This design comes from an exercise in tuning for small area, a short achievable clock period and few clock cycles per item on the open sky130 flow, not from production work. At most, simulation tests tie the RTL to the original design; equivalence was not proved. Not every run is shown, and edits may drop behaviour that the tests do not exercise. For run 2, only the layout was checked, not whether the RTL still works.

==> flow/run.sh <==
#!/bin/bash
# synth_recipe.tcl (not shown) runs the flow's synth.tcl, then flattens the netlist and writes it again
# the make line also repeats each setting of config.mk as NAME=value (left out here)
make -C /OpenROAD-flow-scripts/flow DESIGN_CONFIG=/design/flow/config.mk WORK_HOME=/design/flow/orfs CLKGATE_MAP_FILE= SYNTH_SCRIPT=/design/flow/synth_recipe.tcl finish
==> flow/config.mk <==
export PLATFORM = sky130hd
export DESIGN_NAME = proc
export DESIGN_NICKNAME = proc
export VERILOG_FILES = /design/flow/design.v
export SDC_FILE = /design/flow/constraint.sdc
export NUM_CORES = 4
export LEC_CHECK = 0
export CAP_MARGIN = 20
export CORE_MARGIN = 2
export CORE_UTILIZATION = 40
export SLEW_MARGIN = 20
==> flow/constraint.sdc <==
create_clock -name core_clock -period 20.0 [get_ports {clk}]
set_input_delay 4.0000 -clock core_clock [delete_from_list [all_inputs] [get_ports {clk}]]
set_output_delay 4.0000 -clock core_clock [all_outputs]
set_load 0.01 [all_outputs]
==> flow/design.v <==
`timescale 1ns / 1ps
module REG_DRE_32(
    input [31:0] D,
    output [31:0] Q,
    input CLK,
    input RES,
    input ENABLE
    );
    reg [31:0] Q_tmp;
    assign Q=Q_tmp;
    always @(posedge CLK)
    begin
      if(RES==1'b1)
        Q_tmp<=32'd0;        
      else if(ENABLE==1'b1)
        Q_tmp<=D;
      else
        Q_tmp<=Q_tmp;
    end
endmodule
`timescale 1ns / 1ps
module MUX_2x1_32(
    input [31:0] I0,
    input [31:0] I1,
    input S,
    output [31:0] Y
    );
    assign Y= (S==1'b0) ? I0 : I1;
endmodule
`timescale 1ns / 1ps
module program_counter(
    input [31:0] D,          
    input MODE,              
    input ENABLE,            
    input RES,               
    input CLK,               
    output [31:0] PC_OUT     
    );
    reg [31:0] pc_reg;
    assign PC_OUT = pc_reg;
    always @ (posedge CLK) begin
        if (RES == 1) begin
            pc_reg <= 32'h1A00_0000;
        end else begin
            if (ENABLE == 1) begin
                if (MODE == 1) begin
                    pc_reg <= D;
                end else begin
                    pc_reg <= pc_reg + 4;    
                end
            end  
        end    
    end
endmodule
`timescale 1ns / 1ps
module register 
    # (
       parameter DATA_WIDTH = 32,
       parameter ADDR_WIDTH = 5
    )
    (
        input  [DATA_WIDTH-1:0]   D,             
        input  [ADDR_WIDTH-1:0]   A_D,           
        input  [ADDR_WIDTH-1:0]   A_Q0,          
        input  [ADDR_WIDTH-1:0]   A_Q1,
        input                     write_enable,  
        input                     RES,           
        input                     CLK,           
        output [DATA_WIDTH-1:0]   Q0,            
        output [DATA_WIDTH-1:0]   Q1             
    );
    reg [DATA_WIDTH-1:0] regset [2**ADDR_WIDTH-1:0];
    integer i;
    always @ (posedge CLK) begin
        if (RES) begin
            for (i=0; i<2**ADDR_WIDTH; i=i+1)
                regset[i] <= 0;        
        end else begin
            if (write_enable & A_D != 0)  
                regset[A_D] <= D;
        end
    end
    assign Q0 = regset[A_Q0];
    assign Q1 = regset[A_Q1];
endmodule
`timescale 1ns / 1ps
module imm_gen(
    input  [31:0] instr,
    output reg [31:0] imm
);
    reg [6:0] op_code;
    always @ (instr) begin
        op_code = instr[6:0];
        case (op_code)
            7'h13  :begin
                if (instr[14:12] == 3'b001 || instr[14:12] == 3'b101) begin
                    imm = $unsigned(instr[24:20]);
                end else begin
                    imm = $signed(instr[31:20]);    
                end
            end
            7'h03,
            7'h67   : imm = $signed(instr[31:20]);
            7'h23  : imm = $signed({instr[31:25],instr[11:7]});
            7'h63 : imm = $signed({instr[31],instr[7],instr[30:25],instr[11:8]});
            7'h6f    : imm = $signed({instr[31],instr[19:12],instr[20],instr[30:21]});
            7'h17  : imm = instr[31:12] << 12;
            7'h37    : imm = instr[31:12] << 12; 
            default        : imm = $signed(instr[31:20]);
        endcase
    end
endmodule
`timescale 1ns / 1ps
module ALU_control(
    input  [3:0] ALUOp,
    input  [4:0] func_bits,
    output [5:0] alu_ctr    
);   
    reg [4:0] func;
    assign alu_ctr[5] = (ALUOp == 4'b0100) ? 1'b1 : 1'b0;
    always @ (ALUOp, func_bits) begin
        case (ALUOp)
            4'b0000,
            4'b0101,
            4'b0110,
            4'b0111,
            4'b1000: func = func_bits;
            4'b0001: begin
                if (func_bits[2:0] == 3'b101) begin  
                    if (func_bits[4] == 1'b1) begin
                        func = 5'b10101;
                    end else begin
                        func = 5'b00101;
                    end
                end else begin
                    func = {2'b00, func_bits[2:0]};    
                end
            end
            4'b0100: func = {2'b00, func_bits[2:0]};
            4'b0010,
            4'b0011,
            4'b1001: func = 5'b00000;
            default: func = 5'b00000;
        endcase
    end
    assign alu_ctr[4:0] = func; 
endmodule
`timescale 1ns / 1ps
module alu(
    input       [5:0]  alu_ctr,
    input       [31:0] alu_rs1,
    input       [31:0] alu_rs2,
    output reg  [31:0] alu_res,
    output reg         alu_cmp
    );
    always @ (alu_ctr, alu_rs1, alu_rs2) begin
        alu_res = 32'd0; 
        alu_cmp = 1'b0;
        case (alu_ctr)
            6'b000000 : alu_res = $signed(alu_rs1) + $signed(alu_rs2);
            6'b001000 : alu_res = $signed(alu_rs1) * $signed(alu_rs2);    
            6'b010000 : alu_res = $signed(alu_rs1) - $signed(alu_rs2);
            6'b000001 : alu_res = alu_rs1 << alu_rs2[4:0];
            6'b000010 : alu_res = ($signed(alu_rs1) < $signed(alu_rs2))     ? 32'd1 : 32'd0;
            6'b000011: alu_res = ($unsigned(alu_rs1) < $unsigned(alu_rs2)) ? 32'd1 : 32'd0;
            6'b000100 : alu_res = alu_rs1 ^ alu_rs2;
            6'b000101 : alu_res = alu_rs1 >> alu_rs2[4:0];
            6'b010101 : alu_res = $signed(alu_rs1) >>> alu_rs2[4:0];
            6'b000110  : alu_res = alu_rs1 | alu_rs2;
            6'b000111 : alu_res = alu_rs1 & alu_rs2;
            6'b100000 : alu_cmp = ($signed(alu_rs1) == $signed(alu_rs2))    ? 1 : 0;
            6'b100001 : alu_cmp = ($signed(alu_rs1) != $signed(alu_rs2))    ? 1 : 0;
            6'b100100 : alu_cmp = ($signed(alu_rs1) <  $signed(alu_rs2))    ? 1 : 0;
            6'b100101 : alu_cmp = ($signed(alu_rs1) >=  $signed(alu_rs2))   ? 1 : 0;
            6'b100110: alu_cmp = ($unsigned(alu_rs1) < $unsigned(alu_rs2)) ? 1 : 0;
            6'b100111: alu_cmp = ($unsigned(alu_rs1) >= $unsigned(alu_rs2)) ? 1 : 0;
             default : begin alu_res = 32'd0; alu_cmp = 1'b0; end
        endcase
    end
 endmodule
`timescale 1ns / 1ps
module ctrl(
    input clk,
    input res,
    input         instr_gnt,
    input         instr_r_valid,
    input  [6:0]  instr_opcode, 
    output reg        instr_req,
    input         data_gnt,
    input         data_r_valid, 
    output reg        data_req,
    output reg        data_write_enable,
    input         irq,
    output reg        irq_ack,
    input         mret,  
    input  [1:0]  times_required,
    output reg        mem_access,
    output reg        mem_write, 
    output        finished_once,     
    output reg        pc_en,
    output reg        pc_backup_en,
    output reg        instr_en,
    output reg        instr_rst,
    output        instr_clr,
    output        irq_id_en,
    output reg        irq_ack_id_en,
    output reg        INT,
    output reg        instr_done,
    output reg [13:0] ctr_code
);
    reg int_Q;
    reg int_D;
    reg int_running_Q;     
    reg int_running_D;
    reg int_rst;
    parameter INITIAL = 0, INSTR_WAIT_GNT = 1, INSTR_WAIT_VALID = 2, INSTR_EXE = 3, READ_DATA_WAIT_GNT = 4, 
              WRITE_DATA_WAIT_GNT = 5, DATA_WAIT_VALID = 6, INT_PROC = 7;  
    reg [2:0] cur_state, next_state;   
    always @ (posedge clk) begin
        if (res) begin
            cur_state     <= INITIAL;  
            int_Q         <= 1'b1;
            int_running_Q <= 1'b0;
        end else begin
            cur_state     <= next_state;
            int_Q         <= int_D;
            int_running_Q <= int_running_D;
        end
    end
    always @ (int_Q, irq, int_rst) begin
        int_D = 1'b1;
        case (int_Q)
            1'b0: begin
                if (int_rst) begin
                    int_D = 1'b1;
                end else begin
                    int_D = 1'b0;     
                end
            end
            1'b1: begin
                if(irq) begin
                    int_D = 1'b0;    
                end
            end
            default: int_D = 1'b1;
        endcase
    end
    assign irq_id_en = int_Q;
    always @ (int_running_Q, INT, int_rst) begin
        int_running_D = 1'b0;
        case (int_running_Q)
            1'b0 : begin
                if (INT) begin
                    int_running_D = 1'b1;
                end
            end
            1'b1 : begin
                if (int_rst) begin
                    int_running_D = 1'b0;
                end else begin
                    int_running_D = 1'b1;
                end
           end
           default : int_running_D = 1'b0;
        endcase
    end
    always @ (cur_state,instr_gnt,instr_r_valid,mem_access,mem_write,times_required,data_gnt,data_r_valid,int_Q,int_running_Q) begin
        case(cur_state)
            INITIAL       : begin
                next_state = INSTR_WAIT_GNT;
            end
            INSTR_WAIT_GNT: begin
               if (instr_gnt) begin
                    next_state = INSTR_WAIT_VALID;
               end else begin
                    next_state = INSTR_WAIT_GNT;
               end 
            end            
            INSTR_WAIT_VALID: begin
               if (instr_r_valid) begin
                    next_state = INSTR_EXE;
               end else begin
                    next_state = INSTR_WAIT_VALID;
               end 
            end 
            INSTR_EXE: begin
                if (mem_access) begin
                    if(mem_write) begin
                        next_state = WRITE_DATA_WAIT_GNT;
                    end else begin
                        next_state = READ_DATA_WAIT_GNT;    
                    end
                end else if (!int_Q && !int_running_Q) begin
                    next_state = INT_PROC;
                end else begin
                    next_state = INSTR_WAIT_GNT;
                end   
            end
            INT_PROC: begin
                next_state = INSTR_WAIT_GNT;
            end
            READ_DATA_WAIT_GNT: begin
                if (data_gnt) begin
                    next_state = DATA_WAIT_VALID;
                end else begin
                    next_state = READ_DATA_WAIT_GNT;
                end    
            end
            DATA_WAIT_VALID: begin
                if (data_r_valid) begin
                    if (times_required != 2'b00) begin
                        next_state = READ_DATA_WAIT_GNT;
                    end else if (!int_Q && !int_running_Q) begin
                        next_state = INT_PROC;
                    end else begin
                        next_state = INSTR_WAIT_GNT;
                    end
                end else begin
                    next_state = DATA_WAIT_VALID;
                end
            end
            WRITE_DATA_WAIT_GNT: begin
                if (data_gnt) begin
                    if (times_required != 2'b00) begin
                        next_state = WRITE_DATA_WAIT_GNT;
                    end else if(!int_Q && !int_running_Q) begin
                        next_state = INT_PROC;
                    end else begin
                        next_state = INSTR_WAIT_GNT;    
                    end
                end else begin
                    next_state = WRITE_DATA_WAIT_GNT;
                end    
            end
            default: begin
                    next_state = INSTR_WAIT_GNT;
            end  
        endcase    
    end
    assign instr_clr = (next_state == INSTR_WAIT_GNT) || (next_state == INT_PROC);
    assign finished_once = (cur_state == DATA_WAIT_VALID) ? (data_r_valid) : 
                           (cur_state == WRITE_DATA_WAIT_GNT) ? (data_gnt) : 1'b0;
    always @ (cur_state) begin
        instr_req         = 1'b0;
        data_req          = 1'b0;
        pc_en             = 1'b0;
        pc_backup_en      = 1'b0;
        instr_en          = 1'b0;
        instr_rst         = 1'b0;
        irq_ack_id_en     = 1'b0;
        data_write_enable = 1'b0;
        INT               = 1'b0; 
        irq_ack           = 1'b0;                
        case (cur_state)
            INITIAL       : begin
            end
            INSTR_WAIT_GNT: begin
                instr_req = 1'b1; 
                instr_rst = 1'b1;                        
            end                         
            INSTR_WAIT_VALID: begin
                instr_req = 1'b0;   
                instr_en  = 1'b1;            
            end       
            INSTR_EXE: begin   
                pc_en = 1'b1;
            end  
            READ_DATA_WAIT_GNT: begin
                data_req = 1'b1;
            end
            WRITE_DATA_WAIT_GNT: begin
                data_req = 1'b1;
                data_write_enable = 1'b1;
            end
            DATA_WAIT_VALID: begin
                data_req  = 1'b0;               
            end
            INT_PROC: begin
                irq_ack       = 1'b1; 
                instr_rst     = 1'b1; 
                pc_en         = 1'b1; 
                pc_backup_en  = 1'b1; 
                irq_ack_id_en = 1'b1;
                INT           = 1'b1;         
            end    
            default: begin
                instr_req         = 1'b0;
                data_req          = 1'b0;
                pc_en             = 1'b0;
                pc_backup_en      = 1'b0;
                instr_en          = 1'b0;
                instr_rst         = 1'b0;
                irq_ack_id_en     = 1'b0;
                data_write_enable = 1'b0;
                INT               = 1'b0;
                irq_ack           = 1'b0;
            end
        endcase
    end
    always @ (instr_opcode,mret) begin
        mem_access = 1'b0;
        mem_write  = 1'b0;
        int_rst    = 1'b0;
        ctr_code   = 14'b00_0000_0000_0000;
        case (instr_opcode)
            7'h33     : ctr_code = 14'b00_0010_0000_0000;
            7'h13  : ctr_code = 14'b00_0110_0000_0001;  
            7'h23  : begin 
                ctr_code = 14'b00_0100_0000_0010;
                mem_access = 1'b1;
                mem_write = 1'b1;
             end
            7'h03   : begin
                ctr_code = 14'b00_1110_0000_0011;
                mem_access = 1'b1;
             end
            7'h63 : ctr_code = 14'b01_0000_0010_0100;
            7'h67   : ctr_code = 14'b00_0010_1100_0101;
            7'h6f    : ctr_code = 14'b00_0010_1110_0110;
            7'h17  : ctr_code = 14'b00_0010_1000_0111;
            7'h37    : ctr_code = 14'b00_0011_1000_1000;
            7'h73   : begin
                if (mret) begin
                    int_rst  = 1'b1;
                    ctr_code = 14'b00_0000_0001_1001;
                end else begin
                    ctr_code = 14'b10_0010_0000_1001;
                end
            end
            default        : ctr_code = 14'b00_0000_0000_0000;
        endcase    
    end
    always @ (cur_state, mem_access, data_r_valid, times_required) begin
        instr_done = 1'b0;
        case (cur_state)
            INSTR_EXE: begin 
                if (!mem_access)
                    instr_done = 1'b1;  
            end  
            DATA_WAIT_VALID: begin
                if (data_r_valid && times_required == 2'b00)
                    instr_done = 1'b1;              
            end
            WRITE_DATA_WAIT_GNT: begin
                if (data_gnt && times_required == 2'b00)
                    instr_done = 1'b1;
            end 
            default: instr_done = 1'b0;
        endcase        
    end
endmodule
`timescale 1ns / 1ps
module CSR
#(
    parameter ID = 1
)
(
    input clk,
    input res,
    input request,
    input instr_done,
    input [11:0] A,
    input [31:0] mode,
    output [31:0] Q
);
    reg [63:0] RDINSTRET;
    reg [31:0] reg_data;
    always @ (posedge clk) begin
        if (res) begin
            RDINSTRET <= 64'd0;
        end else begin
            if (instr_done)
                RDINSTRET <= RDINSTRET + 1;
        end
    end
    always @ (A, RDINSTRET) begin
        case (A)
            12'hC02:  reg_data = RDINSTRET[31:0];
            12'hC82: reg_data = RDINSTRET[63:32];     
            12'hF14:        reg_data = ID; 
            default:              reg_data = 32'd0;
        endcase
    end
    assign Q = reg_data;
endmodule
`timescale 1ns / 1ps
module int_proc(
    input clk,
    input res,
    input enable,
    input  [4:0] irq_id_D,
    output reg [4:0] irq_id_Q
);
    always @ (posedge clk) begin
        if (res) begin
            irq_id_Q <= 5'b00000;
        end else if (enable) begin
            irq_id_Q <= irq_id_D;
        end
    end
endmodule
`timescale 1ns / 1ps
module mem_access_ctrl(
    input clk,
    input res,
    input access,
    input write,
    input finished_once,
    input [2:0] width,
    input [31:0] addr_pre,
    input [31:0] data_from_mem,
    input [31:0] data_from_reg,
    output reg [1:0] times_required, 
    output reg [3:0]  data_be,
    output reg [31:0] addr_post,
    output reg [31:0] data_to_mem,
    output reg [31:0] data_to_reg
);
    reg  [31:0] prev_value_Q, prev_value_D;     
    wire [31:0] starting_addr = {addr_pre[31:2], 2'b00};
    wire [1:0] byte_offset = addr_pre[1:0];
    reg aligned;
    always @ (byte_offset, width) begin
        aligned = 1'b1;
        case (width)
            3'b000,
            3'b100: begin
                aligned = 1'b1;   
             end
            3'b001,
            3'b101: begin
                if (byte_offset == 2'b00 || byte_offset == 2'b01 || byte_offset == 2'b10) begin
                    aligned = 1'b1;                
                end else begin
                    aligned = 1'b0;
                end
             end
            3'b010: begin
                if (byte_offset == 2'b00) begin
                    aligned = 1'b1;                
                end else begin
                    aligned = 1'b0;
                end
             end  
             default: aligned = 1'b1;  
        endcase
    end
    parameter S0 = 0, S1 = 1, S2 = 2;
    reg [1:0] cur_state, next_state; 
    always @ (posedge clk) begin
        if (res) begin  
            cur_state <= S0;
            prev_value_Q <= 32'd0;   
        end else begin
            cur_state <= next_state;
            prev_value_Q <= prev_value_D;
        end
    end   
    always @ (cur_state, access, aligned, finished_once) begin
        next_state = S0;
        case (cur_state)
            S0 : begin
                if (access) begin
                    if (aligned)
                        next_state = S1;
                    else 
                        next_state = S2;
                end else begin
                    next_state = S0;
                end
            end
            S1 : begin
                if(finished_once) begin
                    next_state = S0;
                end else begin
                    next_state = S1;
                end
            end 
            S2 : begin
                if(finished_once) begin
                    next_state = S1;
                end else begin
                    next_state = S2;
                end
            end  
            default: next_state = S0;
        endcase
    end
    always @ (cur_state, finished_once) begin
        times_required = 2'b00;
        case (cur_state)
            S0 : begin
                times_required = 2'b00;    
            end
            S1 : begin
                if (finished_once) begin
                    times_required = 2'b00;
                end else begin
                    times_required = 2'b01;
                end
            end
            S2 : begin
                if (finished_once) begin
                    times_required = 2'b01;
                end else begin
                    times_required = 2'b10;    
                end
            end
            default : times_required = 2'b00;
        endcase 
    end
    always @ (cur_state, write, starting_addr, byte_offset, width, aligned, data_from_reg, data_from_mem, prev_value_Q) begin
        addr_post = 32'd0;
        data_to_mem = 32'd0;
        data_to_reg = 32'd0;
        data_be = 4'b0000;
        case (cur_state)
            S0 : begin
                addr_post = 32'd0;
                data_to_mem = 32'd0;
                data_to_reg = 32'd0; 
                data_be = 4'b0000;       
            end 
            S1 : begin
                case (width)
                    3'b000 : begin
                        addr_post = starting_addr;
                        if (write) begin
                            case (byte_offset) 
                                2'b00 : data_to_mem = {24'd0, data_from_reg[7:0]};
                                2'b01 : data_to_mem = {16'd0, data_from_reg[7:0], 8'd0};
                                2'b10 : data_to_mem = {8'd0, data_from_reg[7:0], 16'd0};
                                2'b11 : data_to_mem = {data_from_reg[7:0], 24'd0};
                                default : data_to_mem = 32'd0;
                            endcase    
                            data_be = 4'b0001 << byte_offset;    
                        end else begin
                            case (byte_offset) 
                                2'b00 : data_to_reg = {{24{data_from_mem[7]}}, data_from_mem[7:0]};
                                2'b01 : data_to_reg = {{24{data_from_mem[15]}}, data_from_mem[15:8]};
                                2'b10 : data_to_reg = {{24{data_from_mem[23]}}, data_from_mem[23:16]};
                                2'b11 : data_to_reg = {{24{data_from_mem[31]}}, data_from_mem[31:24]};
                                default : data_to_reg = 32'd0;
                            endcase    
                        end       
                    end
                    3'b100 : begin
                        addr_post = starting_addr;                       
                        case (byte_offset) 
                            2'b00 : data_to_reg = {24'd0, data_from_mem[7:0]};
                            2'b01 : data_to_reg = {24'd0, data_from_mem[15:8]};
                            2'b10 : data_to_reg = {24'd0, data_from_mem[23:16]};
                            2'b11 : data_to_reg = {24'd0, data_from_mem[31:24]};
                            default : data_to_reg = 32'd0;
                        endcase             
                    end
                    3'b001 : begin
                        if (aligned) begin
                            addr_post = starting_addr;
                             if (write) begin
                               case (byte_offset) 
                                 2'b00 : data_to_mem = {16'd0, data_from_reg[15:0]};
                                 2'b01 : data_to_mem = {8'd0, data_from_reg[15:0], 8'd0};
                                 2'b10 : data_to_mem = {data_from_reg[15:0], 16'd0};
                                 default : data_to_mem = 32'd0;
                             endcase    
                             data_be = 4'b0011 << byte_offset;     
                           end else begin
                               case (byte_offset) 
                                   2'b00 : data_to_reg = {{16{data_from_mem[15]}}, data_from_mem[15:0]};
                                   2'b01 : data_to_reg = {{16{data_from_mem[23]}}, data_from_mem[23:8]};
                                   2'b10 : data_to_reg = {{16{data_from_mem[31]}}, data_from_mem[31:16]};
                                   default : data_to_reg = 32'd0;
                               endcase     
                           end
                        end else begin
                            addr_post = starting_addr + 4;
                            if (write) begin
                                data_to_mem = {24'd0, data_from_reg[15:8]};
                                data_be = 4'b0001;    
                            end else begin
                                data_to_reg = {{16{data_from_mem[7]}},data_from_mem[7:0],prev_value_Q[7:0]};
                            end
                        end
                    end
                    3'b101 : begin
                        if (aligned) begin
                            addr_post = starting_addr;
                           case (byte_offset) 
                               2'b00 : data_to_reg = {16'd0, data_from_mem[15:0]};
                               2'b01 : data_to_reg = {16'd0, data_from_mem[23:8]};
                               2'b10 : data_to_reg = {16'd0, data_from_mem[31:16]};
                               default : data_to_reg = 32'd0;
                           endcase     
                        end else begin
                            addr_post = starting_addr + 4;
                            data_to_reg = {16'd0,data_from_mem[7:0],prev_value_Q[7:0]};
                        end    
                    end
                    3'b010 : begin
                        if (aligned) begin
                            addr_post = starting_addr;
                            if (write) begin
                                data_to_mem = data_from_reg;
                                data_be = 4'b1111;     
                            end else begin
                               data_to_reg = data_from_mem;    
                           end
                        end else begin
                            addr_post = starting_addr + 4;
                            if (write) begin
                                case (byte_offset)
                                    2'b01 : data_to_mem = {24'd0, data_from_reg[31:24]};
                                    2'b10 : data_to_mem = {16'd0, data_from_reg[31:16]};
                                    2'b11 : data_to_mem = {8'd0, data_from_reg[31:8]};
                                    default : data_to_mem = 32'd0;
                                endcase 
                                data_be = (byte_offset == 2'b01)?(4'b0001):(byte_offset == 2'b10)?(4'b0011):(byte_offset == 2'b11)?(4'b0111):(4'b0000);   
                            end else begin
                                case (byte_offset)
                                    2'b01 : data_to_reg = {data_from_mem[7:0], prev_value_Q[23:0]};
                                    2'b10 : data_to_reg = {data_from_mem[15:0],prev_value_Q[15:0]};
                                    2'b11 : data_to_reg = {data_from_mem[23:0],prev_value_Q[7:0]};
                                    default : data_to_reg = 32'd0;
                                endcase 
                            end
                        end
                    end 
                    default : begin
                        addr_post = 32'd0;
                        data_to_mem = 32'd0;
                        data_to_reg = 32'd0; 
                        data_be = 4'b0000;     
                    end
                endcase     
            end
            S2 : begin
                case (width)
                    3'b001 : begin
                        addr_post = starting_addr;
                        if (write) begin
                            data_to_mem = {data_from_reg[7:0], 24'd0};
                            data_be = 4'b1000;    
                        end else begin
                            data_to_reg = 32'd0;
                        end
                    end
                    3'b101 : begin
                        addr_post = starting_addr;
                        data_to_reg = 32'd0;
                    end
                    3'b010 : begin
                        addr_post = starting_addr;
                        if (write) begin
                            case (byte_offset)
                                2'b01 : data_to_mem = {data_from_reg[23:0], 8'd0};
                                2'b10 : data_to_mem = {data_from_reg[15:0], 16'd0};
                                2'b11 : data_to_mem = {data_from_reg[7:0], 24'd0};
                                default : data_to_mem = 32'd0;
                            endcase 
                            data_be = 4'b1111 << byte_offset;  
                        end else begin
                            data_to_reg = 32'd0;
                        end    
                    end 
                    default : begin
                        addr_post = 32'd0;
                        data_to_mem = 32'd0;
                        data_to_reg = 32'd0; 
                        data_be = 4'b0000;     
                    end
                endcase
            end
            default: begin
                addr_post = 32'd0;
                data_to_mem = 32'd0;
                data_to_reg = 32'd0; 
                data_be = 4'b0000; 
            end  
        endcase            
    end
    always @ (cur_state, width, byte_offset, data_from_reg, data_from_mem, prev_value_Q) begin
        prev_value_D = 32'd0;
        case (cur_state)
            S0,
            S1 : prev_value_D = prev_value_Q;
            S2 : begin
                case (width)
                    3'b001,
                    3'b101 : begin
                        prev_value_D = {24'd0, data_from_mem[31:24]};    
                    end
                    3'b010 : begin
                        case (byte_offset)
                            2'b01 : prev_value_D = {8'd0, data_from_mem[31:8]};
                            2'b10 : prev_value_D = {16'd0, data_from_mem[31:16]};
                            2'b11 : prev_value_D = {24'd0, data_from_mem[31:24]};
                            default : prev_value_D = 32'd0;  
                        endcase  
                    end
                    default : prev_value_D = 32'd0; 
                endcase        
            end
            default : prev_value_D = 32'd0;
        endcase
    end
endmodule
`timescale 1ns / 1ps
module proc
#(  
    parameter ID = 1
)
(
    input clk,
    input res,
    input         instr_gnt,
    input         instr_r_valid,
    input  [31:0] instr_read,
    output        instr_req,
    output [31:0] instr_addr,
    input         data_gnt,
    input         data_r_valid,
    input  [31:0] data_read,
    output        data_req,
    output        data_write_enable,
    output [3:0]  data_be,
    output [31:0] data_addr,   
    output [31:0] data_write
);
    wire         irq = 1'b0;
    wire  [4:0]  irq_id = 5'b00000;
    wire         irq_ack;
    wire  [4:0]  irq_ack_id;
    wire        pc_mode;
    wire        pc_en;
    wire        pc_backup_en;
    wire [31:0] pc_value;
    wire [31:0] pc_backup;
    wire [31:0] pc_jump_address;
    wire instr_reg_en;
    wire instr_reg_rst;
    wire instr_en;
    wire instr_rst;
    wire instr_clr;
    wire [31:0] instr;
    wire        mret;    
    wire        instr_done;
    wire        CSRReq, Branch, MemtoReg, ALUSrc, RegWrite, LUI, ALUtoMem, Jump, JAL, RET;
    wire [3:0]  ALUOp;
    wire [6:0]  instr_opcode;
    wire [13:0] ctr_code;
    wire        INT;
    wire        irq_id_en;
    wire        irq_ack_id_en;
    wire [4:0]  cur_irq_id;
    wire [31:0] reg_read_Q0, reg_read_Q1;
    wire [31:0] reg_write_data;
    wire        alu_cmp;
    wire [5:0]  alu_ctrl;
    wire [31:0] alu_result;
    wire [31:0] alu_rs1;
    wire [31:0] alu_rs2;
    wire [1:0] times_required;
    wire mem_access;
    wire mem_write;
    wire finished_once;
    wire [31:0] load_data;
    wire [31:0] imm;
    wire [31:0] csr_data;
    wire [31:0] post_mux_CSR;
    wire [31:0] data_LUI;
    wire [31:0] data_AUIPC;
    wire [31:0] post_mux_LUI;
    wire [31:0] post_mux_Jump;
    wire [31:0] data_prev_mem;
    wire [31:0] data_jump;
    assign pc_mode = (alu_cmp & Branch) | Jump | INT | RET;
    assign pc_jump_address = (INT == 1'b1) ? (32'h1C00_8000 + {cur_irq_id, 2'b0}) : 
                             (RET == 1'B1) ? (pc_backup) :
                             (JAL == 1'b1) ? (pc_value + {imm[30:0], 1'b0}) : (reg_read_Q0 + imm);
    program_counter pc(
        .D(pc_jump_address),     
        .MODE(pc_mode),          
        .ENABLE(pc_en),          
        .RES(res),               
        .CLK(clk),               
        .PC_OUT(pc_value)        
    );
    assign instr_addr = pc_value;    
    REG_DRE_32 pc_backup_reg(
        .D(pc_value),
        .Q(pc_backup),
        .CLK(clk),
        .RES(res),
        .ENABLE(pc_backup_en)    
    );
    assign instr_reg_en  = instr_r_valid & instr_en;
    assign instr_reg_rst = instr_clr | res;
    REG_DRE_32 instr_reg(
        .D(instr_read),
        .Q(instr),
        .CLK(clk),
        .RES(instr_reg_rst),
        .ENABLE(instr_reg_en)
    );
    assign instr_opcode = instr[6:0];
    ctrl ctrl_unit(
        .clk(clk),
        .res(res),
        .instr_gnt(instr_gnt),
        .instr_r_valid(instr_r_valid),
        .instr_req(instr_req),  
        .instr_opcode(instr_opcode),
        .data_gnt(data_gnt),
        .data_r_valid(data_r_valid),
        .data_req(data_req),
        .data_write_enable(data_write_enable),
        .irq(irq),
        .irq_ack(irq_ack),
        .mret(mret),
        .times_required(times_required),
        .mem_access(mem_access),
        .mem_write(mem_write), 
        .finished_once(finished_once),  
        .pc_en(pc_en),
        .pc_backup_en(pc_backup_en),
        .instr_en(instr_en),
        .instr_rst(instr_rst),
        .instr_clr(instr_clr),
        .irq_id_en(irq_id_en),
        .irq_ack_id_en(irq_ack_id_en),
        .INT(INT),
        .instr_done(instr_done),
        .ctr_code(ctr_code)
    ); 
    assign mret     = (instr_opcode == 7'h73 && instr[14:12] == 3'b000) ? 1'b1 : 1'b0;
    assign CSRReq   = ctr_code[13];
    assign Branch   = ctr_code[12];
    assign MemtoReg = ctr_code[11];
    assign ALUSrc   = ctr_code[10];
    assign RegWrite = ctr_code[9];
    assign LUI      = ctr_code[8];
    assign ALUtoMem = ctr_code[7];
    assign Jump     = ctr_code[6];
    assign JAL      = ctr_code[5];
    assign RET      = ctr_code[4];
    assign ALUOp    = ctr_code[3:0];
    CSR #(.ID(ID)) csr_unit(
        .clk(clk),
        .res(res),
        .request(CSRReq),
        .instr_done(instr_done),
        .A(instr[31:20]),
        .mode(reg_read_Q0),
        .Q(csr_data)
    );
    int_proc irq_id_reg(
        .clk(clk),
        .res(res),
        .enable(irq_id_en),
        .irq_id_D(irq_id),
        .irq_id_Q(cur_irq_id)
    );    
    assign irq_ack_id = irq_ack_id_en ? cur_irq_id : 5'b00000;
    register register_set(
        .D(reg_write_data),           
        .A_D(instr[11:7]),            
        .A_Q0(instr[19:15]),          
        .A_Q1(instr[24:20]),
        .write_enable(RegWrite & instr_done),     
        .RES(res),                   
        .CLK(clk),                   
        .Q0(reg_read_Q0),            
        .Q1(reg_read_Q1)             
    );
    imm_gen imm_gen_unit(
        .instr(instr),
        .imm(imm)
    );
    ALU_control alu_ctrl_unit(
        .ALUOp(ALUOp),
        .func_bits({instr[30],instr[25],instr[14:12]}),
        .alu_ctr(alu_ctrl)    
    );
    MUX_2x1_32 mux_alu_rs2(
        .I0(reg_read_Q1),
        .I1(imm),
        .S(ALUSrc),
        .Y(alu_rs2)
    );
    assign alu_rs1 = reg_read_Q0; 
    alu alu_unit(
        .alu_ctr(alu_ctrl),
        .alu_rs1(alu_rs1),
        .alu_rs2(alu_rs2),
        .alu_res(alu_result),
        .alu_cmp(alu_cmp)
    );
    mem_access_ctrl mem_access_ctrl_unit(
        .clk(clk),
        .res(res),
        .access(mem_access),
        .write(mem_write),
        .finished_once(finished_once),
        .width(instr[14:12]),
        .addr_pre(alu_result),
        .data_from_mem(data_read),
        .data_from_reg(reg_read_Q1),
        .times_required(times_required), 
        .data_be(data_be),
        .addr_post(data_addr),
        .data_to_mem(data_write),
        .data_to_reg(load_data)
    );
    assign data_LUI = imm;
    assign data_AUIPC = pc_value + imm;    
    MUX_2x1_32 mux_LUI(
        .I0(data_AUIPC),
        .I1(data_LUI),
        .S(LUI),
        .Y(post_mux_LUI)
    );
    assign data_jump = pc_value + 4;
    MUX_2x1_32 mux_Jump(
        .I0(post_mux_LUI),
        .I1(data_jump),
        .S(Jump),
        .Y(post_mux_Jump)
    );   
    MUX_2x1_32 mux_CSR(
        .I0(alu_result),
        .I1(csr_data),
        .S(CSRReq),
        .Y(post_mux_CSR)
    );
    MUX_2x1_32 mux_prev_mem(
        .I0(post_mux_CSR),
        .I1(post_mux_Jump),
        .S(ALUtoMem),
        .Y(data_prev_mem)
    );
    MUX_2x1_32 mux_post_mem(
        .I0(data_prev_mem),
        .I1(load_data),
        .S(MemtoReg),
        .Y(reg_write_data)
    );     
endmodule
**Run 1: met3 routing**

Drawn at 1 px/um.
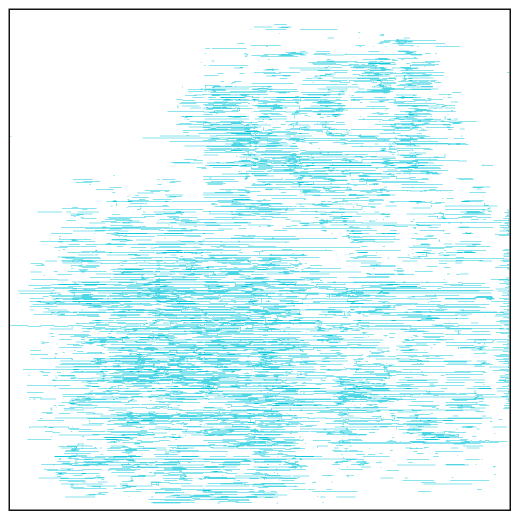
main direction: horizontal
share of all routed wire: 15%

**Run 1: the whole layout, all layers**

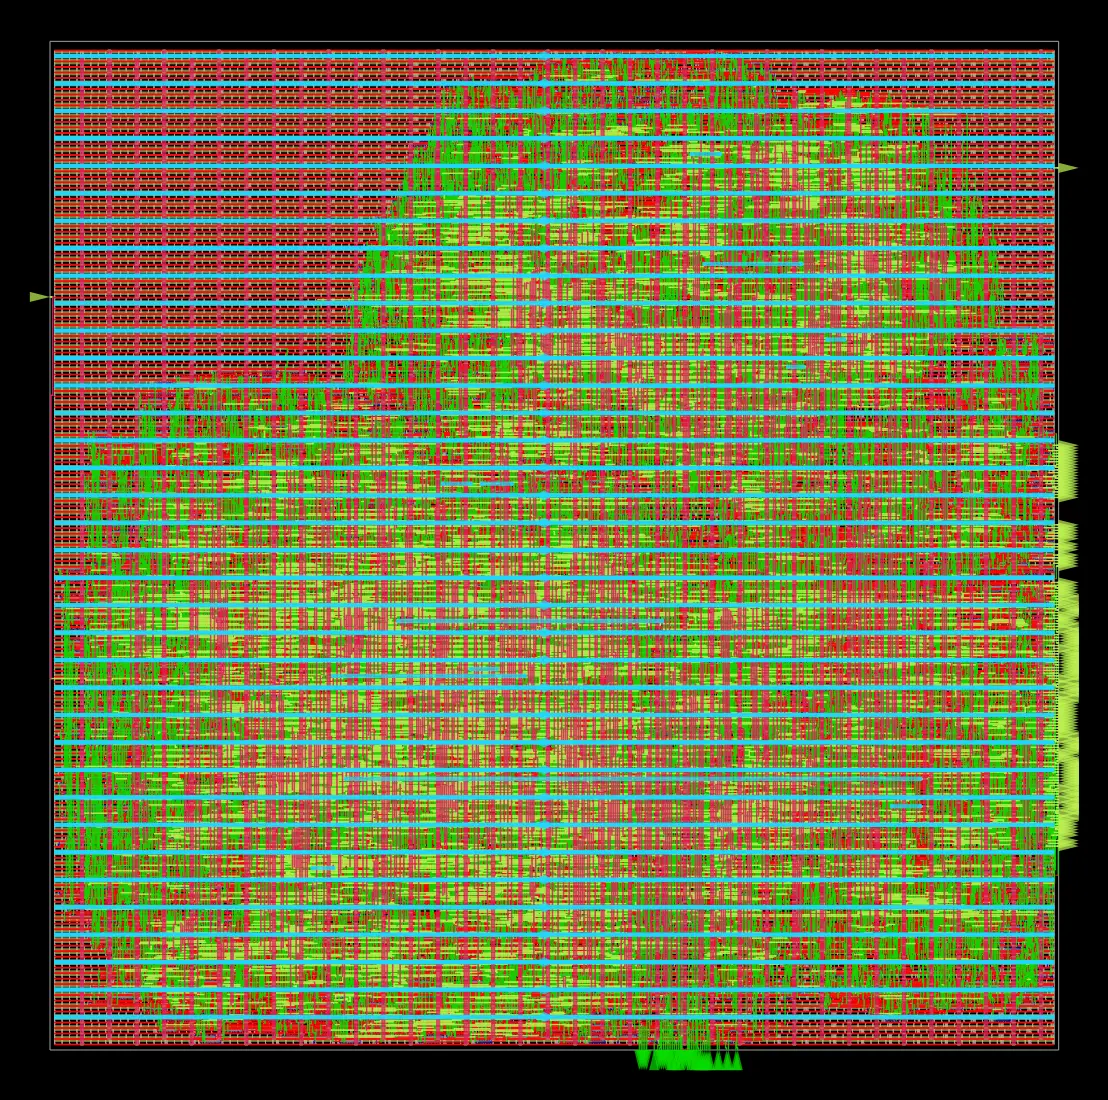
routed wire length: 496 mm
overall die area: 0.250 mm2
non-filler instance count after layout: 13400
core occupancy in the finished layout: 44.6%

**Run 1: sequential cells grouped by signal name**

Drawn at 1.5 px/um. Other sequential cells in the stronger gray, the rest of the logic in the fainter gray.
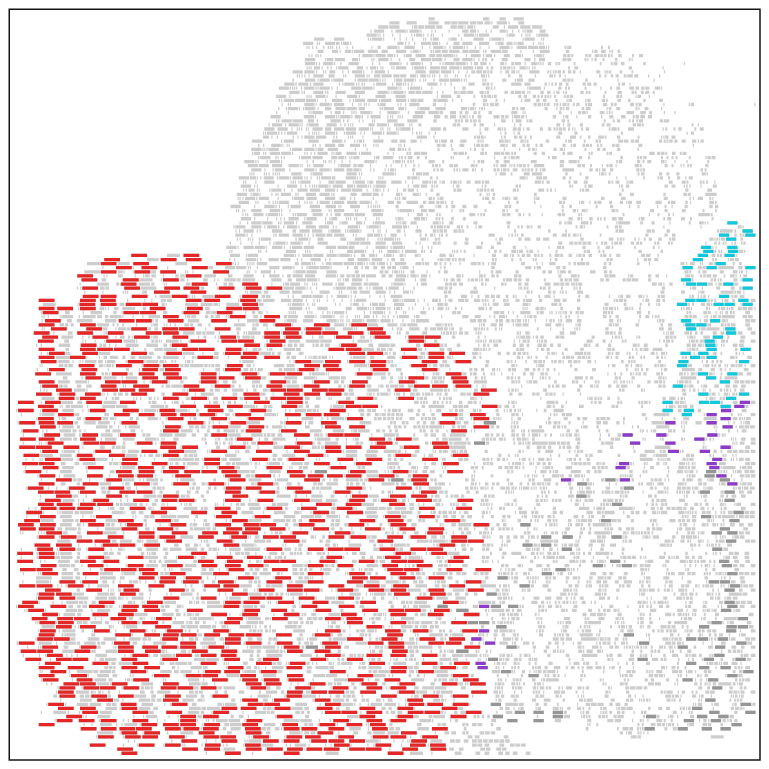
| name in the netlist | color | flops |
|---|---|---|
| `csr_unit.RDINSTRET` | cyan | 64 |
| `instr_reg.Q_tmp` | purple | 32 |
| `register_set.regset` | red | 1024 |
not colored: 111

## run 1: layer usage
layer	routed length (um)	GRT usage [%]
met1	176000	48.5
met2	204000	55.1
met3	72400	13.1
met4	42600	27.1
met5	652	1.45
## run 1: path summary, 6_finish.rpt
kind                         from                          end  slack (ns)  depth (start not counted)
setup / recovery         register                data_addr[31]        1.70                         34
hold / removal    ctrl_unit.int_Q              ctrl_unit.int_Q        0.45                          1
setup reg to reg         register  register_set.regset[30][30]        5.89                         32
hold reg to reg   ctrl_unit.int_Q              ctrl_unit.int_Q        0.45                          1
## run 1: final cells by class
type / instances / share of cell area, %
inverters: 597 / 2.06
clock inverters: 74 / 1.05
well taps: 3202 / 3.69
flip-flops and latches: 1231 / 32.1
repair buffers: 508 / 4.01
diodes: 18 / 0.0414
multi-input cells: 7584 / 53.8
clock buffers: 166 / 3.24
## run 1: metrics by stage
stage,cells,hold WS (ns),instance area [um2]
finish,13400,0.449,109000
global route,13400,0.473,109000
CTS,13400,0.451,109000
detailed placement,13100,0.434,104000
global placement,13100,0.420,104000
floorplan,10200,0.406,98400
## run 1: Yosys cell counts, types with 29 or more instances
cell type | number | area share [%]
sky130_fd_sc_hd__nor2_1 | 1814 | 6.9
sky130_fd_sc_hd__edfxtp_1 | 1024 | 31
sky130_fd_sc_hd__nand2_1 | 789 | 3.0
sky130_fd_sc_hd__inv_1 | 575 | 2.2
sky130_fd_sc_hd__clkbuf_1 | 573 | 2.2
sky130_fd_sc_hd__mux2i_1 | 506 | 5.2
sky130_fd_sc_hd__a21oi_1 | 487 | 2.5
sky130_fd_sc_hd__fa_1 | 413 | 8.4
sky130_fd_sc_hd__ha_1 | 352 | 4.5
sky130_fd_sc_hd__a22oi_1 | 350 | 2.7
sky130_fd_sc_hd__o21ai_0 | 307 | 1.6
sky130_fd_sc_hd__mux4_2 | 293 | 6.7
sky130_fd_sc_hd__nand3_1 | 226 | 1.2
sky130_fd_sc_hd__dfxtp_1 | 207 | 4.2
sky130_fd_sc_hd__xnor2_1 | 152 | 1.4
sky130_fd_sc_hd__nor3_1 | 151 | 0.77
sky130_fd_sc_hd__a211oi_1 | 145 | 1.1
sky130_fd_sc_hd__xor2_1 | 103 | 0.92
sky130_fd_sc_hd__buf_2 | 100 | 0.51
sky130_fd_sc_hd__o211ai_1 | 99 | 0.76
sky130_fd_sc_hd__nor2b_1 | 87 | 0.55
sky130_fd_sc_hd__a31oi_1 | 80 | 0.51
sky130_fd_sc_hd__o22ai_1 | 78 | 0.50
sky130_fd_sc_hd__and3_1 | 73 | 0.46
sky130_fd_sc_hd__a221oi_1 | 69 | 0.62
sky130_fd_sc_hd__a22o_1 | 69 | 0.62
sky130_fd_sc_hd__buf_4 | 59 | 0.45
sky130_fd_sc_hd__a21o_1 | 52 | 0.40
sky130_fd_sc_hd__buf_1 | 50 | 0.19
sky130_fd_sc_hd__or3_1 | 50 | 0.32
sky130_fd_sc_hd__and2_1 | 47 | 0.30
sky130_fd_sc_hd__nand2b_1 | 47 | 0.30
sky130_fd_sc_hd__nand4_1 | 43 | 0.27
sky130_fd_sc_hd__o21a_1 | 39 | 0.30
sky130_fd_sc_hd__o221ai_1 | 37 | 0.33
sky130_fd_sc_hd__buf_6 | 30 | 0.34
sky130_fd_sc_hd__mux2_2 | 29 | 0.33
## run 1: cells by family after synthesis
group	after synthesis	synth area share, %
DFF	1231	35.5
and+or+nand+nor	3478	15.3
adders and majority gates	765	12.9
xor gates and xnor gates	262	2.44
AOI/OAI and AO/OA	2217	15.6
muxes	828	12.2
other	1	0.00382
buffers and inverters	1415	6.04
## run 1: critical path: cells and delay by family, from the launching register on
kind	cells	cell delay, ns
AO/OA/AOI/OAI	9	2.61
AND/OR/NAND/NOR	6	1.35
flip-flops	1	0.81
multiplexers	3	1.67
adder cells (fa/ha/maj)	10	4.80
buffers and inverters	6	2.11
==> results by group, run 1 <==
Outcome
  • Outcome: finished clean

Min path
  • Class of the most critical hold timing path: reg2reg

Synth
  • Synth warn: 10
  • Register area share after synthesis: 35.5%
  • Number of library cell types mapped by synthesis: 113
  • Number of synthesized flops with an enable pin: 1024

Global routing
  • Maximum number of pins on one net before global-route repair: roughly 160
  • Number of antenna violations at the first check in global routing: 29
  • GR Overflow Total: 0
  • Via count of the first global-routing pass: roughly 87000

Drt
  • Detail-routed net length per standard cell: between 30 and 40 um

Finish
  • Area used by multi-input combinational logic: 0.0585 mm2
  • Count of nets after finishing: 10900
  • Leading cell type in the layout, fill and taps excluded: sky130_fd_sc_hd__nor2_1
  • Top register by number of flip-flops: register_set.regset
  • Sequential Area: 0.0349 mm2

Clock network
  • # clock sinks: 1231
  • Root cell of the clock tree: sky130_fd_sc_hd__clkbuf_16
  • Number of buffers created by CTS: 132
  • Clock-pin slew on the worst setup and hold paths: 0.06 ns
  • Buffer levels on the longest clock path: 3
  • CTS HTree Levels: 4
  • Number of buffers added to fix hold violations after cts: 0

Floorplan
  • Die span in x: 500 um
  • Number of top-level design ports: roughly 170
  • Core ar.: 0.244 mm2
  • Starting density of the core: 40.3%

Timing
  • Final worst path period need: 18.30 ns
  • Unrepaired setup endpoints after global routing: no
  • Worst Max-Slew Pin Slew: 1.28 ns
  • Final worst clock skew: about 0.07 ns
  • Worst slew margin relative to its limit: 14.5%
  • Total Negative Setup Slacks: 0 ns
  • Period utilization: around nine tenths

Placement
  • Gp weighted congestion: roughly 1.0
  • IO Port Bufs: 170
  • Pre-CTS setup slack: ~2.9 ns

Critical path
  • Worst-path fanout max: 33
  • Critical Setup Path Class: reg2out
  • Largest stage delay on the critical path: 0.87 ns
  • Cell mode on critical path: sky130_fd_sc_hd__fa_1
  • Crit path launch type: register
  • Data arrival time of the critical path: 14.30 ns
Testbench counts for the RTL of run 1, summed over its fixed seeds: cycles 114,744, instructions 33,484.
==> run 2: a larger rewrite; changed files in full <==
==> flow/design.v <==
`timescale 1ns / 1ps
module proc
#(
    parameter ID = 1
)
(
    input clk,
    input res,
    input         instr_gnt,
    input         instr_r_valid,
    input  [31:0] instr_read,
    output        instr_req,
    output [31:0] instr_addr,
    input         data_gnt,
    input         data_r_valid,
    input  [31:0] data_read,
    output        data_req,
    output        data_write_enable,
    output [3:0]  data_be,
    output [31:0] data_addr,
    output [31:0] data_write
);
    localparam [29:0] RESET_PC = 30'h0680_0000;  
    wire        d_adv;         
    wire        e_adv;         
    wire        e_redirect;    
    wire [29:0] e_target;
    reg  [29:0] pc_d;          
    reg  [29:0] pc_f;
    reg  [1:0]  inf;           
    reg  [1:0]  dead;          
    reg         req_hold;      
    reg         pend_dead;     
    reg         resync;        
    reg  [1:0]  ib_cnt;
    reg  [31:0] ib0, ib1;
    wire [1:0] live = inf - dead;
    wire can_fetch = ((ib_cnt == 2'd2) ? (live == 2'd0) : (live <= 2'd1)) && (inf != 2'd3);
    assign instr_req  = req_hold | (~resync & can_fetch);
    assign instr_addr = {pc_f, 2'b00};
    wire pending   = instr_req & ~instr_gnt;
    wire grant     = instr_req & instr_gnt;
    wire r_dead    = instr_r_valid & (dead != 2'd0);
    wire r_live    = instr_r_valid & (dead == 2'd0);
    wire overflow  = r_live & (ib_cnt == 2'd2) & ~d_adv;
    wire redirect  = e_redirect | overflow;
    wire [1:0] inf_n = inf + {1'b0, grant} - {1'b0, instr_r_valid};
    wire push      = r_live & ~redirect;
    always @(posedge clk) begin
        if (res) begin
            pc_f      <= RESET_PC;
            inf       <= 2'd0;
            dead      <= 2'd0;
            req_hold  <= 1'b0;
            pend_dead <= 1'b0;
            resync    <= 1'b0;
        end else begin
            req_hold <= pending;
            inf      <= inf_n;
            if (redirect)
                dead <= inf_n;
            else
                dead <= dead + {1'b0, grant & pend_dead} - {1'b0, r_dead};
            if (pending & redirect)
                pend_dead <= 1'b1;
            else if (grant)
                pend_dead <= 1'b0;
            if (pending) begin
                if (redirect) resync <= 1'b1;
            end else if (e_redirect) begin
                pc_f   <= e_target;
                resync <= 1'b0;
            end else if (overflow | resync) begin
                pc_f   <= pc_d + {28'd0, ib_cnt};
                resync <= 1'b0;
            end else if (grant) begin
                pc_f <= pc_f + 30'd1;
            end
        end
    end
    always @(posedge clk) begin
        if (res)
            ib_cnt <= 2'd0;
        else if (e_redirect)
            ib_cnt <= 2'd0;
        else
            ib_cnt <= ib_cnt - {1'b0, d_adv} + {1'b0, push};
    end
    always @(posedge clk) begin
        if (d_adv | (ib_cnt == 2'd0))
            ib0 <= (ib_cnt == 2'd2) ? ib1 : instr_read;
        if ((ib_cnt == 2'd1 & ~d_adv) | (ib_cnt == 2'd2 & d_adv))
            ib1 <= instr_read;
    end
    always @(posedge clk) begin
        if (res)
            pc_d <= RESET_PC;
        else if (e_redirect)
            pc_d <= e_target;
        else if (d_adv)
            pc_d <= pc_d + 30'd1;
    end
    reg         e_valid, e_we, e_load, e_store, e_mul, e_br, e_jal, e_jalr, e_sub;
    reg         e_fwa, e_fwb, e_fws, e_link, e_csr_lo, e_csr_hi;
    reg  [2:0]  e_f3;
    reg  [3:0]  e_alu;         
    reg         e_sra;
    reg  [4:0]  e_rd;
    reg  [31:0] e_a, e_b, e_s;
    reg  [29:0] e_tgt;
    reg         m_valid, m_we, m_load, m_store, m_two, m_gdone, m_rcv;
    reg  [4:0]  m_rd;
    reg  [31:0] m_res;         
    reg  [3:0]  m_be, m_behi;
    reg  [31:0] m_wdata;
    reg  [2:0]  m_lt;
    reg  [1:0]  m_off;
    reg         w_valid, w_we, w_load, w_two;
    reg  [4:0]  w_rd;
    reg  [31:0] w_res;
    reg  [1:0]  w_need;
    reg  [2:0]  w_lt;
    reg  [1:0]  w_off;
    reg  [31:0] lo_buf;
    wire        wb_en;
    wire [31:0] wb_data;
    reg  [31:1] rfv;
    wire [31:0] rq [0:31];
    assign rq[0] = 32'd0;
    genvar gi;
    generate
        for (gi = 1; gi < 32; gi = gi + 1) begin : g_rf
            reg [31:0] r;
            always @(posedge clk)
                if (wb_en && w_rd == gi) r <= wb_data;
            assign rq[gi] = r;
        end
    endgenerate
    always @(posedge clk) begin
        if (res)
            rfv <= 31'd0;
        else if (wb_en)
            rfv[w_rd] <= 1'b1;
    end
    wire [31:0] inst = ib0;
    wire        d_valid = (ib_cnt != 2'd0);
    wire [4:0]  opc = inst[6:2];
    wire [2:0]  f3  = inst[14:12];
    wire [4:0]  rs1 = inst[19:15];
    wire [4:0]  rs2 = inst[24:20];
    wire [4:0]  rd  = inst[11:7];
    wire is_load  = (opc == 5'b00000);
    wire is_opimm = (opc == 5'b00100);
    wire is_auipc = (opc == 5'b00101);
    wire is_store = (opc == 5'b01000);
    wire is_op    = (opc == 5'b01100);
    wire is_lui   = (opc == 5'b01101);
    wire is_br    = (opc == 5'b11000);
    wire is_jalr  = (opc == 5'b11001);
    wire is_jal   = (opc == 5'b11011);
    wire is_sys   = (opc == 5'b11100);
    wire is_mul   = is_op & inst[25];
    wire use_rs1 = is_op | is_opimm | is_load | is_store | is_br | is_jalr;
    wire use_rs2 = is_op | is_br | is_store;
    wire d_we    = (rd != 5'd0) & (is_op | is_opimm | is_lui | is_auipc | is_jal |
                                   is_jalr | is_load | (is_sys & (f3 != 3'd0)));
    wire [31:0] sel1 = (32'd1 << rs1) & {rfv, 1'b0};
    wire [31:0] sel2 = (32'd1 << rs2) & {rfv, 1'b0};
    reg  [31:0] rf1, rf2;
    integer k;
    always @* begin
        rf1 = 32'd0;
        rf2 = 32'd0;
        for (k = 1; k < 32; k = k + 1) begin
            rf1 = rf1 | ({32{sel1[k]}} & rq[k]);
            rf2 = rf2 | ({32{sel2[k]}} & rq[k]);
        end
    end
    wire e_fw  = e_valid & e_we & ~e_load;
    wire m_fw  = m_valid & m_we & ~m_load;
    wire w_fw  = w_valid & w_we;
    wire fwe1  = e_fw && e_rd == rs1;
    wire fwe2  = e_fw && e_rd == rs2;
    wire [31:0] rs1v = (m_fw && m_rd == rs1) ? m_res :
                       (w_fw && w_rd == rs1) ? wb_data : rf1;
    wire [31:0] rs2v = (m_fw && m_rd == rs2) ? m_res :
                       (w_fw && w_rd == rs2) ? wb_data : rf2;
    wire e_ld = e_valid & e_load & e_we;
    wire m_ld = m_valid & m_load & m_we;
    wire w_ld = w_valid & w_load & w_we & ~(data_r_valid & (w_need == 2'd1));
    wire hz1  = (e_ld && e_rd == rs1) | (m_ld && m_rd == rs1) | (w_ld && w_rd == rs1);
    wire hz2  = (e_ld && e_rd == rs2) | (m_ld && m_rd == rs2) | (w_ld && w_rd == rs2);
    wire hazard = (use_rs1 & hz1) | (use_rs2 & hz2);
    wire [31:0] imm_i = {{20{inst[31]}}, inst[31:20]};
    wire [31:0] imm_s = {{20{inst[31]}}, inst[31:25], inst[11:7]};
    wire [31:0] imm_b = {{19{inst[31]}}, inst[31], inst[7], inst[30:25], inst[11:8], 1'b0};
    wire [31:0] imm_u = {inst[31:12], 12'd0};
    wire [31:0] imm_j = {{11{inst[31]}}, inst[31], inst[19:12], inst[20], inst[30:21], 1'b0};
    wire [29:0] pc_inc = pc_d + 30'd1;
    wire [29:0] d_tgt  = pc_d + (is_jal ? imm_j[31:2] : imm_b[31:2]);
    wire [31:0] d_a = is_lui ? 32'd0 : is_auipc ? {pc_d, 2'b00} : rs1v;
    wire [31:0] d_b = (is_op | is_br) ? rs2v :
                      (is_lui | is_auipc) ? imm_u :
                      is_store ? imm_s : imm_i;
    wire [31:0] d_s = (is_jal | is_jalr) ? {pc_inc, 2'b00} : rs2v;
    wire [3:0]  d_alu = (is_op | is_opimm) ? {1'b0, f3} : 4'd0;
    wire        d_sub = is_br | ((is_op | is_opimm) & (f3 == 3'b010 | f3 == 3'b011)) |
                        (is_op & inst[30] & (f3 == 3'b000));
    wire d_stall = hazard;
    wire e_free;
    assign d_adv = d_valid & ~d_stall & e_free;
    always @(posedge clk) begin
        if (res)
            e_valid <= 1'b0;
        else if (e_free)
            e_valid <= d_adv & ~e_redirect;
    end
    always @(posedge clk) begin
        if (e_free) begin
            e_we     <= d_we;
            e_load   <= is_load;
            e_store  <= is_store;
            e_mul    <= is_mul;
            e_br     <= is_br;
            e_jal    <= is_jal;
            e_jalr   <= is_jalr;
            e_sub    <= d_sub;
            e_alu    <= d_alu;
            e_sra    <= inst[30];
            e_f3     <= f3;
            e_rd     <= rd;
            e_fwa    <= use_rs1 & ~is_lui & ~is_auipc & fwe1;
            e_fwb    <= (is_op | is_br) & fwe2;
            e_fws    <= ~is_jal & ~is_jalr & fwe2;
            e_link   <= is_jal | is_jalr;
            e_csr_lo <= is_sys & (inst[31:20] == 12'hC02);
            e_csr_hi <= is_sys & (inst[31:20] == 12'hC82);
            e_a      <= is_sys ? ((inst[31:20] == 12'hF14) ? ID : 32'd0) : d_a;
            e_b      <= is_sys ? 32'd0 : d_b;
            e_s      <= d_s;
            e_tgt    <= d_tgt;
        end
    end
    wire [31:0] a  = e_fwa ? m_res : e_a;
    wire [31:0] b  = e_fwb ? m_res : e_b;
    wire [31:0] sv = e_fws ? m_res : e_s;
    wire [32:0] sum33 = {1'b0, a} + {1'b0, b ^ {32{e_sub}}} + {32'd0, e_sub};
    wire [31:0] sum   = sum33[31:0];
    wire        ltu   = ~sum33[32];
    wire        lts   = (a[31] ^ b[31]) ? a[31] : sum[31];
    wire        eq    = (a == b);
    wire        shl   = (e_alu[2:0] == 3'b001);
    wire        sra   = e_sra & a[31] & ~shl;
    reg  [31:0] sh_in, sh_rev;
    integer j;
    always @* begin
        for (j = 0; j < 32; j = j + 1) sh_in[j] = shl ? a[31-j] : a[j];
    end
    wire [63:0] sh_wide = {{32{sra}}, sh_in} >> b[4:0];
    always @* begin
        for (j = 0; j < 32; j = j + 1) sh_rev[j] = shl ? sh_wide[31-j] : sh_wide[j];
    end
    reg [31:0] alu_res;
    always @* begin
        case (e_alu[2:0])
            3'b000: alu_res = sum;
            3'b001: alu_res = sh_rev;
            3'b010: alu_res = {31'd0, lts};
            3'b011: alu_res = {31'd0, ltu};
            3'b100: alu_res = a ^ b;
            3'b101: alu_res = sh_rev;
            3'b110: alu_res = a | b;
            default: alu_res = a & b;
        endcase
    end
    reg br_cond;
    always @* begin
        case ({e_f3[2], e_f3[1]})
            2'b00:   br_cond = eq;
            2'b10:   br_cond = lts;
            2'b11:   br_cond = ltu;
            default: br_cond = 1'b0;
        endcase
    end
    wire br_taken = e_br & (br_cond ^ e_f3[0]) & (e_f3[2] | ~e_f3[1]);
    reg  [63:0] instret;
    reg         inc_q;
    wire [63:0] instret_n = instret + {63'd0, inc_q};
    always @(posedge clk) begin
        if (res) begin
            instret <= 64'd0;
            inc_q   <= 1'b0;
        end else begin
            instret <= instret_n;
            inc_q   <= e_adv;
        end
    end
    reg  [2:0]  mcnt;
    reg  [31:0] ma, mb, macc;
    wire [31:0] mul_sum = macc + (mb[0] ? ma        : 32'd0) + (mb[1] ? ma << 1 : 32'd0) +
                                 (mb[2] ? ma << 2 : 32'd0) + (mb[3] ? ma << 3 : 32'd0) +
                                 (mb[4] ? ma << 4 : 32'd0) + (mb[5] ? ma << 5 : 32'd0) +
                                 (mb[6] ? ma << 6 : 32'd0) + (mb[7] ? ma << 7 : 32'd0);
    wire mul_go   = e_valid & e_mul;
    wire mul_last = (mcnt == 3'd4);
    wire m_free;
    assign e_adv   = e_valid & ~(e_mul & ~mul_last) & m_free;
    assign e_free  = ~e_valid | e_adv;
    always @(posedge clk) begin
        if (res)
            mcnt <= 3'd0;
        else if (e_adv)
            mcnt <= 3'd0;
        else if (mul_go & ~mul_last)
            mcnt <= mcnt + 3'd1;
    end
    always @(posedge clk) begin
        if (mul_go & ~mul_last) begin
            if (mcnt == 3'd0) begin
                ma   <= a;
                mb   <= b;
                macc <= 32'd0;
            end else begin
                ma   <= ma << 8;
                mb   <= mb >> 8;
                macc <= mul_sum;
            end
        end
    end
    wire [31:0] e_res = e_link   ? sv :
                        e_mul    ? mul_sum :
                        e_csr_lo ? instret_n[31:0] :
                        e_csr_hi ? instret_n[63:32] : alu_res;
    assign e_redirect = e_adv & (e_jal | e_jalr | br_taken);
    assign e_target   = e_jalr ? sum[31:2] : e_tgt;
    wire [1:0] off   = sum[1:0];
    wire [3:0] msk   = (e_f3[1:0] == 2'b00) ? 4'b0001 : (e_f3[1:0] == 2'b01) ? 4'b0011 : 4'b1111;
    wire [7:0] be8   = {4'b0000, msk} << off;
    reg  [31:0] st_rot;
    always @* begin
        case (off)
            2'd0: st_rot = sv;
            2'd1: st_rot = {sv[23:0], sv[31:24]};
            2'd2: st_rot = {sv[15:0], sv[31:16]};
            default: st_rot = {sv[7:0], sv[31:8]};
        endcase
    end
    wire m_mem   = m_load | m_store;
    assign data_req          = m_valid & m_mem & ~m_gdone;
    assign data_addr         = {m_res[31:2], 2'b00};
    assign data_be           = m_be;
    assign data_write        = m_wdata;
    assign data_write_enable = m_store;
    wire d_grant  = data_req & data_gnt;
    wire w_free;
    wire m_done   = ~m_mem | m_gdone | (d_grant & (m_behi == 4'd0));
    wire m_adv    = m_valid & m_done & w_free;
    assign m_free = ~m_valid | m_adv;
    wire resp_w   = data_r_valid & w_valid & w_load;
    wire resp_m   = data_r_valid & ~(w_valid & w_load);
    always @(posedge clk) begin
        if (res) begin
            m_valid <= 1'b0;
            m_gdone <= 1'b0;
            m_rcv   <= 1'b0;
        end else if (m_free) begin
            m_valid <= e_adv;
            m_gdone <= 1'b0;
            m_rcv   <= 1'b0;
        end else begin
            if (d_grant & (m_behi == 4'd0)) m_gdone <= 1'b1;
            if (resp_m) m_rcv <= 1'b1;
        end
    end
    always @(posedge clk) begin
        if (m_free) begin
            m_we    <= e_we;
            m_load  <= e_load;
            m_store <= e_store;
            m_rd    <= e_rd;
            m_res   <= (e_load | e_store) ? sum : e_res;
            m_be    <= be8[3:0];
            m_behi  <= be8[7:4];
            m_two   <= (be8[7:4] != 4'd0);
            m_wdata <= st_rot;
            m_lt    <= e_f3;
            m_off   <= off;
        end else if (d_grant & (m_behi != 4'd0)) begin
            m_res[31:2] <= m_res[31:2] + 30'd1;
            m_be        <= m_behi;
            m_behi      <= 4'd0;
        end
    end
    assign w_free = ~w_valid | ~w_load | (data_r_valid & (w_need == 2'd1));
    always @(posedge clk) begin
        if (res)
            w_valid <= 1'b0;
        else if (w_free)
            w_valid <= m_adv;
    end
    always @(posedge clk) begin
        if (w_free) begin
            w_we   <= m_we;
            w_load <= m_load;
            w_two  <= m_two;
            w_rd   <= m_rd;
            w_res  <= m_res;
            w_lt   <= m_lt;
            w_off  <= m_off;
            w_need <= (m_two ? 2'd2 : 2'd1) - {1'b0, m_rcv} - {1'b0, resp_m};
        end else if (resp_w) begin
            w_need <= w_need - 2'd1;
        end
        if (resp_m | (resp_w & (w_need == 2'd2)))
            lo_buf <= data_read;
    end
    reg [31:0] merged, ld_rot, ld_val;
    integer bi;
    always @* begin
        for (bi = 0; bi < 4; bi = bi + 1)
            merged[8*bi +: 8] = (w_two && bi >= w_off) ? lo_buf[8*bi +: 8] : data_read[8*bi +: 8];
        case (w_off)
            2'd0: ld_rot = merged;
            2'd1: ld_rot = {merged[7:0], merged[31:8]};
            2'd2: ld_rot = {merged[15:0], merged[31:16]};
            default: ld_rot = {merged[23:0], merged[31:24]};
        endcase
        case (w_lt)
            3'b000:  ld_val = {{24{ld_rot[7]}}, ld_rot[7:0]};
            3'b100:  ld_val = {24'd0, ld_rot[7:0]};
            3'b001:  ld_val = {{16{ld_rot[15]}}, ld_rot[15:0]};
            3'b101:  ld_val = {16'd0, ld_rot[15:0]};
            default: ld_val = ld_rot;
        endcase
    end
    assign wb_en   = w_valid & w_we & (~w_load | (data_r_valid & (w_need == 2'd1)));
    assign wb_data = w_load ? ld_val : w_res;
endmodule
**Run 2: met3 routing**

Drawn at 1 px/um.
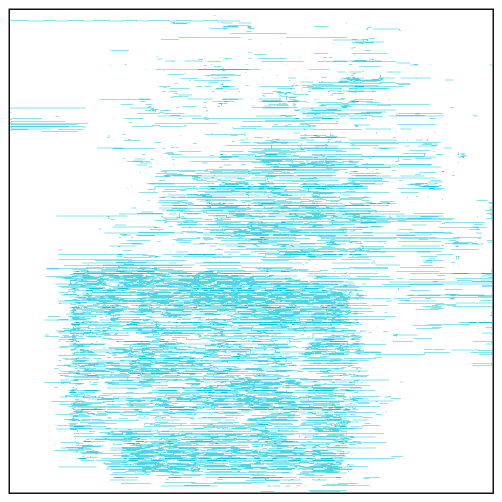
wire length on this layer: 70.2 mm
nets with wire on the layer: 1320

**Run 2: I/O pins on the die edge**

Drawn at 1 px/um. Pins as bars across the die edge, other pins in gray.
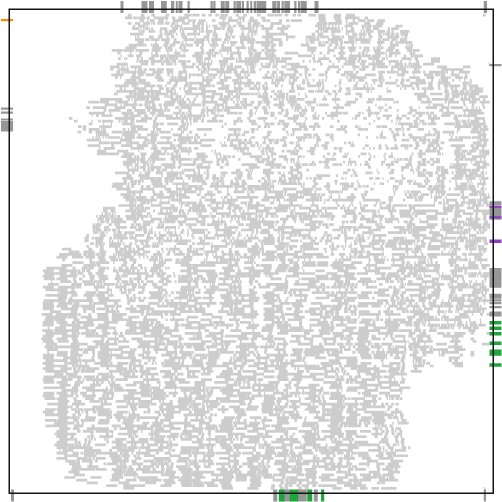
| port | color | pins | direction | edge |
|---|---|---|---|---|
| `clk` | orange | 1 | input | left |
| `data_be` | purple | 4 | output | right |
| `data_read` | green | 32 | input | 18 bottom, 14 right |
all pins by edge: 67 top, 52 right, 43 bottom, 11 left

**Run 2: sequential cells grouped by signal name**

Drawn at 1.5 px/um. Other sequential cells in the stronger gray, the rest of the logic in the fainter gray.
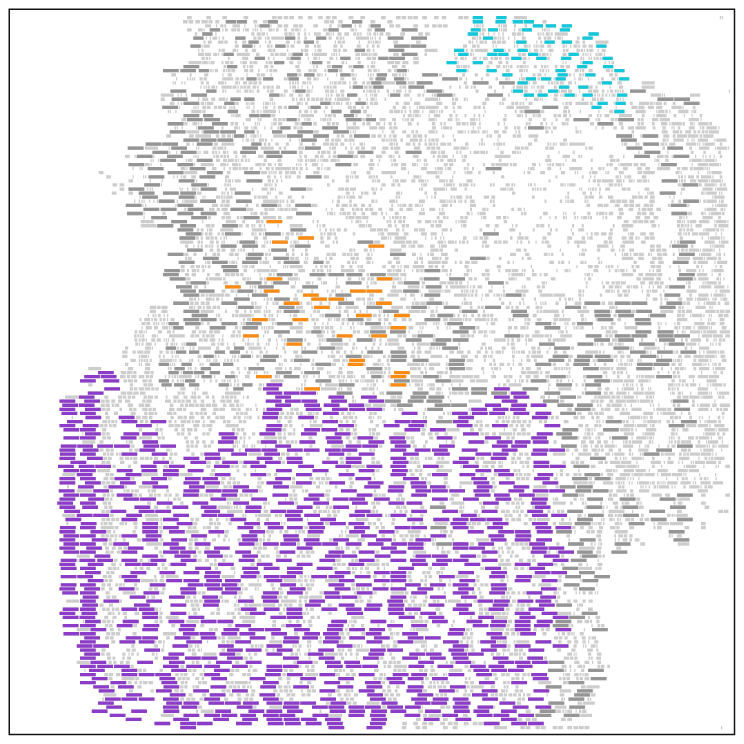
core occupancy in the finished layout: 45.4%
Sequential Area: 0.0474 mm2
fraction of standard cell area that is sequential: 46.0%

==> run 2 against run 1 <==
Against the previous run: wire length is 10% lower; via count is 14% lower; critical path depth is 19 lower; count of clock-buffer cells in the layout is 46 higher; cell count is 16% lower; non-clock buffer count is 53 lower; hold slack better by 0.020 ns; clock skew is 0.0021 ns higher.
==> results by group, run 2 <==
Outcome
  • Outcome: finished clean

Synth
  • Area share of the leading cell type in the synthesized netlist: 48.0%
  • Dominant cell by count in the synthesized netlist: sky130_fd_sc_hd__edfxtp_1
  • Register area share after synthesis: roughly half
  • Top cells by area, synth: sky130_fd_sc_hd__edfxtp_1 (48%), sky130_fd_sc_hd__fa_1 (4.2%), sky130_fd_sc_hd__dfxtp_1 (3.8%)
  • Number of synthesized flops with an enable pin: 1464

Drt
  • Routed wire length: 446 mm

Critical path
  • Critical path depth: 15
  • Critical Setup Path Class: in2reg
  • Category of cells accounting for the largest share of critical-path delay: buffers and inverters
  • Number of cells on the worst reg-to-reg path: 16

Min path
  • Hold path startpoint: pend_dead

Timing
  • Final worst path period need: around 9.3 ns
  • Final worst clock skew: 0.0724 ns

Floorplan
  • Overall die area: between 0.2 and 0.25 mm2

Placement
  • Pre-CTS setup slack: 9.95 ns
  • Placed insts: between 10000 and 15000

Clock network
  • # clock sinks: around 1600
  • Number of buffers created by CTS: 175
  • Root cell of the clock tree: sky130_fd_sc_hd__clkbuf_16

Global routing
  • GR Overflow Total: 0
  • Number of antenna violations at the first check in global routing: 42

Finish
  • Count of nets after finishing: between 8000 and 9000
  • Leading cell type in the layout, fill and taps excluded: sky130_fd_sc_hd__edfxtp_1
==> run 2: kinds of logic (layout without fill, tap and decap cells) <==
group	Yosys count	after routing	share of synthesized area, %
other cells	1	35	0.00410
flops	1637	1637	51.8
compound gates	2120	2120	16.9
fa+ha+maj	386	386	6.84
mux	375	375	4.87
simple gates	2209	2209	11.7
buf+inv	1017	1127	4.39
xor+xnor	367	367	3.51
==> run 2: final cells by class <==
cell class | instances | area, um2 | area share, %
Sequential cell | 1637 | 47400 | 46.0
Multi-Input combinational cell | 5461 | 40900 | 39.7
Clock buffer | 212 | 4660 | 4.52
Timing Repair Buffer | 455 | 3840 | 3.73
Tap cell | 3009 | 3760 | 3.65
Inverter | 351 | 1320 | 1.28
Clock inverter | 109 | 1170 | 1.14
Antenna cell | 31 | 77.6 | 0.0752
==> run 2: final timing paths <==
path | endpoint | slack [ns]
hold reg to reg | pend_dead | 0.47
setup / recovery | pc_f[26] | 10.71
hold / removal | pend_dead | 0.47
setup reg to reg | pc_f[26] | 12.64
==> run 2: per-stage QoR <==
stage               utilization [%]  hold slack (ns)  instance area [um2]
floorplan                         -            0.400                91600
global placement               42.7            0.452                97200
detailed placement             42.7            0.450                97200
CTS                            45.3            0.459               103000
global route                   45.3            0.472               103000
finish                         45.4            0.468               103000
==> run 2: per-layer routing <==
metal / part of all wire (%) / wire [um]
met4: 8.9 / 39600
met5: 0.057 / 255
met2: 40 / 180000
met3: 16 / 70200
met1: 35 / 155000
==> run 2: worst register-to-register path, delay by kind of cell (launching register included) <==
kind            cells  cell delay (ns)
flops               1             0.35
mux                 3             2.06
compound gates      6             2.06
buf+inv             3             1.38
fa+ha+maj           1             0.45
simple gates        3             0.96
## Run 3: files that changed since run 2, shown whole
removed: flow/run.sh
==> flow/design.v <==
`timescale 1ns / 1ps
module proc
#(
    parameter ID = 1
)
(
    input clk,
    input res,
    input         instr_gnt,
    input         instr_r_valid,
    input  [31:0] instr_read,
    output        instr_req,
    output [31:0] instr_addr,
    input         data_gnt,
    input         data_r_valid,
    input  [31:0] data_read,
    output        data_req,
    output        data_write_enable,
    output [3:0]  data_be,
    output [31:0] data_addr,
    output [31:0] data_write
);
    localparam [29:0] RESET_PC = 30'h0680_0000;  
    wire        d_adv;         
    wire        e_adv;         
    wire        e_redirect;    
    wire [29:0] e_target;
    wire        d_redirect;    
    wire [29:0] d_tgt;
    wire [29:0] d_next;        
    reg  [29:0] pc_d;          
    reg  [29:0] pc_f;
    reg  [1:0]  inf;           
    reg  [1:0]  dead;          
    reg         pend_dead;     
    reg         resync;        
    reg  [1:0]  ib_cnt;
    reg  [31:0] ib0, ib1;
    reg         req_q;         
    assign instr_req  = req_q;
    assign instr_addr = {pc_f, 2'b00};
    wire pending   = instr_req & ~instr_gnt;
    wire grant     = instr_req & instr_gnt;
    wire r_dead    = instr_r_valid & (dead != 2'd0);
    wire r_live    = instr_r_valid & (dead == 2'd0);
    wire overflow  = r_live & (ib_cnt == 2'd2) & ~d_adv;
    wire redirect  = e_redirect | d_redirect | overflow;
    reg         btb_v;
    reg  [29:0] btb_pc, btb_tgt;
    wire        hit_f = btb_v & (pc_f == btb_pc);
    wire [29:0] resync_pc = (ib_cnt == 2'd0) ? pc_d : d_next;
    wire [1:0] inf_n = inf + {1'b0, grant} - {1'b0, instr_r_valid};
    wire push      = r_live & ~redirect;
    wire [1:0] dead_n   = redirect ? inf_n : dead + {1'b0, grant & pend_dead} - {1'b0, r_dead};
    wire       resync_n = pending & (resync | redirect);
    wire [1:0] ib_cnt_n = (e_redirect | d_redirect) ? 2'd0 :
                          overflow ? 2'd1 : ib_cnt - {1'b0, d_adv} + {1'b0, push};
    wire [1:0] live_n   = inf_n - dead_n;
    wire can_fetch_n    = ((ib_cnt_n == 2'd2) ? (live_n == 2'd0) : (live_n <= 2'd1)) &&
                          (inf_n != 2'd3);
    always @(posedge clk) begin
        if (res) begin
            pc_f      <= RESET_PC;
            inf       <= 2'd0;
            dead      <= 2'd0;
            pend_dead <= 1'b0;
            resync    <= 1'b0;
            req_q     <= 1'b1;
        end else begin
            req_q    <= pending | (~resync_n & can_fetch_n);
            inf      <= inf_n;
            dead     <= dead_n;
            resync   <= resync_n;
            if (pending & redirect)
                pend_dead <= 1'b1;
            else if (grant)
                pend_dead <= 1'b0;
            if (pending) begin
            end else if (e_redirect) begin
                pc_f   <= e_target;
            end else if (d_redirect) begin
                pc_f   <= d_tgt;
            end else if (overflow | resync) begin
                pc_f   <= resync_pc;
            end else if (grant) begin
                pc_f <= hit_f ? btb_tgt : pc_f + 30'd1;
            end
        end
    end
    always @(posedge clk) begin
        if (res)
            ib_cnt <= 2'd0;
        else
            ib_cnt <= ib_cnt_n;
    end
    always @(posedge clk) begin
        if (d_adv | (ib_cnt == 2'd0))
            ib0 <= (ib_cnt == 2'd2) ? ib1 : instr_read;
        if ((ib_cnt == 2'd1 & ~d_adv) | (ib_cnt == 2'd2 & d_adv))
            ib1 <= instr_read;
    end
    always @(posedge clk) begin
        if (res)
            pc_d <= RESET_PC;
        else if (e_redirect)
            pc_d <= e_target;
        else if (d_adv)
            pc_d <= d_next;
    end
    always @(posedge clk) begin
        if (res)
            btb_v <= 1'b0;
        else if (d_redirect & ~ib0[2])     
            btb_v <= 1'b1;
    end
    always @(posedge clk) begin
        if (d_redirect & ~ib0[2]) begin
            btb_pc  <= pc_d;
            btb_tgt <= d_tgt;
        end
    end
    reg         e_valid, e_we, e_load, e_store, e_mul, e_br, e_jal, e_jalr, e_sub;
    reg         e_fwa, e_fwb, e_fws, e_link, e_csr_lo, e_csr_hi, e_pt;
    reg  [2:0]  e_f3;
    reg  [3:0]  e_alu;         
    reg         e_sra;
    reg  [4:0]  e_rd;
    reg  [31:0] e_a, e_b, e_s;
    reg         m_valid, m_we, m_load, m_store, m_two, m_gdone, m_got;
    reg  [1:0]  m_need;        
    reg  [4:0]  m_rd;
    reg  [31:0] m_res;         
    reg  [3:0]  m_be, m_behi;
    reg  [31:0] m_wdata;       
    reg  [2:0]  m_lt;
    reg  [1:0]  m_off;
    reg         w_valid, w_we, w_load, w_two, w_got;
    reg  [1:0]  w_need;
    reg  [4:0]  w_rd;
    reg  [31:0] w_res;         
    reg  [2:0]  w_lt;
    reg  [1:0]  w_off;
    reg         x_valid, x_we, x_load, x_two, x_got;
    reg  [1:0]  x_need;
    reg  [4:0]  x_rd;
    reg  [31:0] x_res;
    reg  [2:0]  x_lt;
    reg  [1:0]  x_off;
    wire        wb_en;
    wire [31:0] wb_data;
    reg  [31:1] rfv;
    wire [31:0] rq [0:31];
    assign rq[0] = 32'd0;
    genvar gi;
    generate
        for (gi = 1; gi < 32; gi = gi + 1) begin : g_rf
            reg [31:0] r;
            always @(posedge clk)
                if (wb_en && x_rd == gi) r <= wb_data;
            assign rq[gi] = r;
        end
    endgenerate
    always @(posedge clk) begin
        if (res)
            rfv <= 31'd0;
        else if (wb_en)
            rfv[x_rd] <= 1'b1;
    end
    wire [31:0] inst = ib0;
    wire        d_valid = (ib_cnt != 2'd0);
    wire [4:0]  opc = inst[6:2];
    wire [2:0]  f3  = inst[14:12];
    wire [4:0]  rs1 = inst[19:15];
    wire [4:0]  rs2 = inst[24:20];
    wire [4:0]  rd  = inst[11:7];
    wire is_load  = (opc == 5'b00000);
    wire is_opimm = (opc == 5'b00100);
    wire is_auipc = (opc == 5'b00101);
    wire is_store = (opc == 5'b01000);
    wire is_op    = (opc == 5'b01100);
    wire is_lui   = (opc == 5'b01101);
    wire is_br    = (opc == 5'b11000);
    wire is_jalr  = (opc == 5'b11001);
    wire is_jal   = (opc == 5'b11011);
    wire is_sys   = (opc == 5'b11100);
    wire is_mul   = is_op & inst[25];
    wire use_rs1 = is_op | is_opimm | is_load | is_store | is_br | is_jalr;
    wire use_rs2 = is_op | is_br | is_store;
    wire d_we    = (rd != 5'd0) & (is_op | is_opimm | is_lui | is_auipc | is_jal |
                                   is_jalr | is_load | (is_sys & (f3 != 3'd0)));
    wire [31:0] sel1 = (32'd1 << rs1) & {rfv, 1'b0};
    wire [31:0] sel2 = (32'd1 << rs2) & {rfv, 1'b0};
    reg  [31:0] rf1, rf2;
    integer k;
    always @* begin
        rf1 = 32'd0;
        rf2 = 32'd0;
        for (k = 1; k < 32; k = k + 1) begin
            rf1 = rf1 | ({32{sel1[k]}} & rq[k]);
            rf2 = rf2 | ({32{sel2[k]}} & rq[k]);
        end
    end
    wire e_fw  = e_valid & e_we & ~e_load;
    wire m_fw  = m_valid & m_we & ~m_load;
    wire w_fw  = w_valid & w_we & ~w_load;
    wire x_fw  = x_valid & x_we;
    wire fwe1  = e_fw && e_rd == rs1;
    wire fwe2  = e_fw && e_rd == rs2;
    wire [31:0] rs1v = (m_fw && m_rd == rs1) ? m_res :
                       (w_fw && w_rd == rs1) ? w_res :
                       (x_fw && x_rd == rs1) ? wb_data : rf1;
    wire [31:0] rs2v = (m_fw && m_rd == rs2) ? m_res :
                       (w_fw && w_rd == rs2) ? w_res :
                       (x_fw && x_rd == rs2) ? wb_data : rf2;
    wire e_ld = e_valid & e_load & e_we;
    wire m_ld = m_valid & m_load & m_we;
    wire w_ld = w_valid & w_load & w_we;
    wire x_ld = x_valid & x_load & x_we & (x_need != 2'd0);
    wire hz1  = (e_ld && e_rd == rs1) | (m_ld && m_rd == rs1) |
                (w_ld && w_rd == rs1) | (x_ld && x_rd == rs1);
    wire hz2  = (e_ld && e_rd == rs2) | (m_ld && m_rd == rs2) |
                (w_ld && w_rd == rs2) | (x_ld && x_rd == rs2);
    wire hazard = (use_rs1 & hz1) | (use_rs2 & hz2);
    wire [31:0] imm_i = {{20{inst[31]}}, inst[31:20]};
    wire [31:0] imm_s = {{20{inst[31]}}, inst[31:25], inst[11:7]};
    wire [31:0] imm_b = {{19{inst[31]}}, inst[31], inst[7], inst[30:25], inst[11:8], 1'b0};
    wire [31:0] imm_u = {inst[31:12], 12'd0};
    wire [31:0] imm_j = {{11{inst[31]}}, inst[31], inst[19:12], inst[20], inst[30:21], 1'b0};
    wire [29:0] pc_inc = pc_d + 30'd1;
    assign      d_tgt  = pc_d + (is_jal ? imm_j[31:2] : imm_b[31:2]);
    wire        pt_d   = is_jal | (is_br & inst[31]);
    wire        pred_d = btb_v & (pc_d == btb_pc);
    assign      d_next = pt_d ? d_tgt : pc_inc;
    wire [31:0] d_a = is_lui ? 32'd0 : (is_auipc | is_jal) ? {pc_d, 2'b00} : rs1v;
    wire [31:0] d_b = (is_op | is_br) ? rs2v :
                      (is_lui | is_auipc) ? imm_u :
                      is_jal ? 32'd4 :
                      is_store ? imm_s : imm_i;
    wire [31:0] d_s = (is_br & ~pt_d) ? {d_tgt, 2'b00} :
                      (is_br | is_jalr) ? {pc_inc, 2'b00} :
                      is_mul ? 32'd0 : rs2v;
    wire [3:0]  d_alu = (is_op | is_opimm) & ~is_mul ? {1'b0, f3} : 4'd0;
    wire        d_sub = is_br | ((is_op | is_opimm) & (f3 == 3'b010 | f3 == 3'b011)) |
                        (is_op & inst[30] & (f3 == 3'b000));
    wire e_free;
    assign d_adv = d_valid & ~hazard & e_free;
    assign d_redirect = d_adv & pt_d & ~pred_d;
    always @(posedge clk) begin
        if (res)
            e_valid <= 1'b0;
        else if (e_free)
            e_valid <= d_adv & ~e_redirect;
    end
    wire mul_step;
    wire [31:0] a, b, mul_sum;
    always @(posedge clk) begin
        if (e_free) begin
            e_we     <= d_we;
            e_load   <= is_load;
            e_store  <= is_store;
            e_mul    <= is_mul;
            e_br     <= is_br;
            e_jal    <= is_jal;
            e_jalr   <= is_jalr;
            e_sub    <= d_sub;
            e_alu    <= d_alu;
            e_sra    <= inst[30];
            e_f3     <= f3;
            e_rd     <= rd;
            e_fwa    <= use_rs1 & fwe1;
            e_fwb    <= (is_op | is_br) & fwe2;
            e_fws    <= is_store & fwe2;
            e_link   <= is_jalr;
            e_pt     <= pt_d;
            e_csr_lo <= is_sys & (inst[31:20] == 12'hC02);
            e_csr_hi <= is_sys & (inst[31:20] == 12'hC82);
            e_a      <= is_sys ? ((inst[31:20] == 12'hF14) ? ID : 32'd0) : d_a;
            e_b      <= is_sys ? 32'd0 : d_b;
            e_s      <= d_s;
        end else if (mul_step) begin
            e_fwa    <= 1'b0;
            e_fwb    <= 1'b0;
            if (e_fwa | e_fwb) begin
                e_a  <= a;
                e_b  <= b;
            end else begin
                e_a  <= e_a << 8;
                e_b  <= e_b >> 8;
                e_s  <= mul_sum;
            end
        end
    end
    assign      a  = e_fwa ? m_res : e_a;
    assign      b  = e_fwb ? m_res : e_b;
    wire [31:0] sv = e_fws ? m_res : e_s;
    wire [32:0] sum33 = {1'b0, a} + {1'b0, b ^ {32{e_sub}}} + {32'd0, e_sub};
    wire [31:0] sum   = sum33[31:0];
    wire        ltu   = ~sum33[32];
    wire        lts   = (a[31] ^ b[31]) ? a[31] : sum[31];
    wire        eq    = (a == b);
    wire        shl   = (e_alu[2:0] == 3'b001);
    wire        sra   = e_sra & a[31] & ~shl;
    reg  [31:0] sh_in, sh_rev;
    integer j;
    always @* begin
        for (j = 0; j < 32; j = j + 1) sh_in[j] = shl ? a[31-j] : a[j];
    end
    wire [63:0] sh_wide = {{32{sra}}, sh_in} >> b[4:0];
    always @* begin
        for (j = 0; j < 32; j = j + 1) sh_rev[j] = shl ? sh_wide[31-j] : sh_wide[j];
    end
    reg [31:0] alu_res;
    always @* begin
        case (e_alu[2:0])
            3'b000: alu_res = sum;
            3'b001: alu_res = sh_rev;
            3'b010: alu_res = {31'd0, lts};
            3'b011: alu_res = {31'd0, ltu};
            3'b100: alu_res = a ^ b;
            3'b101: alu_res = sh_rev;
            3'b110: alu_res = a | b;
            default: alu_res = a & b;
        endcase
    end
    reg br_cond;
    always @* begin
        case ({e_f3[2], e_f3[1]})
            2'b00:   br_cond = eq;
            2'b10:   br_cond = lts;
            2'b11:   br_cond = ltu;
            default: br_cond = 1'b0;
        endcase
    end
    wire br_taken = e_br & (br_cond ^ e_f3[0]) & (e_f3[2] | ~e_f3[1]);
    reg  [63:0] instret;
    reg         inc_q;
    wire [63:0] instret_n = instret + {63'd0, inc_q};
    always @(posedge clk) begin
        if (res) begin
            instret <= 64'd0;
            inc_q   <= 1'b0;
        end else begin
            instret <= instret_n;
            inc_q   <= e_adv;
        end
    end
    reg  [1:0]  mcnt;
    assign mul_sum = e_s + (e_b[0] ? e_a      : 32'd0) + (e_b[1] ? e_a << 1 : 32'd0) +
                           (e_b[2] ? e_a << 2 : 32'd0) + (e_b[3] ? e_a << 3 : 32'd0) +
                           (e_b[4] ? e_a << 4 : 32'd0) + (e_b[5] ? e_a << 5 : 32'd0) +
                           (e_b[6] ? e_a << 6 : 32'd0) + (e_b[7] ? e_a << 7 : 32'd0);
    wire mul_last = (mcnt == 2'd3) & ~e_fwa & ~e_fwb;
    assign mul_step = e_valid & e_mul & ~mul_last;
    wire m_free;
    assign e_adv   = e_valid & ~mul_step & m_free;
    assign e_free  = ~e_valid | e_adv;
    always @(posedge clk) begin
        if (res)
            mcnt <= 2'd0;
        else if (e_adv)
            mcnt <= 2'd0;
        else if (mul_step & ~e_fwa & ~e_fwb)
            mcnt <= mcnt + 2'd1;
    end
    wire [31:0] e_res = e_link   ? sv :
                        e_mul    ? mul_sum :
                        e_csr_lo ? instret_n[31:0] :
                        e_csr_hi ? instret_n[63:32] : alu_res;
    assign e_redirect = e_adv & (e_jalr | (e_br & (br_taken ^ e_pt)));
    assign e_target   = e_jalr ? sum[31:2] : e_s[31:2];
    wire [1:0] off   = sum[1:0];
    wire [3:0] msk   = (e_f3[1:0] == 2'b00) ? 4'b0001 : (e_f3[1:0] == 2'b01) ? 4'b0011 : 4'b1111;
    wire [7:0] be8   = {4'b0000, msk} << off;
    reg  [31:0] st_rot;
    always @* begin
        case (off)
            2'd0: st_rot = sv;
            2'd1: st_rot = {sv[23:0], sv[31:24]};
            2'd2: st_rot = {sv[15:0], sv[31:16]};
            default: st_rot = {sv[7:0], sv[31:8]};
        endcase
    end
    reg         pr_v, pr_we;
    reg  [29:0] pr_addr;
    reg  [3:0]  pr_be;
    reg  [31:0] pr_wdata;
    wire m_mem   = m_load | m_store;
    wire m_fire  = m_valid & m_mem & ~m_gdone & ~pr_v;
    wire m_last  = (m_behi == 4'd0);
    assign data_req          = pr_v | (m_valid & m_mem & ~m_gdone);
    assign data_addr         = {pr_v ? pr_addr : m_res[31:2], 2'b00};
    assign data_be           = pr_v ? pr_be : m_be;
    assign data_write        = pr_v ? pr_wdata : m_wdata;
    assign data_write_enable = pr_v ? pr_we : m_store;
    always @(posedge clk) begin
        if (res)
            pr_v <= 1'b0;
        else if (pr_v)
            pr_v <= ~data_gnt;
        else
            pr_v <= m_fire & ~data_gnt;
    end
    always @(posedge clk) begin
        if (~pr_v) begin
            pr_we    <= m_store;
            pr_addr  <= m_res[31:2];
            pr_be    <= m_be;
            pr_wdata <= m_wdata;
        end
    end
    wire x_wait = x_valid & x_load & (x_need != 2'd0);
    wire w_wait = w_valid & w_load & (w_need != 2'd0);
    wire resp_x = data_r_valid & x_wait;
    wire resp_w = data_r_valid & ~x_wait & w_wait;
    wire resp_m = data_r_valid & ~x_wait & ~w_wait;
    function [31:0] capture;
        input        two, got;
        input [1:0]  off;
        input [31:0] held, rd;
        integer n;
        begin
            for (n = 0; n < 4; n = n + 1)
                capture[8*n +: 8] = (two && got && n >= off) ? held[8*n +: 8] : rd[8*n +: 8];
        end
    endfunction
    wire w_free;
    wire m_done   = ~m_mem | m_gdone | (m_fire & m_last);
    wire m_adv    = m_valid & m_done & w_free;
    assign m_free = ~m_valid | m_adv;
    wire [1:0] m_need_n = m_need + {1'b0, m_fire & m_load} - {1'b0, resp_m};
    wire [31:0] m_word  = resp_m ? capture(m_two, m_got, m_off, m_wdata, data_read) : m_wdata;
    always @(posedge clk) begin
        if (res) begin
            m_valid <= 1'b0;
            m_gdone <= 1'b0;
        end else if (m_free) begin
            m_valid <= e_adv;
            m_gdone <= 1'b0;
        end else if (m_fire & m_last) begin
            m_gdone <= 1'b1;
        end
    end
    always @(posedge clk) begin
        if (m_free) begin
            m_we    <= e_we;
            m_load  <= e_load;
            m_store <= e_store;
            m_rd    <= e_rd;
            m_res   <= (e_load | e_store) ? sum : e_res;
            m_be    <= be8[3:0];
            m_behi  <= be8[7:4];
            m_two   <= (be8[7:4] != 4'd0);
            m_wdata <= st_rot;
            m_lt    <= e_f3;
            m_off   <= off;
            m_need  <= 2'd0;
            m_got   <= 1'b0;
        end else begin
            if (m_fire & ~m_last) begin
                m_res[31:2] <= m_res[31:2] + 30'd1;
                m_be        <= m_behi;
                m_behi      <= 4'd0;
            end
            m_need  <= m_need_n;
            m_wdata <= m_word;
            if (resp_m) m_got <= 1'b1;
        end
    end
    wire x_free;
    wire w_adv = w_valid & x_free;
    assign w_free = ~w_valid | w_adv;
    wire [31:0] w_word = resp_w ? capture(w_two, w_got, w_off, w_res, data_read) : w_res;
    always @(posedge clk) begin
        if (res)
            w_valid <= 1'b0;
        else if (w_free)
            w_valid <= m_adv;
    end
    always @(posedge clk) begin
        if (w_free) begin
            w_we   <= m_we;
            w_load <= m_load;
            w_two  <= m_two;
            w_rd   <= m_rd;
            w_res  <= m_load ? m_word : m_res;
            w_lt   <= m_lt;
            w_off  <= m_off;
            w_need <= m_need_n;
            w_got  <= m_got | resp_m;
        end else begin
            w_res  <= w_word;
            w_need <= w_need - {1'b0, resp_w};
            if (resp_w) w_got <= 1'b1;
        end
    end
    wire x_ready = ~x_load | (x_need == 2'd0);
    assign x_free = ~x_valid | x_ready;
    wire [31:0] x_word = resp_x ? capture(x_two, x_got, x_off, x_res, data_read) : x_res;
    always @(posedge clk) begin
        if (res)
            x_valid <= 1'b0;
        else if (x_free)
            x_valid <= w_adv;
    end
    always @(posedge clk) begin
        if (x_free) begin
            x_we   <= w_we;
            x_load <= w_load;
            x_two  <= w_two;
            x_rd   <= w_rd;
            x_res  <= w_word;
            x_lt   <= w_lt;
            x_off  <= w_off;
            x_need <= w_need - {1'b0, resp_w};
            x_got  <= w_got | resp_w;
        end else begin
            x_res  <= x_word;
            x_need <= x_need - {1'b0, resp_x};
            if (resp_x) x_got <= 1'b1;
        end
    end
    reg [31:0] ld_rot, ld_val;
    always @* begin
        case (x_off)
            2'd0: ld_rot = x_res;
            2'd1: ld_rot = {x_res[7:0], x_res[31:8]};
            2'd2: ld_rot = {x_res[15:0], x_res[31:16]};
            default: ld_rot = {x_res[23:0], x_res[31:24]};
        endcase
        case (x_lt)
            3'b000:  ld_val = {{24{ld_rot[7]}}, ld_rot[7:0]};
            3'b100:  ld_val = {24'd0, ld_rot[7:0]};
            3'b001:  ld_val = {{16{ld_rot[15]}}, ld_rot[15:0]};
            3'b101:  ld_val = {16'd0, ld_rot[15:0]};
            default: ld_val = ld_rot;
        endcase
    end
    assign wb_en   = x_valid & x_we & x_ready;
    assign wb_data = x_load ? ld_val : x_res;
endmodule
==> flow/flow/run.sh <==
#!/bin/bash
# Standard ORFS layout, with the resizer's setup repair aiming for extra slack
# (the clock and the constraints are the design's own).
set -euo pipefail
bash standard.sh SETUP_SLACK_MARGIN=14 finish > standard_flow.log 2>&1
==> flow/standard.sh <==
#!/bin/bash
# synth_recipe.tcl (not shown) runs the flow's synth.tcl, then flattens the netlist and writes it again
# the make line also repeats each setting of config.mk as NAME=value (left out here)
make -C /OpenROAD-flow-scripts/flow DESIGN_CONFIG=/design/flow/config.mk WORK_HOME=/design/flow/orfs CLKGATE_MAP_FILE= SYNTH_SCRIPT=/design/flow/synth_recipe.tcl "${@:-finish}"
**Run 3: the whole layout, all layers**

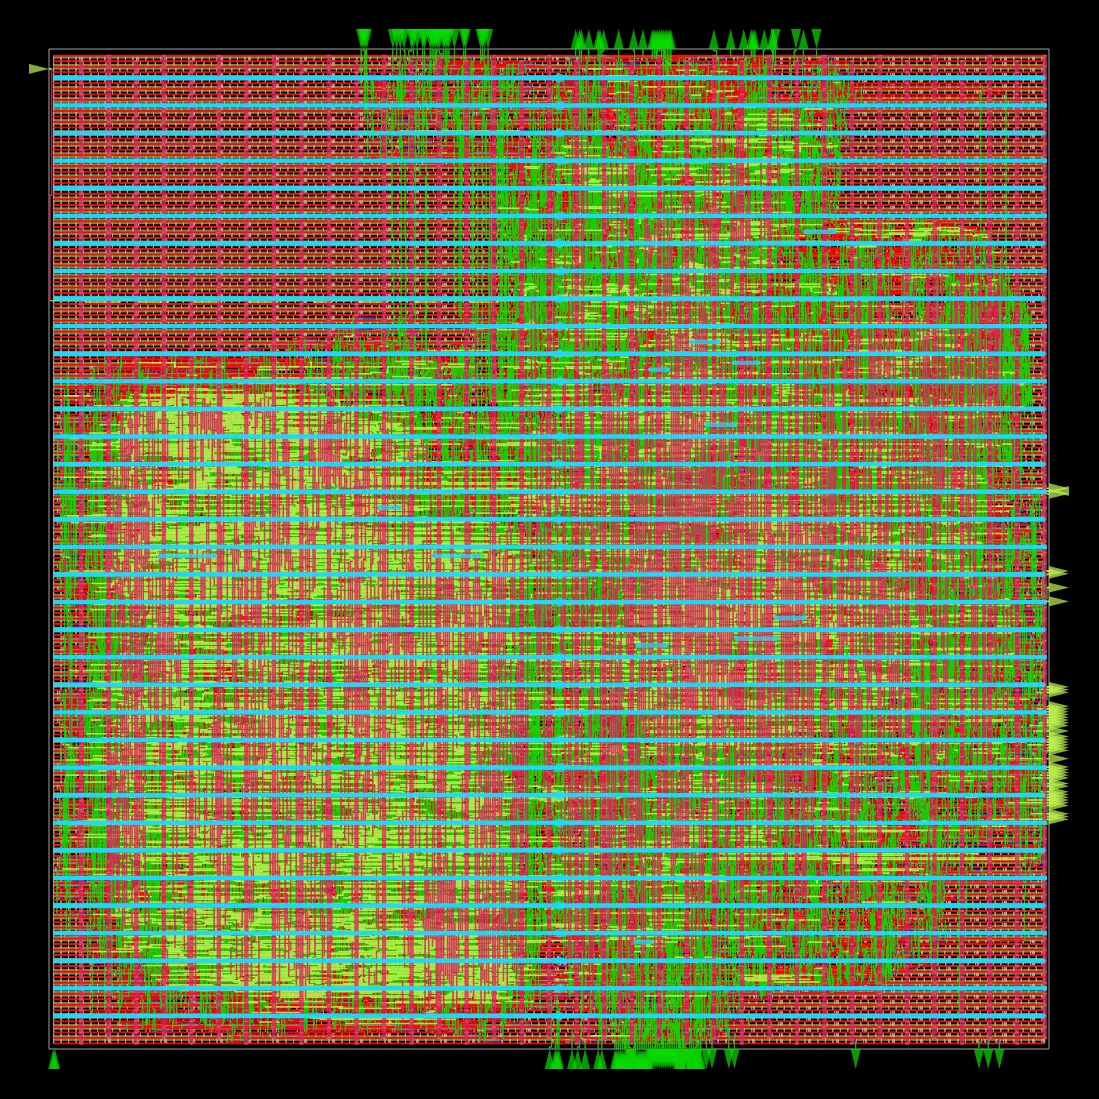
number of top-level design ports: 173
core occupancy in the finished layout: 46.7%

**Run 3: I/O pins on the die edge**

Drawn at 1 px/um. Pins as bars across the die edge, other pins in gray.
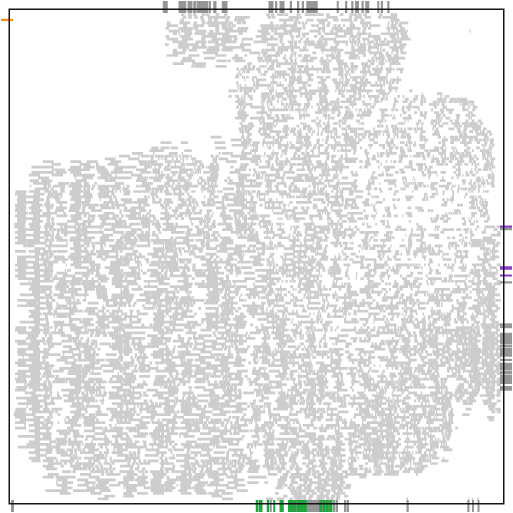
die height: 493 um
die span in x: 493 um
IO Port Bufs: 166

**Run 3: sequential cells grouped by signal name**

Drawn at 1.5 px/um. Other sequential cells in the stronger gray, the rest of the logic in the fainter gray.
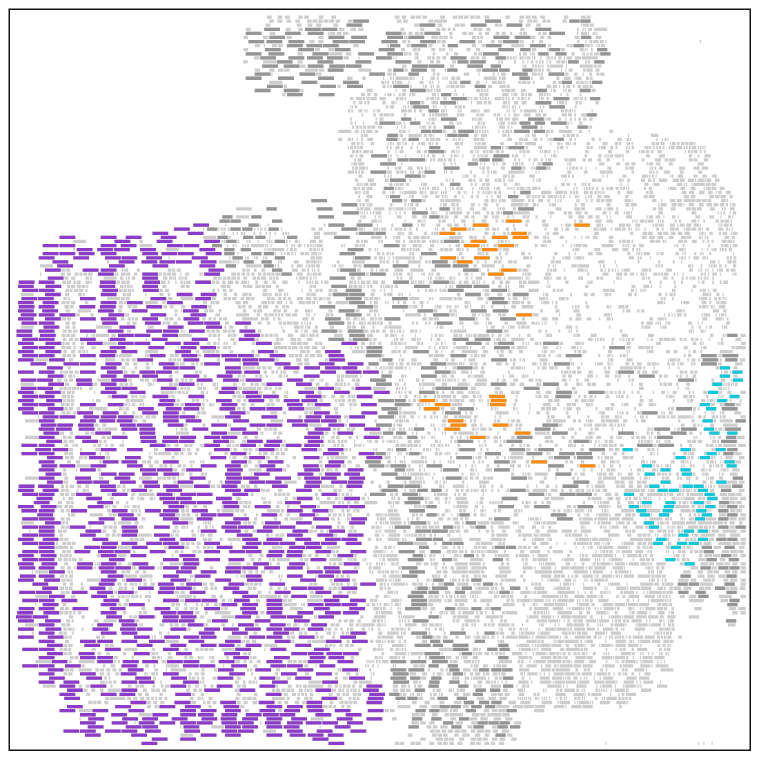
| name in the netlist | color | flops |
|---|---|---|
| `instret` | cyan | 64 |
| `e_s` | orange | 32 |
| `g_rf.r` | purple | 992 |
not colored: 570

==> run 3 against run 2 <==
Against the previous run: critical endpoint is now data_addr[29]; global-route usage grew 1.9 points; clock skew increased by 0.031 ns; synthesized area rose by 4.4%; via count increased by 12%; wire length is 11% higher; first-iteration DRC count increased by 9.0%; cell count increased by 9.6%; fmax increased by 47%; critical path depth fell by 9.
==> results by group, run 3 <==
Outcome
  • Outcome: finished clean

Critical path
  • Crit path launch type: register
  • Critical Setup Path Class: reg2out
  • Critical path depth: 6
  • Number of buffer and inverter stages on the critical path: 5
  • Number of cells on the worst reg-to-reg path: 22
  • Reg-to-reg slack, setup: 13.79 ns

Timing
  • Unrepaired setup endpoints after global routing: yes
  • Final worst path period need: 6.31 ns
  • Worst slew margin relative to its limit: 14.7%
  • Total Negative Setup Slacks: 0 ns
  • Final worst clock skew: 0.104 ns

Synth
  • Top cells by area, synth: sky130_fd_sc_hd__edfxtp_1 (42%), sky130_fd_sc_hd__dfxtp_1 (6.5%), sky130_fd_sc_hd__fa_1 (4.0%)
  • Number of library cell types mapped by synthesis: 91
  • Cell type with the highest aggregate area in the netlist: sky130_fd_sc_hd__edfxtp_1
  • List of most frequent post-synthesis cells: sky130_fd_sc_hd__edfxtp_1 (1346), sky130_fd_sc_hd__nor2_1 (646), sky130_fd_sc_hd__clkbuf_1 (629)

Clock network
  • Number of buffers created by CTS: 179
  • Buffer levels on the longest clock path: 3

Finish
  • Leading cell type in the layout, fill and taps excluded: sky130_fd_sc_hd__edfxtp_1
  • Top register by number of flip-flops: g_rf.r
  • Count of nets after finishing: between 9000 and 10000
  • Post-route standard cell area excluding fillers: 0.111 mm2

Floorplan
  • Overall die area: around 0.24 mm2
  • Starting density of the core: 40.2%

Min path
  • Worst Hold Path Cells: 0

Drt
  • Detail-routed net length per standard cell: roughly 40 um

Global routing
  • Via count of the first global-routing pass: 81100
Testbench counts for the RTL of run 3, summed over its fixed seeds: cycles 45,334, instructions 33,484.
run 3: logic make-up after synthesis:
| kind of cell | count (synthesis) | share of synthesized area [%] |
|---|---|---|
| AOI/OAI and AO/OA | 2518 | 18.7 |
| and+or+nand+nor | 2317 | 11.7 |
| DFF | 1658 | 48.8 |
| buffers and inverters | 1116 | 4.44 |
| muxes | 508 | 6.24 |
| xor gates and xnor gates | 388 | 3.55 |
| adders and majority gates | 381 | 6.47 |
| other | 1 | 0.00392 |
run 3: what timing repair did:
item | 4_1_cts | 5_1_grt
cloned | 13 | 2
hold buffers | 0 | 0
setup endpoints to repair | 186 | 138
resized for setup | 523 | 128
pin swaps | 21 | 47
buffers inserted | 76 | 37
run 3: area by class of cell:
| cell class | count | area (um2) | area share (%) |
|---|---|---|---|
| Clock inverter | 113 | 1280 | 1.15 |
| Inverter | 369 | 1390 | 1.25 |
| Sequential cell | 1658 | 46700 | 42.0 |
| Timing Repair Buffer | 677 | 6430 | 5.79 |
| Clock buffer | 219 | 4780 | 4.31 |
| Multi-Input combinational cell | 6116 | 46500 | 41.8 |
| Tap cell | 3167 | 3960 | 3.57 |
| Antenna cell | 25 | 62.6 | 0.0563 |
run 3: path summary, 6_finish.rpt:
check | end | startpoint
worst min register to register | w_lt[2] | m_lt[2]
worst min-delay path | w_lt[2] | m_lt[2]
worst max register to register | m_res[25] | e_b[4]
worst max-delay path | data_addr[29] | pr_v
run 3: metal layers:
layer	wire [um]	up-vias	track usage, %	part of all wire (%)
met1	164000	42600	45.9	33
met4	51800	24	31.4	10
li1	-	34200	-	-
met3	74900	2547	15.2	15
met5	172	-	0.117	0.035
met2	203000	8510	56.9	41
run 3: metrics by stage:
stage          hold slack [ns]  worst slack (ns)
2_1_floorplan            0.400             14.02
3_3_place_gp             0.414             12.87
3_5_place_dp             0.407             12.79
4_1_cts                  0.384             13.65
5_1_grt                  0.403             13.65
6_report                 0.383             13.69
run 3: worst reg2reg max path, stage by stage, from the launching register on:
cell                       delay, ns
sky130_fd_sc_hd__edfxtp_1       0.45
sky130_fd_sc_hd__buf_6          0.18
sky130_fd_sc_hd__buf_16         0.15
sky130_fd_sc_hd__and2_4         0.14
sky130_fd_sc_hd__fa_2           0.56
sky130_fd_sc_hd__inv_2          0.04
sky130_fd_sc_hd__fa_2           0.56
sky130_fd_sc_hd__fa_1           0.40
sky130_fd_sc_hd__inv_1          0.07
sky130_fd_sc_hd__fa_1           0.44
sky130_fd_sc_hd__ha_4           0.19
sky130_fd_sc_hd__or4_4          0.50
sky130_fd_sc_hd__a21oi_4        0.17
sky130_fd_sc_hd__o21bai_4       0.08
sky130_fd_sc_hd__o211ai_1       0.26
sky130_fd_sc_hd__a31o_2         0.27
sky130_fd_sc_hd__o21bai_1       0.11
sky130_fd_sc_hd__a21oi_2        0.17
sky130_fd_sc_hd__o21bai_1       0.09
sky130_fd_sc_hd__a21oi_2        0.23
sky130_fd_sc_hd__xor2_4         0.35
sky130_fd_sc_hd__a221oi_2       0.12
sky130_fd_sc_hd__a221o_1        0.34
==> run 3 -> run 4 <==
--- a/flow/design.v
+++ b/flow/design.v
@@ -30,7 +30,7 @@
     wire [29:0] d_next;        
     reg  [29:0] pc_d;          
     reg  [29:0] pc_f;
-    reg  [1:0]  inf;           
+    reg  [1:0]  live;          
     reg  [1:0]  dead;          
     reg         pend_dead;     
     reg         resync;        
@@ -49,26 +49,27 @@
     reg  [29:0] btb_pc, btb_tgt;
     wire        hit_f = btb_v & (pc_f == btb_pc);
     wire [29:0] resync_pc = (ib_cnt == 2'd0) ? pc_d : d_next;
-    wire [1:0] inf_n = inf + {1'b0, grant} - {1'b0, instr_r_valid};
+    wire [1:0] inf_n = live + dead + {1'b0, grant} - {1'b0, instr_r_valid};
     wire push      = r_live & ~redirect;
+    wire [1:0] live_s   = live + {1'b0, grant & ~pend_dead} - {1'b0, r_live};
+    wire [1:0] ib_cnt_s = ib_cnt - {1'b0, d_adv} + {1'b0, r_live};
     wire [1:0] dead_n   = redirect ? inf_n : dead + {1'b0, grant & pend_dead} - {1'b0, r_dead};
     wire       resync_n = pending & (resync | redirect);
-    wire [1:0] ib_cnt_n = (e_redirect | d_redirect) ? 2'd0 :
-                          overflow ? 2'd1 : ib_cnt - {1'b0, d_adv} + {1'b0, push};
-    wire [1:0] live_n   = inf_n - dead_n;
-    wire can_fetch_n    = ((ib_cnt_n == 2'd2) ? (live_n == 2'd0) : (live_n <= 2'd1)) &&
+    wire [1:0] ib_cnt_n = (e_redirect | d_redirect) ? 2'd0 : overflow ? 2'd1 : ib_cnt_s;
+    wire can_fetch_s    = ((ib_cnt_s == 2'd2) ? (live_s == 2'd0) : (live_s <= 2'd1)) &&
                           (inf_n != 2'd3);
+    wire req_n          = pending | (redirect ? (inf_n != 2'd3) : can_fetch_s);
     always @(posedge clk) begin
         if (res) begin
             pc_f      <= RESET_PC;
-            inf       <= 2'd0;
+            live      <= 2'd0;
             dead      <= 2'd0;
             pend_dead <= 1'b0;
             resync    <= 1'b0;
             req_q     <= 1'b1;
         end else begin
-            req_q    <= pending | (~resync_n & can_fetch_n);
-            inf      <= inf_n;
+            req_q    <= req_n;
+            live     <= redirect ? 2'd0 : live_s;
             dead     <= dead_n;
             resync   <= resync_n;
             if (pending & redirect)
@@ -126,12 +127,10 @@
     reg         e_sra;
     reg  [4:0]  e_rd;
     reg  [31:0] e_a, e_b, e_s;
-    reg         m_valid, m_we, m_load, m_store, m_two, m_gdone, m_got;
+    reg         m_valid, m_we, m_load, m_two, m_got;
     reg  [1:0]  m_need;        
     reg  [4:0]  m_rd;
     reg  [31:0] m_res;         
-    reg  [3:0]  m_be, m_behi;
-    reg  [31:0] m_wdata;       
     reg  [2:0]  m_lt;
     reg  [1:0]  m_off;
     reg         w_valid, w_we, w_load, w_two, w_got;
@@ -277,16 +276,18 @@
             e_a      <= is_sys ? ((inst[31:20] == 12'hF14) ? ID : 32'd0) : d_a;
             e_b      <= is_sys ? 32'd0 : d_b;
             e_s      <= d_s;
-        end else if (mul_step) begin
+        end else begin
             e_fwa    <= 1'b0;
             e_fwb    <= 1'b0;
-            if (e_fwa | e_fwb) begin
-                e_a  <= a;
-                e_b  <= b;
-            end else begin
+            e_fws    <= 1'b0;
+            if (mul_step & ~e_fwa & ~e_fwb) begin
                 e_a  <= e_a << 8;
                 e_b  <= e_b >> 8;
                 e_s  <= mul_sum;
+            end else begin
+                e_a  <= a;
+                e_b  <= b;
+                e_s  <= sv;
             end
         end
     end
@@ -345,14 +346,34 @@
         end
     end
     reg  [1:0]  mcnt;
-    assign mul_sum = e_s + (e_b[0] ? e_a      : 32'd0) + (e_b[1] ? e_a << 1 : 32'd0) +
-                           (e_b[2] ? e_a << 2 : 32'd0) + (e_b[3] ? e_a << 3 : 32'd0) +
-                           (e_b[4] ? e_a << 4 : 32'd0) + (e_b[5] ? e_a << 5 : 32'd0) +
-                           (e_b[6] ? e_a << 6 : 32'd0) + (e_b[7] ? e_a << 7 : 32'd0);
+    function [63:0] csa;       
+        input [31:0] x, y, z;
+        begin
+            csa[31:0]  = x ^ y ^ z;
+            csa[63:32] = {((x[30:0] & y[30:0]) | (x[30:0] & z[30:0]) | (y[30:0] & z[30:0])), 1'b0};
+        end
+    endfunction
+    wire [31:0] pp0 = e_b[0] ? e_a        : 32'd0;
+    wire [31:0] pp1 = e_b[1] ? e_a << 1 : 32'd0;
+    wire [31:0] pp2 = e_b[2] ? e_a << 2 : 32'd0;
+    wire [31:0] pp3 = e_b[3] ? e_a << 3 : 32'd0;
+    wire [31:0] pp4 = e_b[4] ? e_a << 4 : 32'd0;
+    wire [31:0] pp5 = e_b[5] ? e_a << 5 : 32'd0;
+    wire [31:0] pp6 = e_b[6] ? e_a << 6 : 32'd0;
+    wire [31:0] pp7 = e_b[7] ? e_a << 7 : 32'd0;
+    wire [63:0] l1a = csa(pp0, pp1, pp2);
+    wire [63:0] l1b = csa(pp3, pp4, pp5);
+    wire [63:0] l1c = csa(pp6, pp7, e_s);
+    wire [63:0] l2a = csa(l1a[31:0], l1a[63:32], l1b[31:0]);
+    wire [63:0] l2b = csa(l1b[63:32], l1c[31:0], l1c[63:32]);
+    wire [63:0] l3  = csa(l2a[31:0], l2a[63:32], l2b[31:0]);
+    wire [63:0] l4  = csa(l3[31:0], l3[63:32], l2b[63:32]);
+    assign mul_sum = l4[31:0] + l4[63:32];
     wire mul_last = (mcnt == 2'd3) & ~e_fwa & ~e_fwb;
     assign mul_step = e_valid & e_mul & ~mul_last;
     wire m_free;
-    assign e_adv   = e_valid & ~mul_step & m_free;
+    wire   n_full;
+    assign e_adv   = e_valid & ~mul_step & m_free & ~(n_full & (e_load | e_store));
     assign e_free  = ~e_valid | e_adv;
     always @(posedge clk) begin
         if (res)
@@ -380,32 +401,55 @@
             default: st_rot = {sv[7:0], sv[31:8]};
         endcase
     end
-    reg         pr_v, pr_we;
-    reg  [29:0] pr_addr;
-    reg  [3:0]  pr_be;
-    reg  [31:0] pr_wdata;
-    wire m_mem   = m_load | m_store;
-    wire m_fire  = m_valid & m_mem & ~m_gdone & ~pr_v;
-    wire m_last  = (m_behi == 4'd0);
-    assign data_req          = pr_v | (m_valid & m_mem & ~m_gdone);
-    assign data_addr         = {pr_v ? pr_addr : m_res[31:2], 2'b00};
-    assign data_be           = pr_v ? pr_be : m_be;
-    assign data_write        = pr_v ? pr_wdata : m_wdata;
-    assign data_write_enable = pr_v ? pr_we : m_store;
+    reg         b_v, b_we, n_v, n_we;
+    reg  [29:0] b_addr, n_addr;
+    reg  [3:0]  b_be, b_behi, n_be, n_behi;
+    reg  [31:0] b_wdata, n_wdata;
+    assign data_req          = b_v;
+    assign data_addr         = {b_addr, 2'b00};
+    assign data_be           = b_be;
+    assign data_write        = b_wdata;
+    assign data_write_enable = b_we;
+    assign n_full  = n_v;
+    wire e_req     = e_adv & (e_load | e_store);
+    wire b_part2   = b_v & data_gnt & (b_behi != 4'd0);
+    wire b_free_nx = ~b_v | (data_gnt & (b_behi == 4'd0));
+    wire n_to_b    = n_v & b_free_nx;
+    wire e_to_b    = e_req & b_free_nx & ~n_v;
+    wire e_to_n    = e_req & ~b_free_nx;
     always @(posedge clk) begin
-        if (res)
-            pr_v <= 1'b0;
-        else if (pr_v)
-            pr_v <= ~data_gnt;
-        else
-            pr_v <= m_fire & ~data_gnt;
+        if (res) begin
+            b_v <= 1'b0;
+            n_v <= 1'b0;
+        end else begin
+            b_v <= n_to_b | e_to_b | (b_v & ~b_free_nx);
+            n_v <= e_to_n | (n_v & ~b_free_nx);
+        end
     end
     always @(posedge clk) begin
-        if (~pr_v) begin
-            pr_we    <= m_store;
-            pr_addr  <= m_res[31:2];
-            pr_be    <= m_be;
-            pr_wdata <= m_wdata;
+        if (n_to_b) begin
+            b_we    <= n_we;
+            b_addr  <= n_addr;
+            b_be    <= n_be;
+            b_behi  <= n_behi;
+            b_wdata <= n_wdata;
+        end else if (e_to_b) begin
+            b_we    <= e_store;
+            b_addr  <= sum[31:2];
+            b_be    <= be8[3:0];
+            b_behi  <= be8[7:4];
+            b_wdata <= st_rot;
+        end else if (b_part2) begin
+            b_addr  <= b_addr + 30'd1;
+            b_be    <= b_behi;
+            b_behi  <= 4'd0;
+        end
+        if (~n_v) begin
+            n_we    <= e_store;
+            n_addr  <= sum[31:2];
+            n_be    <= be8[3:0];
+            n_behi  <= be8[7:4];
+            n_wdata <= st_rot;
         end
     end
     wire x_wait = x_valid & x_load & (x_need != 2'd0);
@@ -424,45 +468,29 @@
         end
     endfunction
     wire w_free;
-    wire m_done   = ~m_mem | m_gdone | (m_fire & m_last);
-    wire m_adv    = m_valid & m_done & w_free;
+    wire m_adv    = m_valid & w_free;
     assign m_free = ~m_valid | m_adv;
-    wire [1:0] m_need_n = m_need + {1'b0, m_fire & m_load} - {1'b0, resp_m};
-    wire [31:0] m_word  = resp_m ? capture(m_two, m_got, m_off, m_wdata, data_read) : m_wdata;
+    wire [31:0] m_word  = resp_m ? capture(m_two, m_got, m_off, m_res, data_read) : m_res;
     always @(posedge clk) begin
-        if (res) begin
+        if (res)
             m_valid <= 1'b0;
-            m_gdone <= 1'b0;
-        end else if (m_free) begin
+        else if (m_free)
             m_valid <= e_adv;
-            m_gdone <= 1'b0;
-        end else if (m_fire & m_last) begin
-            m_gdone <= 1'b1;
-        end
     end
     always @(posedge clk) begin
         if (m_free) begin
             m_we    <= e_we;
             m_load  <= e_load;
-            m_store <= e_store;
             m_rd    <= e_rd;
             m_res   <= (e_load | e_store) ? sum : e_res;
-            m_be    <= be8[3:0];
-            m_behi  <= be8[7:4];
             m_two   <= (be8[7:4] != 4'd0);
-            m_wdata <= st_rot;
             m_lt    <= e_f3;
             m_off   <= off;
-            m_need  <= 2'd0;
+            m_need  <= ~e_load ? 2'd0 : (be8[7:4] != 4'd0) ? 2'd2 : 2'd1;
             m_got   <= 1'b0;
         end else begin
-            if (m_fire & ~m_last) begin
-                m_res[31:2] <= m_res[31:2] + 30'd1;
-                m_be        <= m_behi;
-                m_behi      <= 4'd0;
-            end
-            m_need  <= m_need_n;
-            m_wdata <= m_word;
+            m_need  <= m_need - {1'b0, resp_m};
+            m_res   <= m_word;
             if (resp_m) m_got <= 1'b1;
         end
     end
@@ -485,7 +513,7 @@
             w_res  <= m_load ? m_word : m_res;
             w_lt   <= m_lt;
             w_off  <= m_off;
-            w_need <= m_need_n;
+            w_need <= m_need - {1'b0, resp_m};
             w_got  <= m_got | resp_m;
         end else begin
             w_res  <= w_word;
**Run 4: met3 routing**

Drawn at 1 px/um.
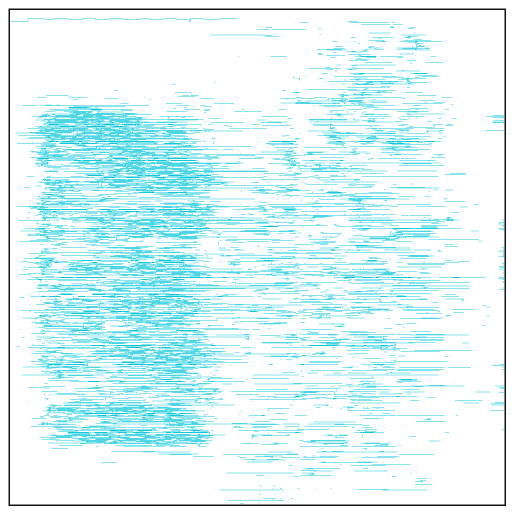
wire length on this layer: 66.9 mm
share of all routed wire: 14%

**Run 4: sequential cells grouped by signal name**

Drawn at 1.5 px/um. Other sequential cells in the stronger gray, the rest of the logic in the fainter gray.
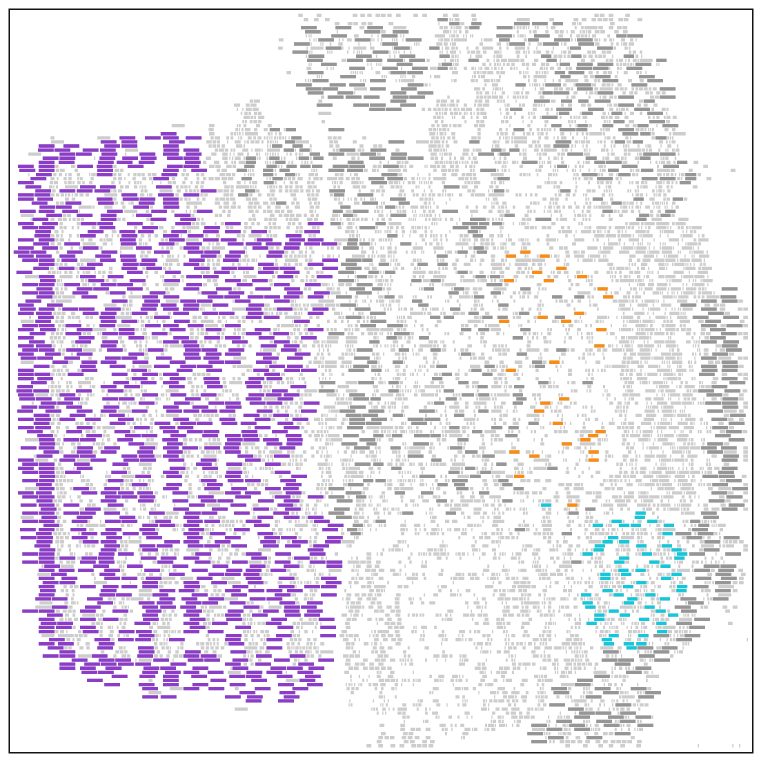
| name in the netlist | color | flops |
|---|---|---|
| `instret` | cyan | 64 |
| `e_s` | orange | 32 |
| `g_rf.r` | purple | 992 |
not colored: 603

**Run 4: I/O pins on the die edge**

Drawn at 1 px/um. Pins as bars across the die edge, other pins in gray.
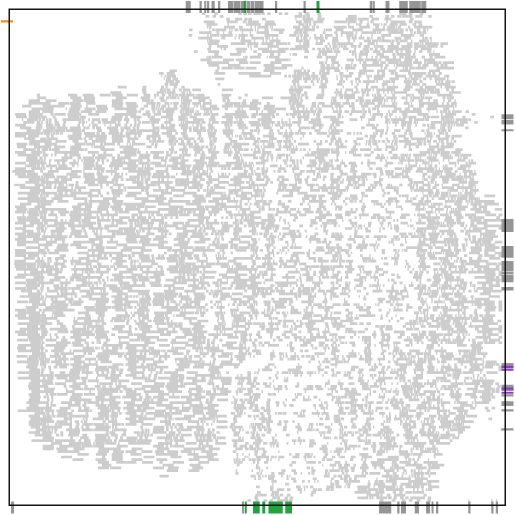
| port | color | pins | direction | edge |
|---|---|---|---|---|
| `data_be` | purple | 4 | output | right |
| `clk` | orange | 1 | input | left |
| `data_read` | green | 32 | input | 29 bottom, 3 top |
all pins by edge: 60 top, 58 bottom, 54 right, 1 left

==> run 4 against run 3 <==
Against the previous run: global-route usage decreased by 0.062 points; largest cell class unchanged; critical path depth increased by 6; highest routed layer unchanged; synthesized cell count increased by 4.5%; setup slack improved by 0.14 ns; core utilization decreased by 0.89 points; still clean on timing, DRC and antenna; via count about the same; fmax increased by 2.2%; synthesized area increased by 0.67%; critical endpoint is now e_b[3].
==> results by group, run 4 <==
Critical path
  • End of the worst register-to-register path: e_b[3]
  • Critical Setup Path Class: reg2reg
  • Crit path launch type: register
  • Worst-path fanout max: 19
  • Reg-to-reg slack, setup: 13.83 ns
  • Data arrival time of the critical path: around 7 ns
  • Largest stage delay on the critical path: between 1 and 1.5 ns

Clock network
  • CTS HTree Levels: 4
  • Number of buffers created by CTS: 186
  • # clock sinks: 1691
  • Buffer levels on the longest clock path: 3
  • Clock-pin slew on the worst setup and hold paths: 0.07 ns

Finish
  • Sequential Area: about 0.047 mm2
  • Top register by number of flip-flops: g_rf.r
  • Leading cell type in the layout, fill and taps excluded: sky130_fd_sc_hd__edfxtp_1
  • Area used by multi-input combinational logic: ~0.046 mm2

Global routing
  • GRT Max-Usage Layer: met2
  • Met3 Usage GRT: 14.0%
  • Number of antenna violations at the first check in global routing: 40
  • GR Overflow Total: 0
  • Via count of the first global-routing pass: 82100
  • Met2 global-route usage: 56.3%
  • Fraction of met1 tracks used by global routing: 46.5%

Outcome
  • Outcome: finished clean

Floorplan
  • Die span in x: just under 500 um
  • Number of top-level design ports: roughly 170
  • Die height: 495 um

Synth
  • Top cells by area, synth: sky130_fd_sc_hd__edfxtp_1 (42%), sky130_fd_sc_hd__dfxtp_1 (7.2%), sky130_fd_sc_hd__a22oi_1 (5.8%)
  • Area share of the leading cell type in the synthesized netlist: 42.0%
  • Cell type with the highest aggregate area in the netlist: sky130_fd_sc_hd__edfxtp_1
  • List of most frequent post-synthesis cells: sky130_fd_sc_hd__edfxtp_1 (1347), sky130_fd_sc_hd__nand2_1 (918), sky130_fd_sc_hd__a22oi_1 (742)
  • Dominant cell by count in the synthesized netlist: sky130_fd_sc_hd__edfxtp_1
  • Number of library cell types mapped by synthesis: 93

Timing
  • Worst Slack Setup Final: 13.83 ns
  • Unrepaired setup endpoints after global routing: yes
  • Total Negative Setup Slacks: 0 ns
  • Worst slew margin relative to its limit: 11.1%
  • Worst Max-Slew Pin Slew: approximately 1.3 ns

Placement
  • Standard cell area after detailed placement: 0.103 mm2
  • Gp weighted congestion: 1.07

Drt
  • Detail-routed net length per standard cell: 38.7 um
  • Routed wire length: 491 mm

Min path
  • Hold path startpoint: m_lt[2]
  • Worst Hold Path Cells: 0
  • Class of the most critical hold timing path: reg2reg
Testbench counts for the RTL of run 4, summed over its fixed seeds: cycles 45,012, instructions 33,484.
-- run 4: changes by cell type after synthesis, sizes merged, moves of 33 or more --
cell | previous run | this run
a21oi | 538 | 435
nand2 | 520 | 918
a22o | 291 | 108
inv | 365 | 404
xnor2 | 265 | 232
nand4 | 178 | 126
o21ai | 285 | 497
mux2 | 173 | 100
a22oi | 356 | 742
a221oi | 306 | 131
and2 | 205 | 163
-- run 4: kinds of logic (layout without fill, tap and decap cells) --
family / after synthesis / count (layout) / share of synthesized area [%]
AO/OA/AOI/OAI: 2667 / 2667 / 19.0
AND/OR/NAND/NOR: 2649 / 2649 / 12.9
flip-flops: 1691 / 1691 / 49.2
buffers and inverters: 1100 / 1300 / 4.34
multiplexers: 404 / 404 / 4.61
XOR/XNOR: 387 / 387 / 3.54
adder cells (fa/ha/maj): 384 / 384 / 6.46
other: 1 / 30 / 0.00390
-- run 4: final cells by class --
class                      count  share of cell area, %
sequential                  1691                   43.2
multi-input combinational   6495                   41.9
timing repair buffer         538                   4.22
tap                         3185                   3.63
clock buffer                 208                   4.38
inverter                     412                   1.41
clock inverter               142                   1.25
antenna                       26                 0.0592
-- run 4: worst max path at each step --
stage                 startpoint  slack [ns]         to
floorplan           data_r_valid       14.15  w_res[16]
global placement          e_b[2]       12.85  m_res[27]
detailed placement        e_a[8]       12.86  m_res[27]
CTS                       e_b[7]       13.89  m_res[27]
global route              e_a[0]       13.93  m_res[27]
finish                   ib0[21]       13.83     e_b[3]
-- run 4: worst max-delay path, delay by kind of cell (launching register included) --
family,cells,cell delay (ns)
compound gates,6,2.74
buf+inv,2,1.02
flops,1,0.86
simple gates,4,1.37
-- run 4: what timing repair did --
action	CTS	global route
gates resized for setup	92	56
hold buffers	0	0
pin swaps	3	6
setup endpoints to repair	118	86
endpoints found under the hold margin	0	0
gates cloned	0	0
setup buffers	7	10
-- run 4: per-stage QoR --
step	instances	util, %	hold WS [ns]
after floorplan	9286	-	0.400
after global placement	12300	42.8	0.413
after detailed placement	12300	42.8	0.409
after CTS	12700	45.6	0.430
after global routing	12700	45.8	0.442
final	12700	45.8	0.430
-- run 4: layer usage --
layer  up-vias  part of all wire [%]
li1      35100                     -
met1     42700                    34
met2      7615                    41
met3      2403                    14
met4        42                    11
met5         -                  0.12

-- port drivers added, routing unchanged --
The flow's constraints put no driver on any port. The routed layouts listed below were extracted and timed again, unchanged, in two steps. Step 1: set_driving_cell puts a clkbuf_16 on clk and a buf_2 on each other input, an assumption about the parent block. Step 2 also shifts input and output timing later by t, the mid clock arrival at the registers, as if the neighbouring blocks saw the same clock. a / b / c = no drivers / after step 1 / after step 2; a / b = the first two.
run | shift t [ns] | slack for setup (ns) | worst setup path at the end | worst register clock-pin slew, ns | worst slew at a driven data input, ns
run 1 | 0.895 | 1.699 / 1.604 / 2.499 | register to output | 0.08 / 0.08 | 0.13
run 2 | 0.969 | 10.713 / 10.721 / 9.752 | input to register | 0.07 / 0.07 | 0.24
run 3 | 0.950 | 13.692 / 13.600 / 13.184 | input to register | 0.07 / 0.07 | 0.05
run 4 | 0.982 | 13.829 / 13.829 / 13.078 | input to register | 0.07 / 0.07 | 0.26
After both steps every run listed still meets setup and hold. For run 2, which loses most, drivers alone change the setup slack by +0.008 ns; drivers and shift together by -0.961 ns.
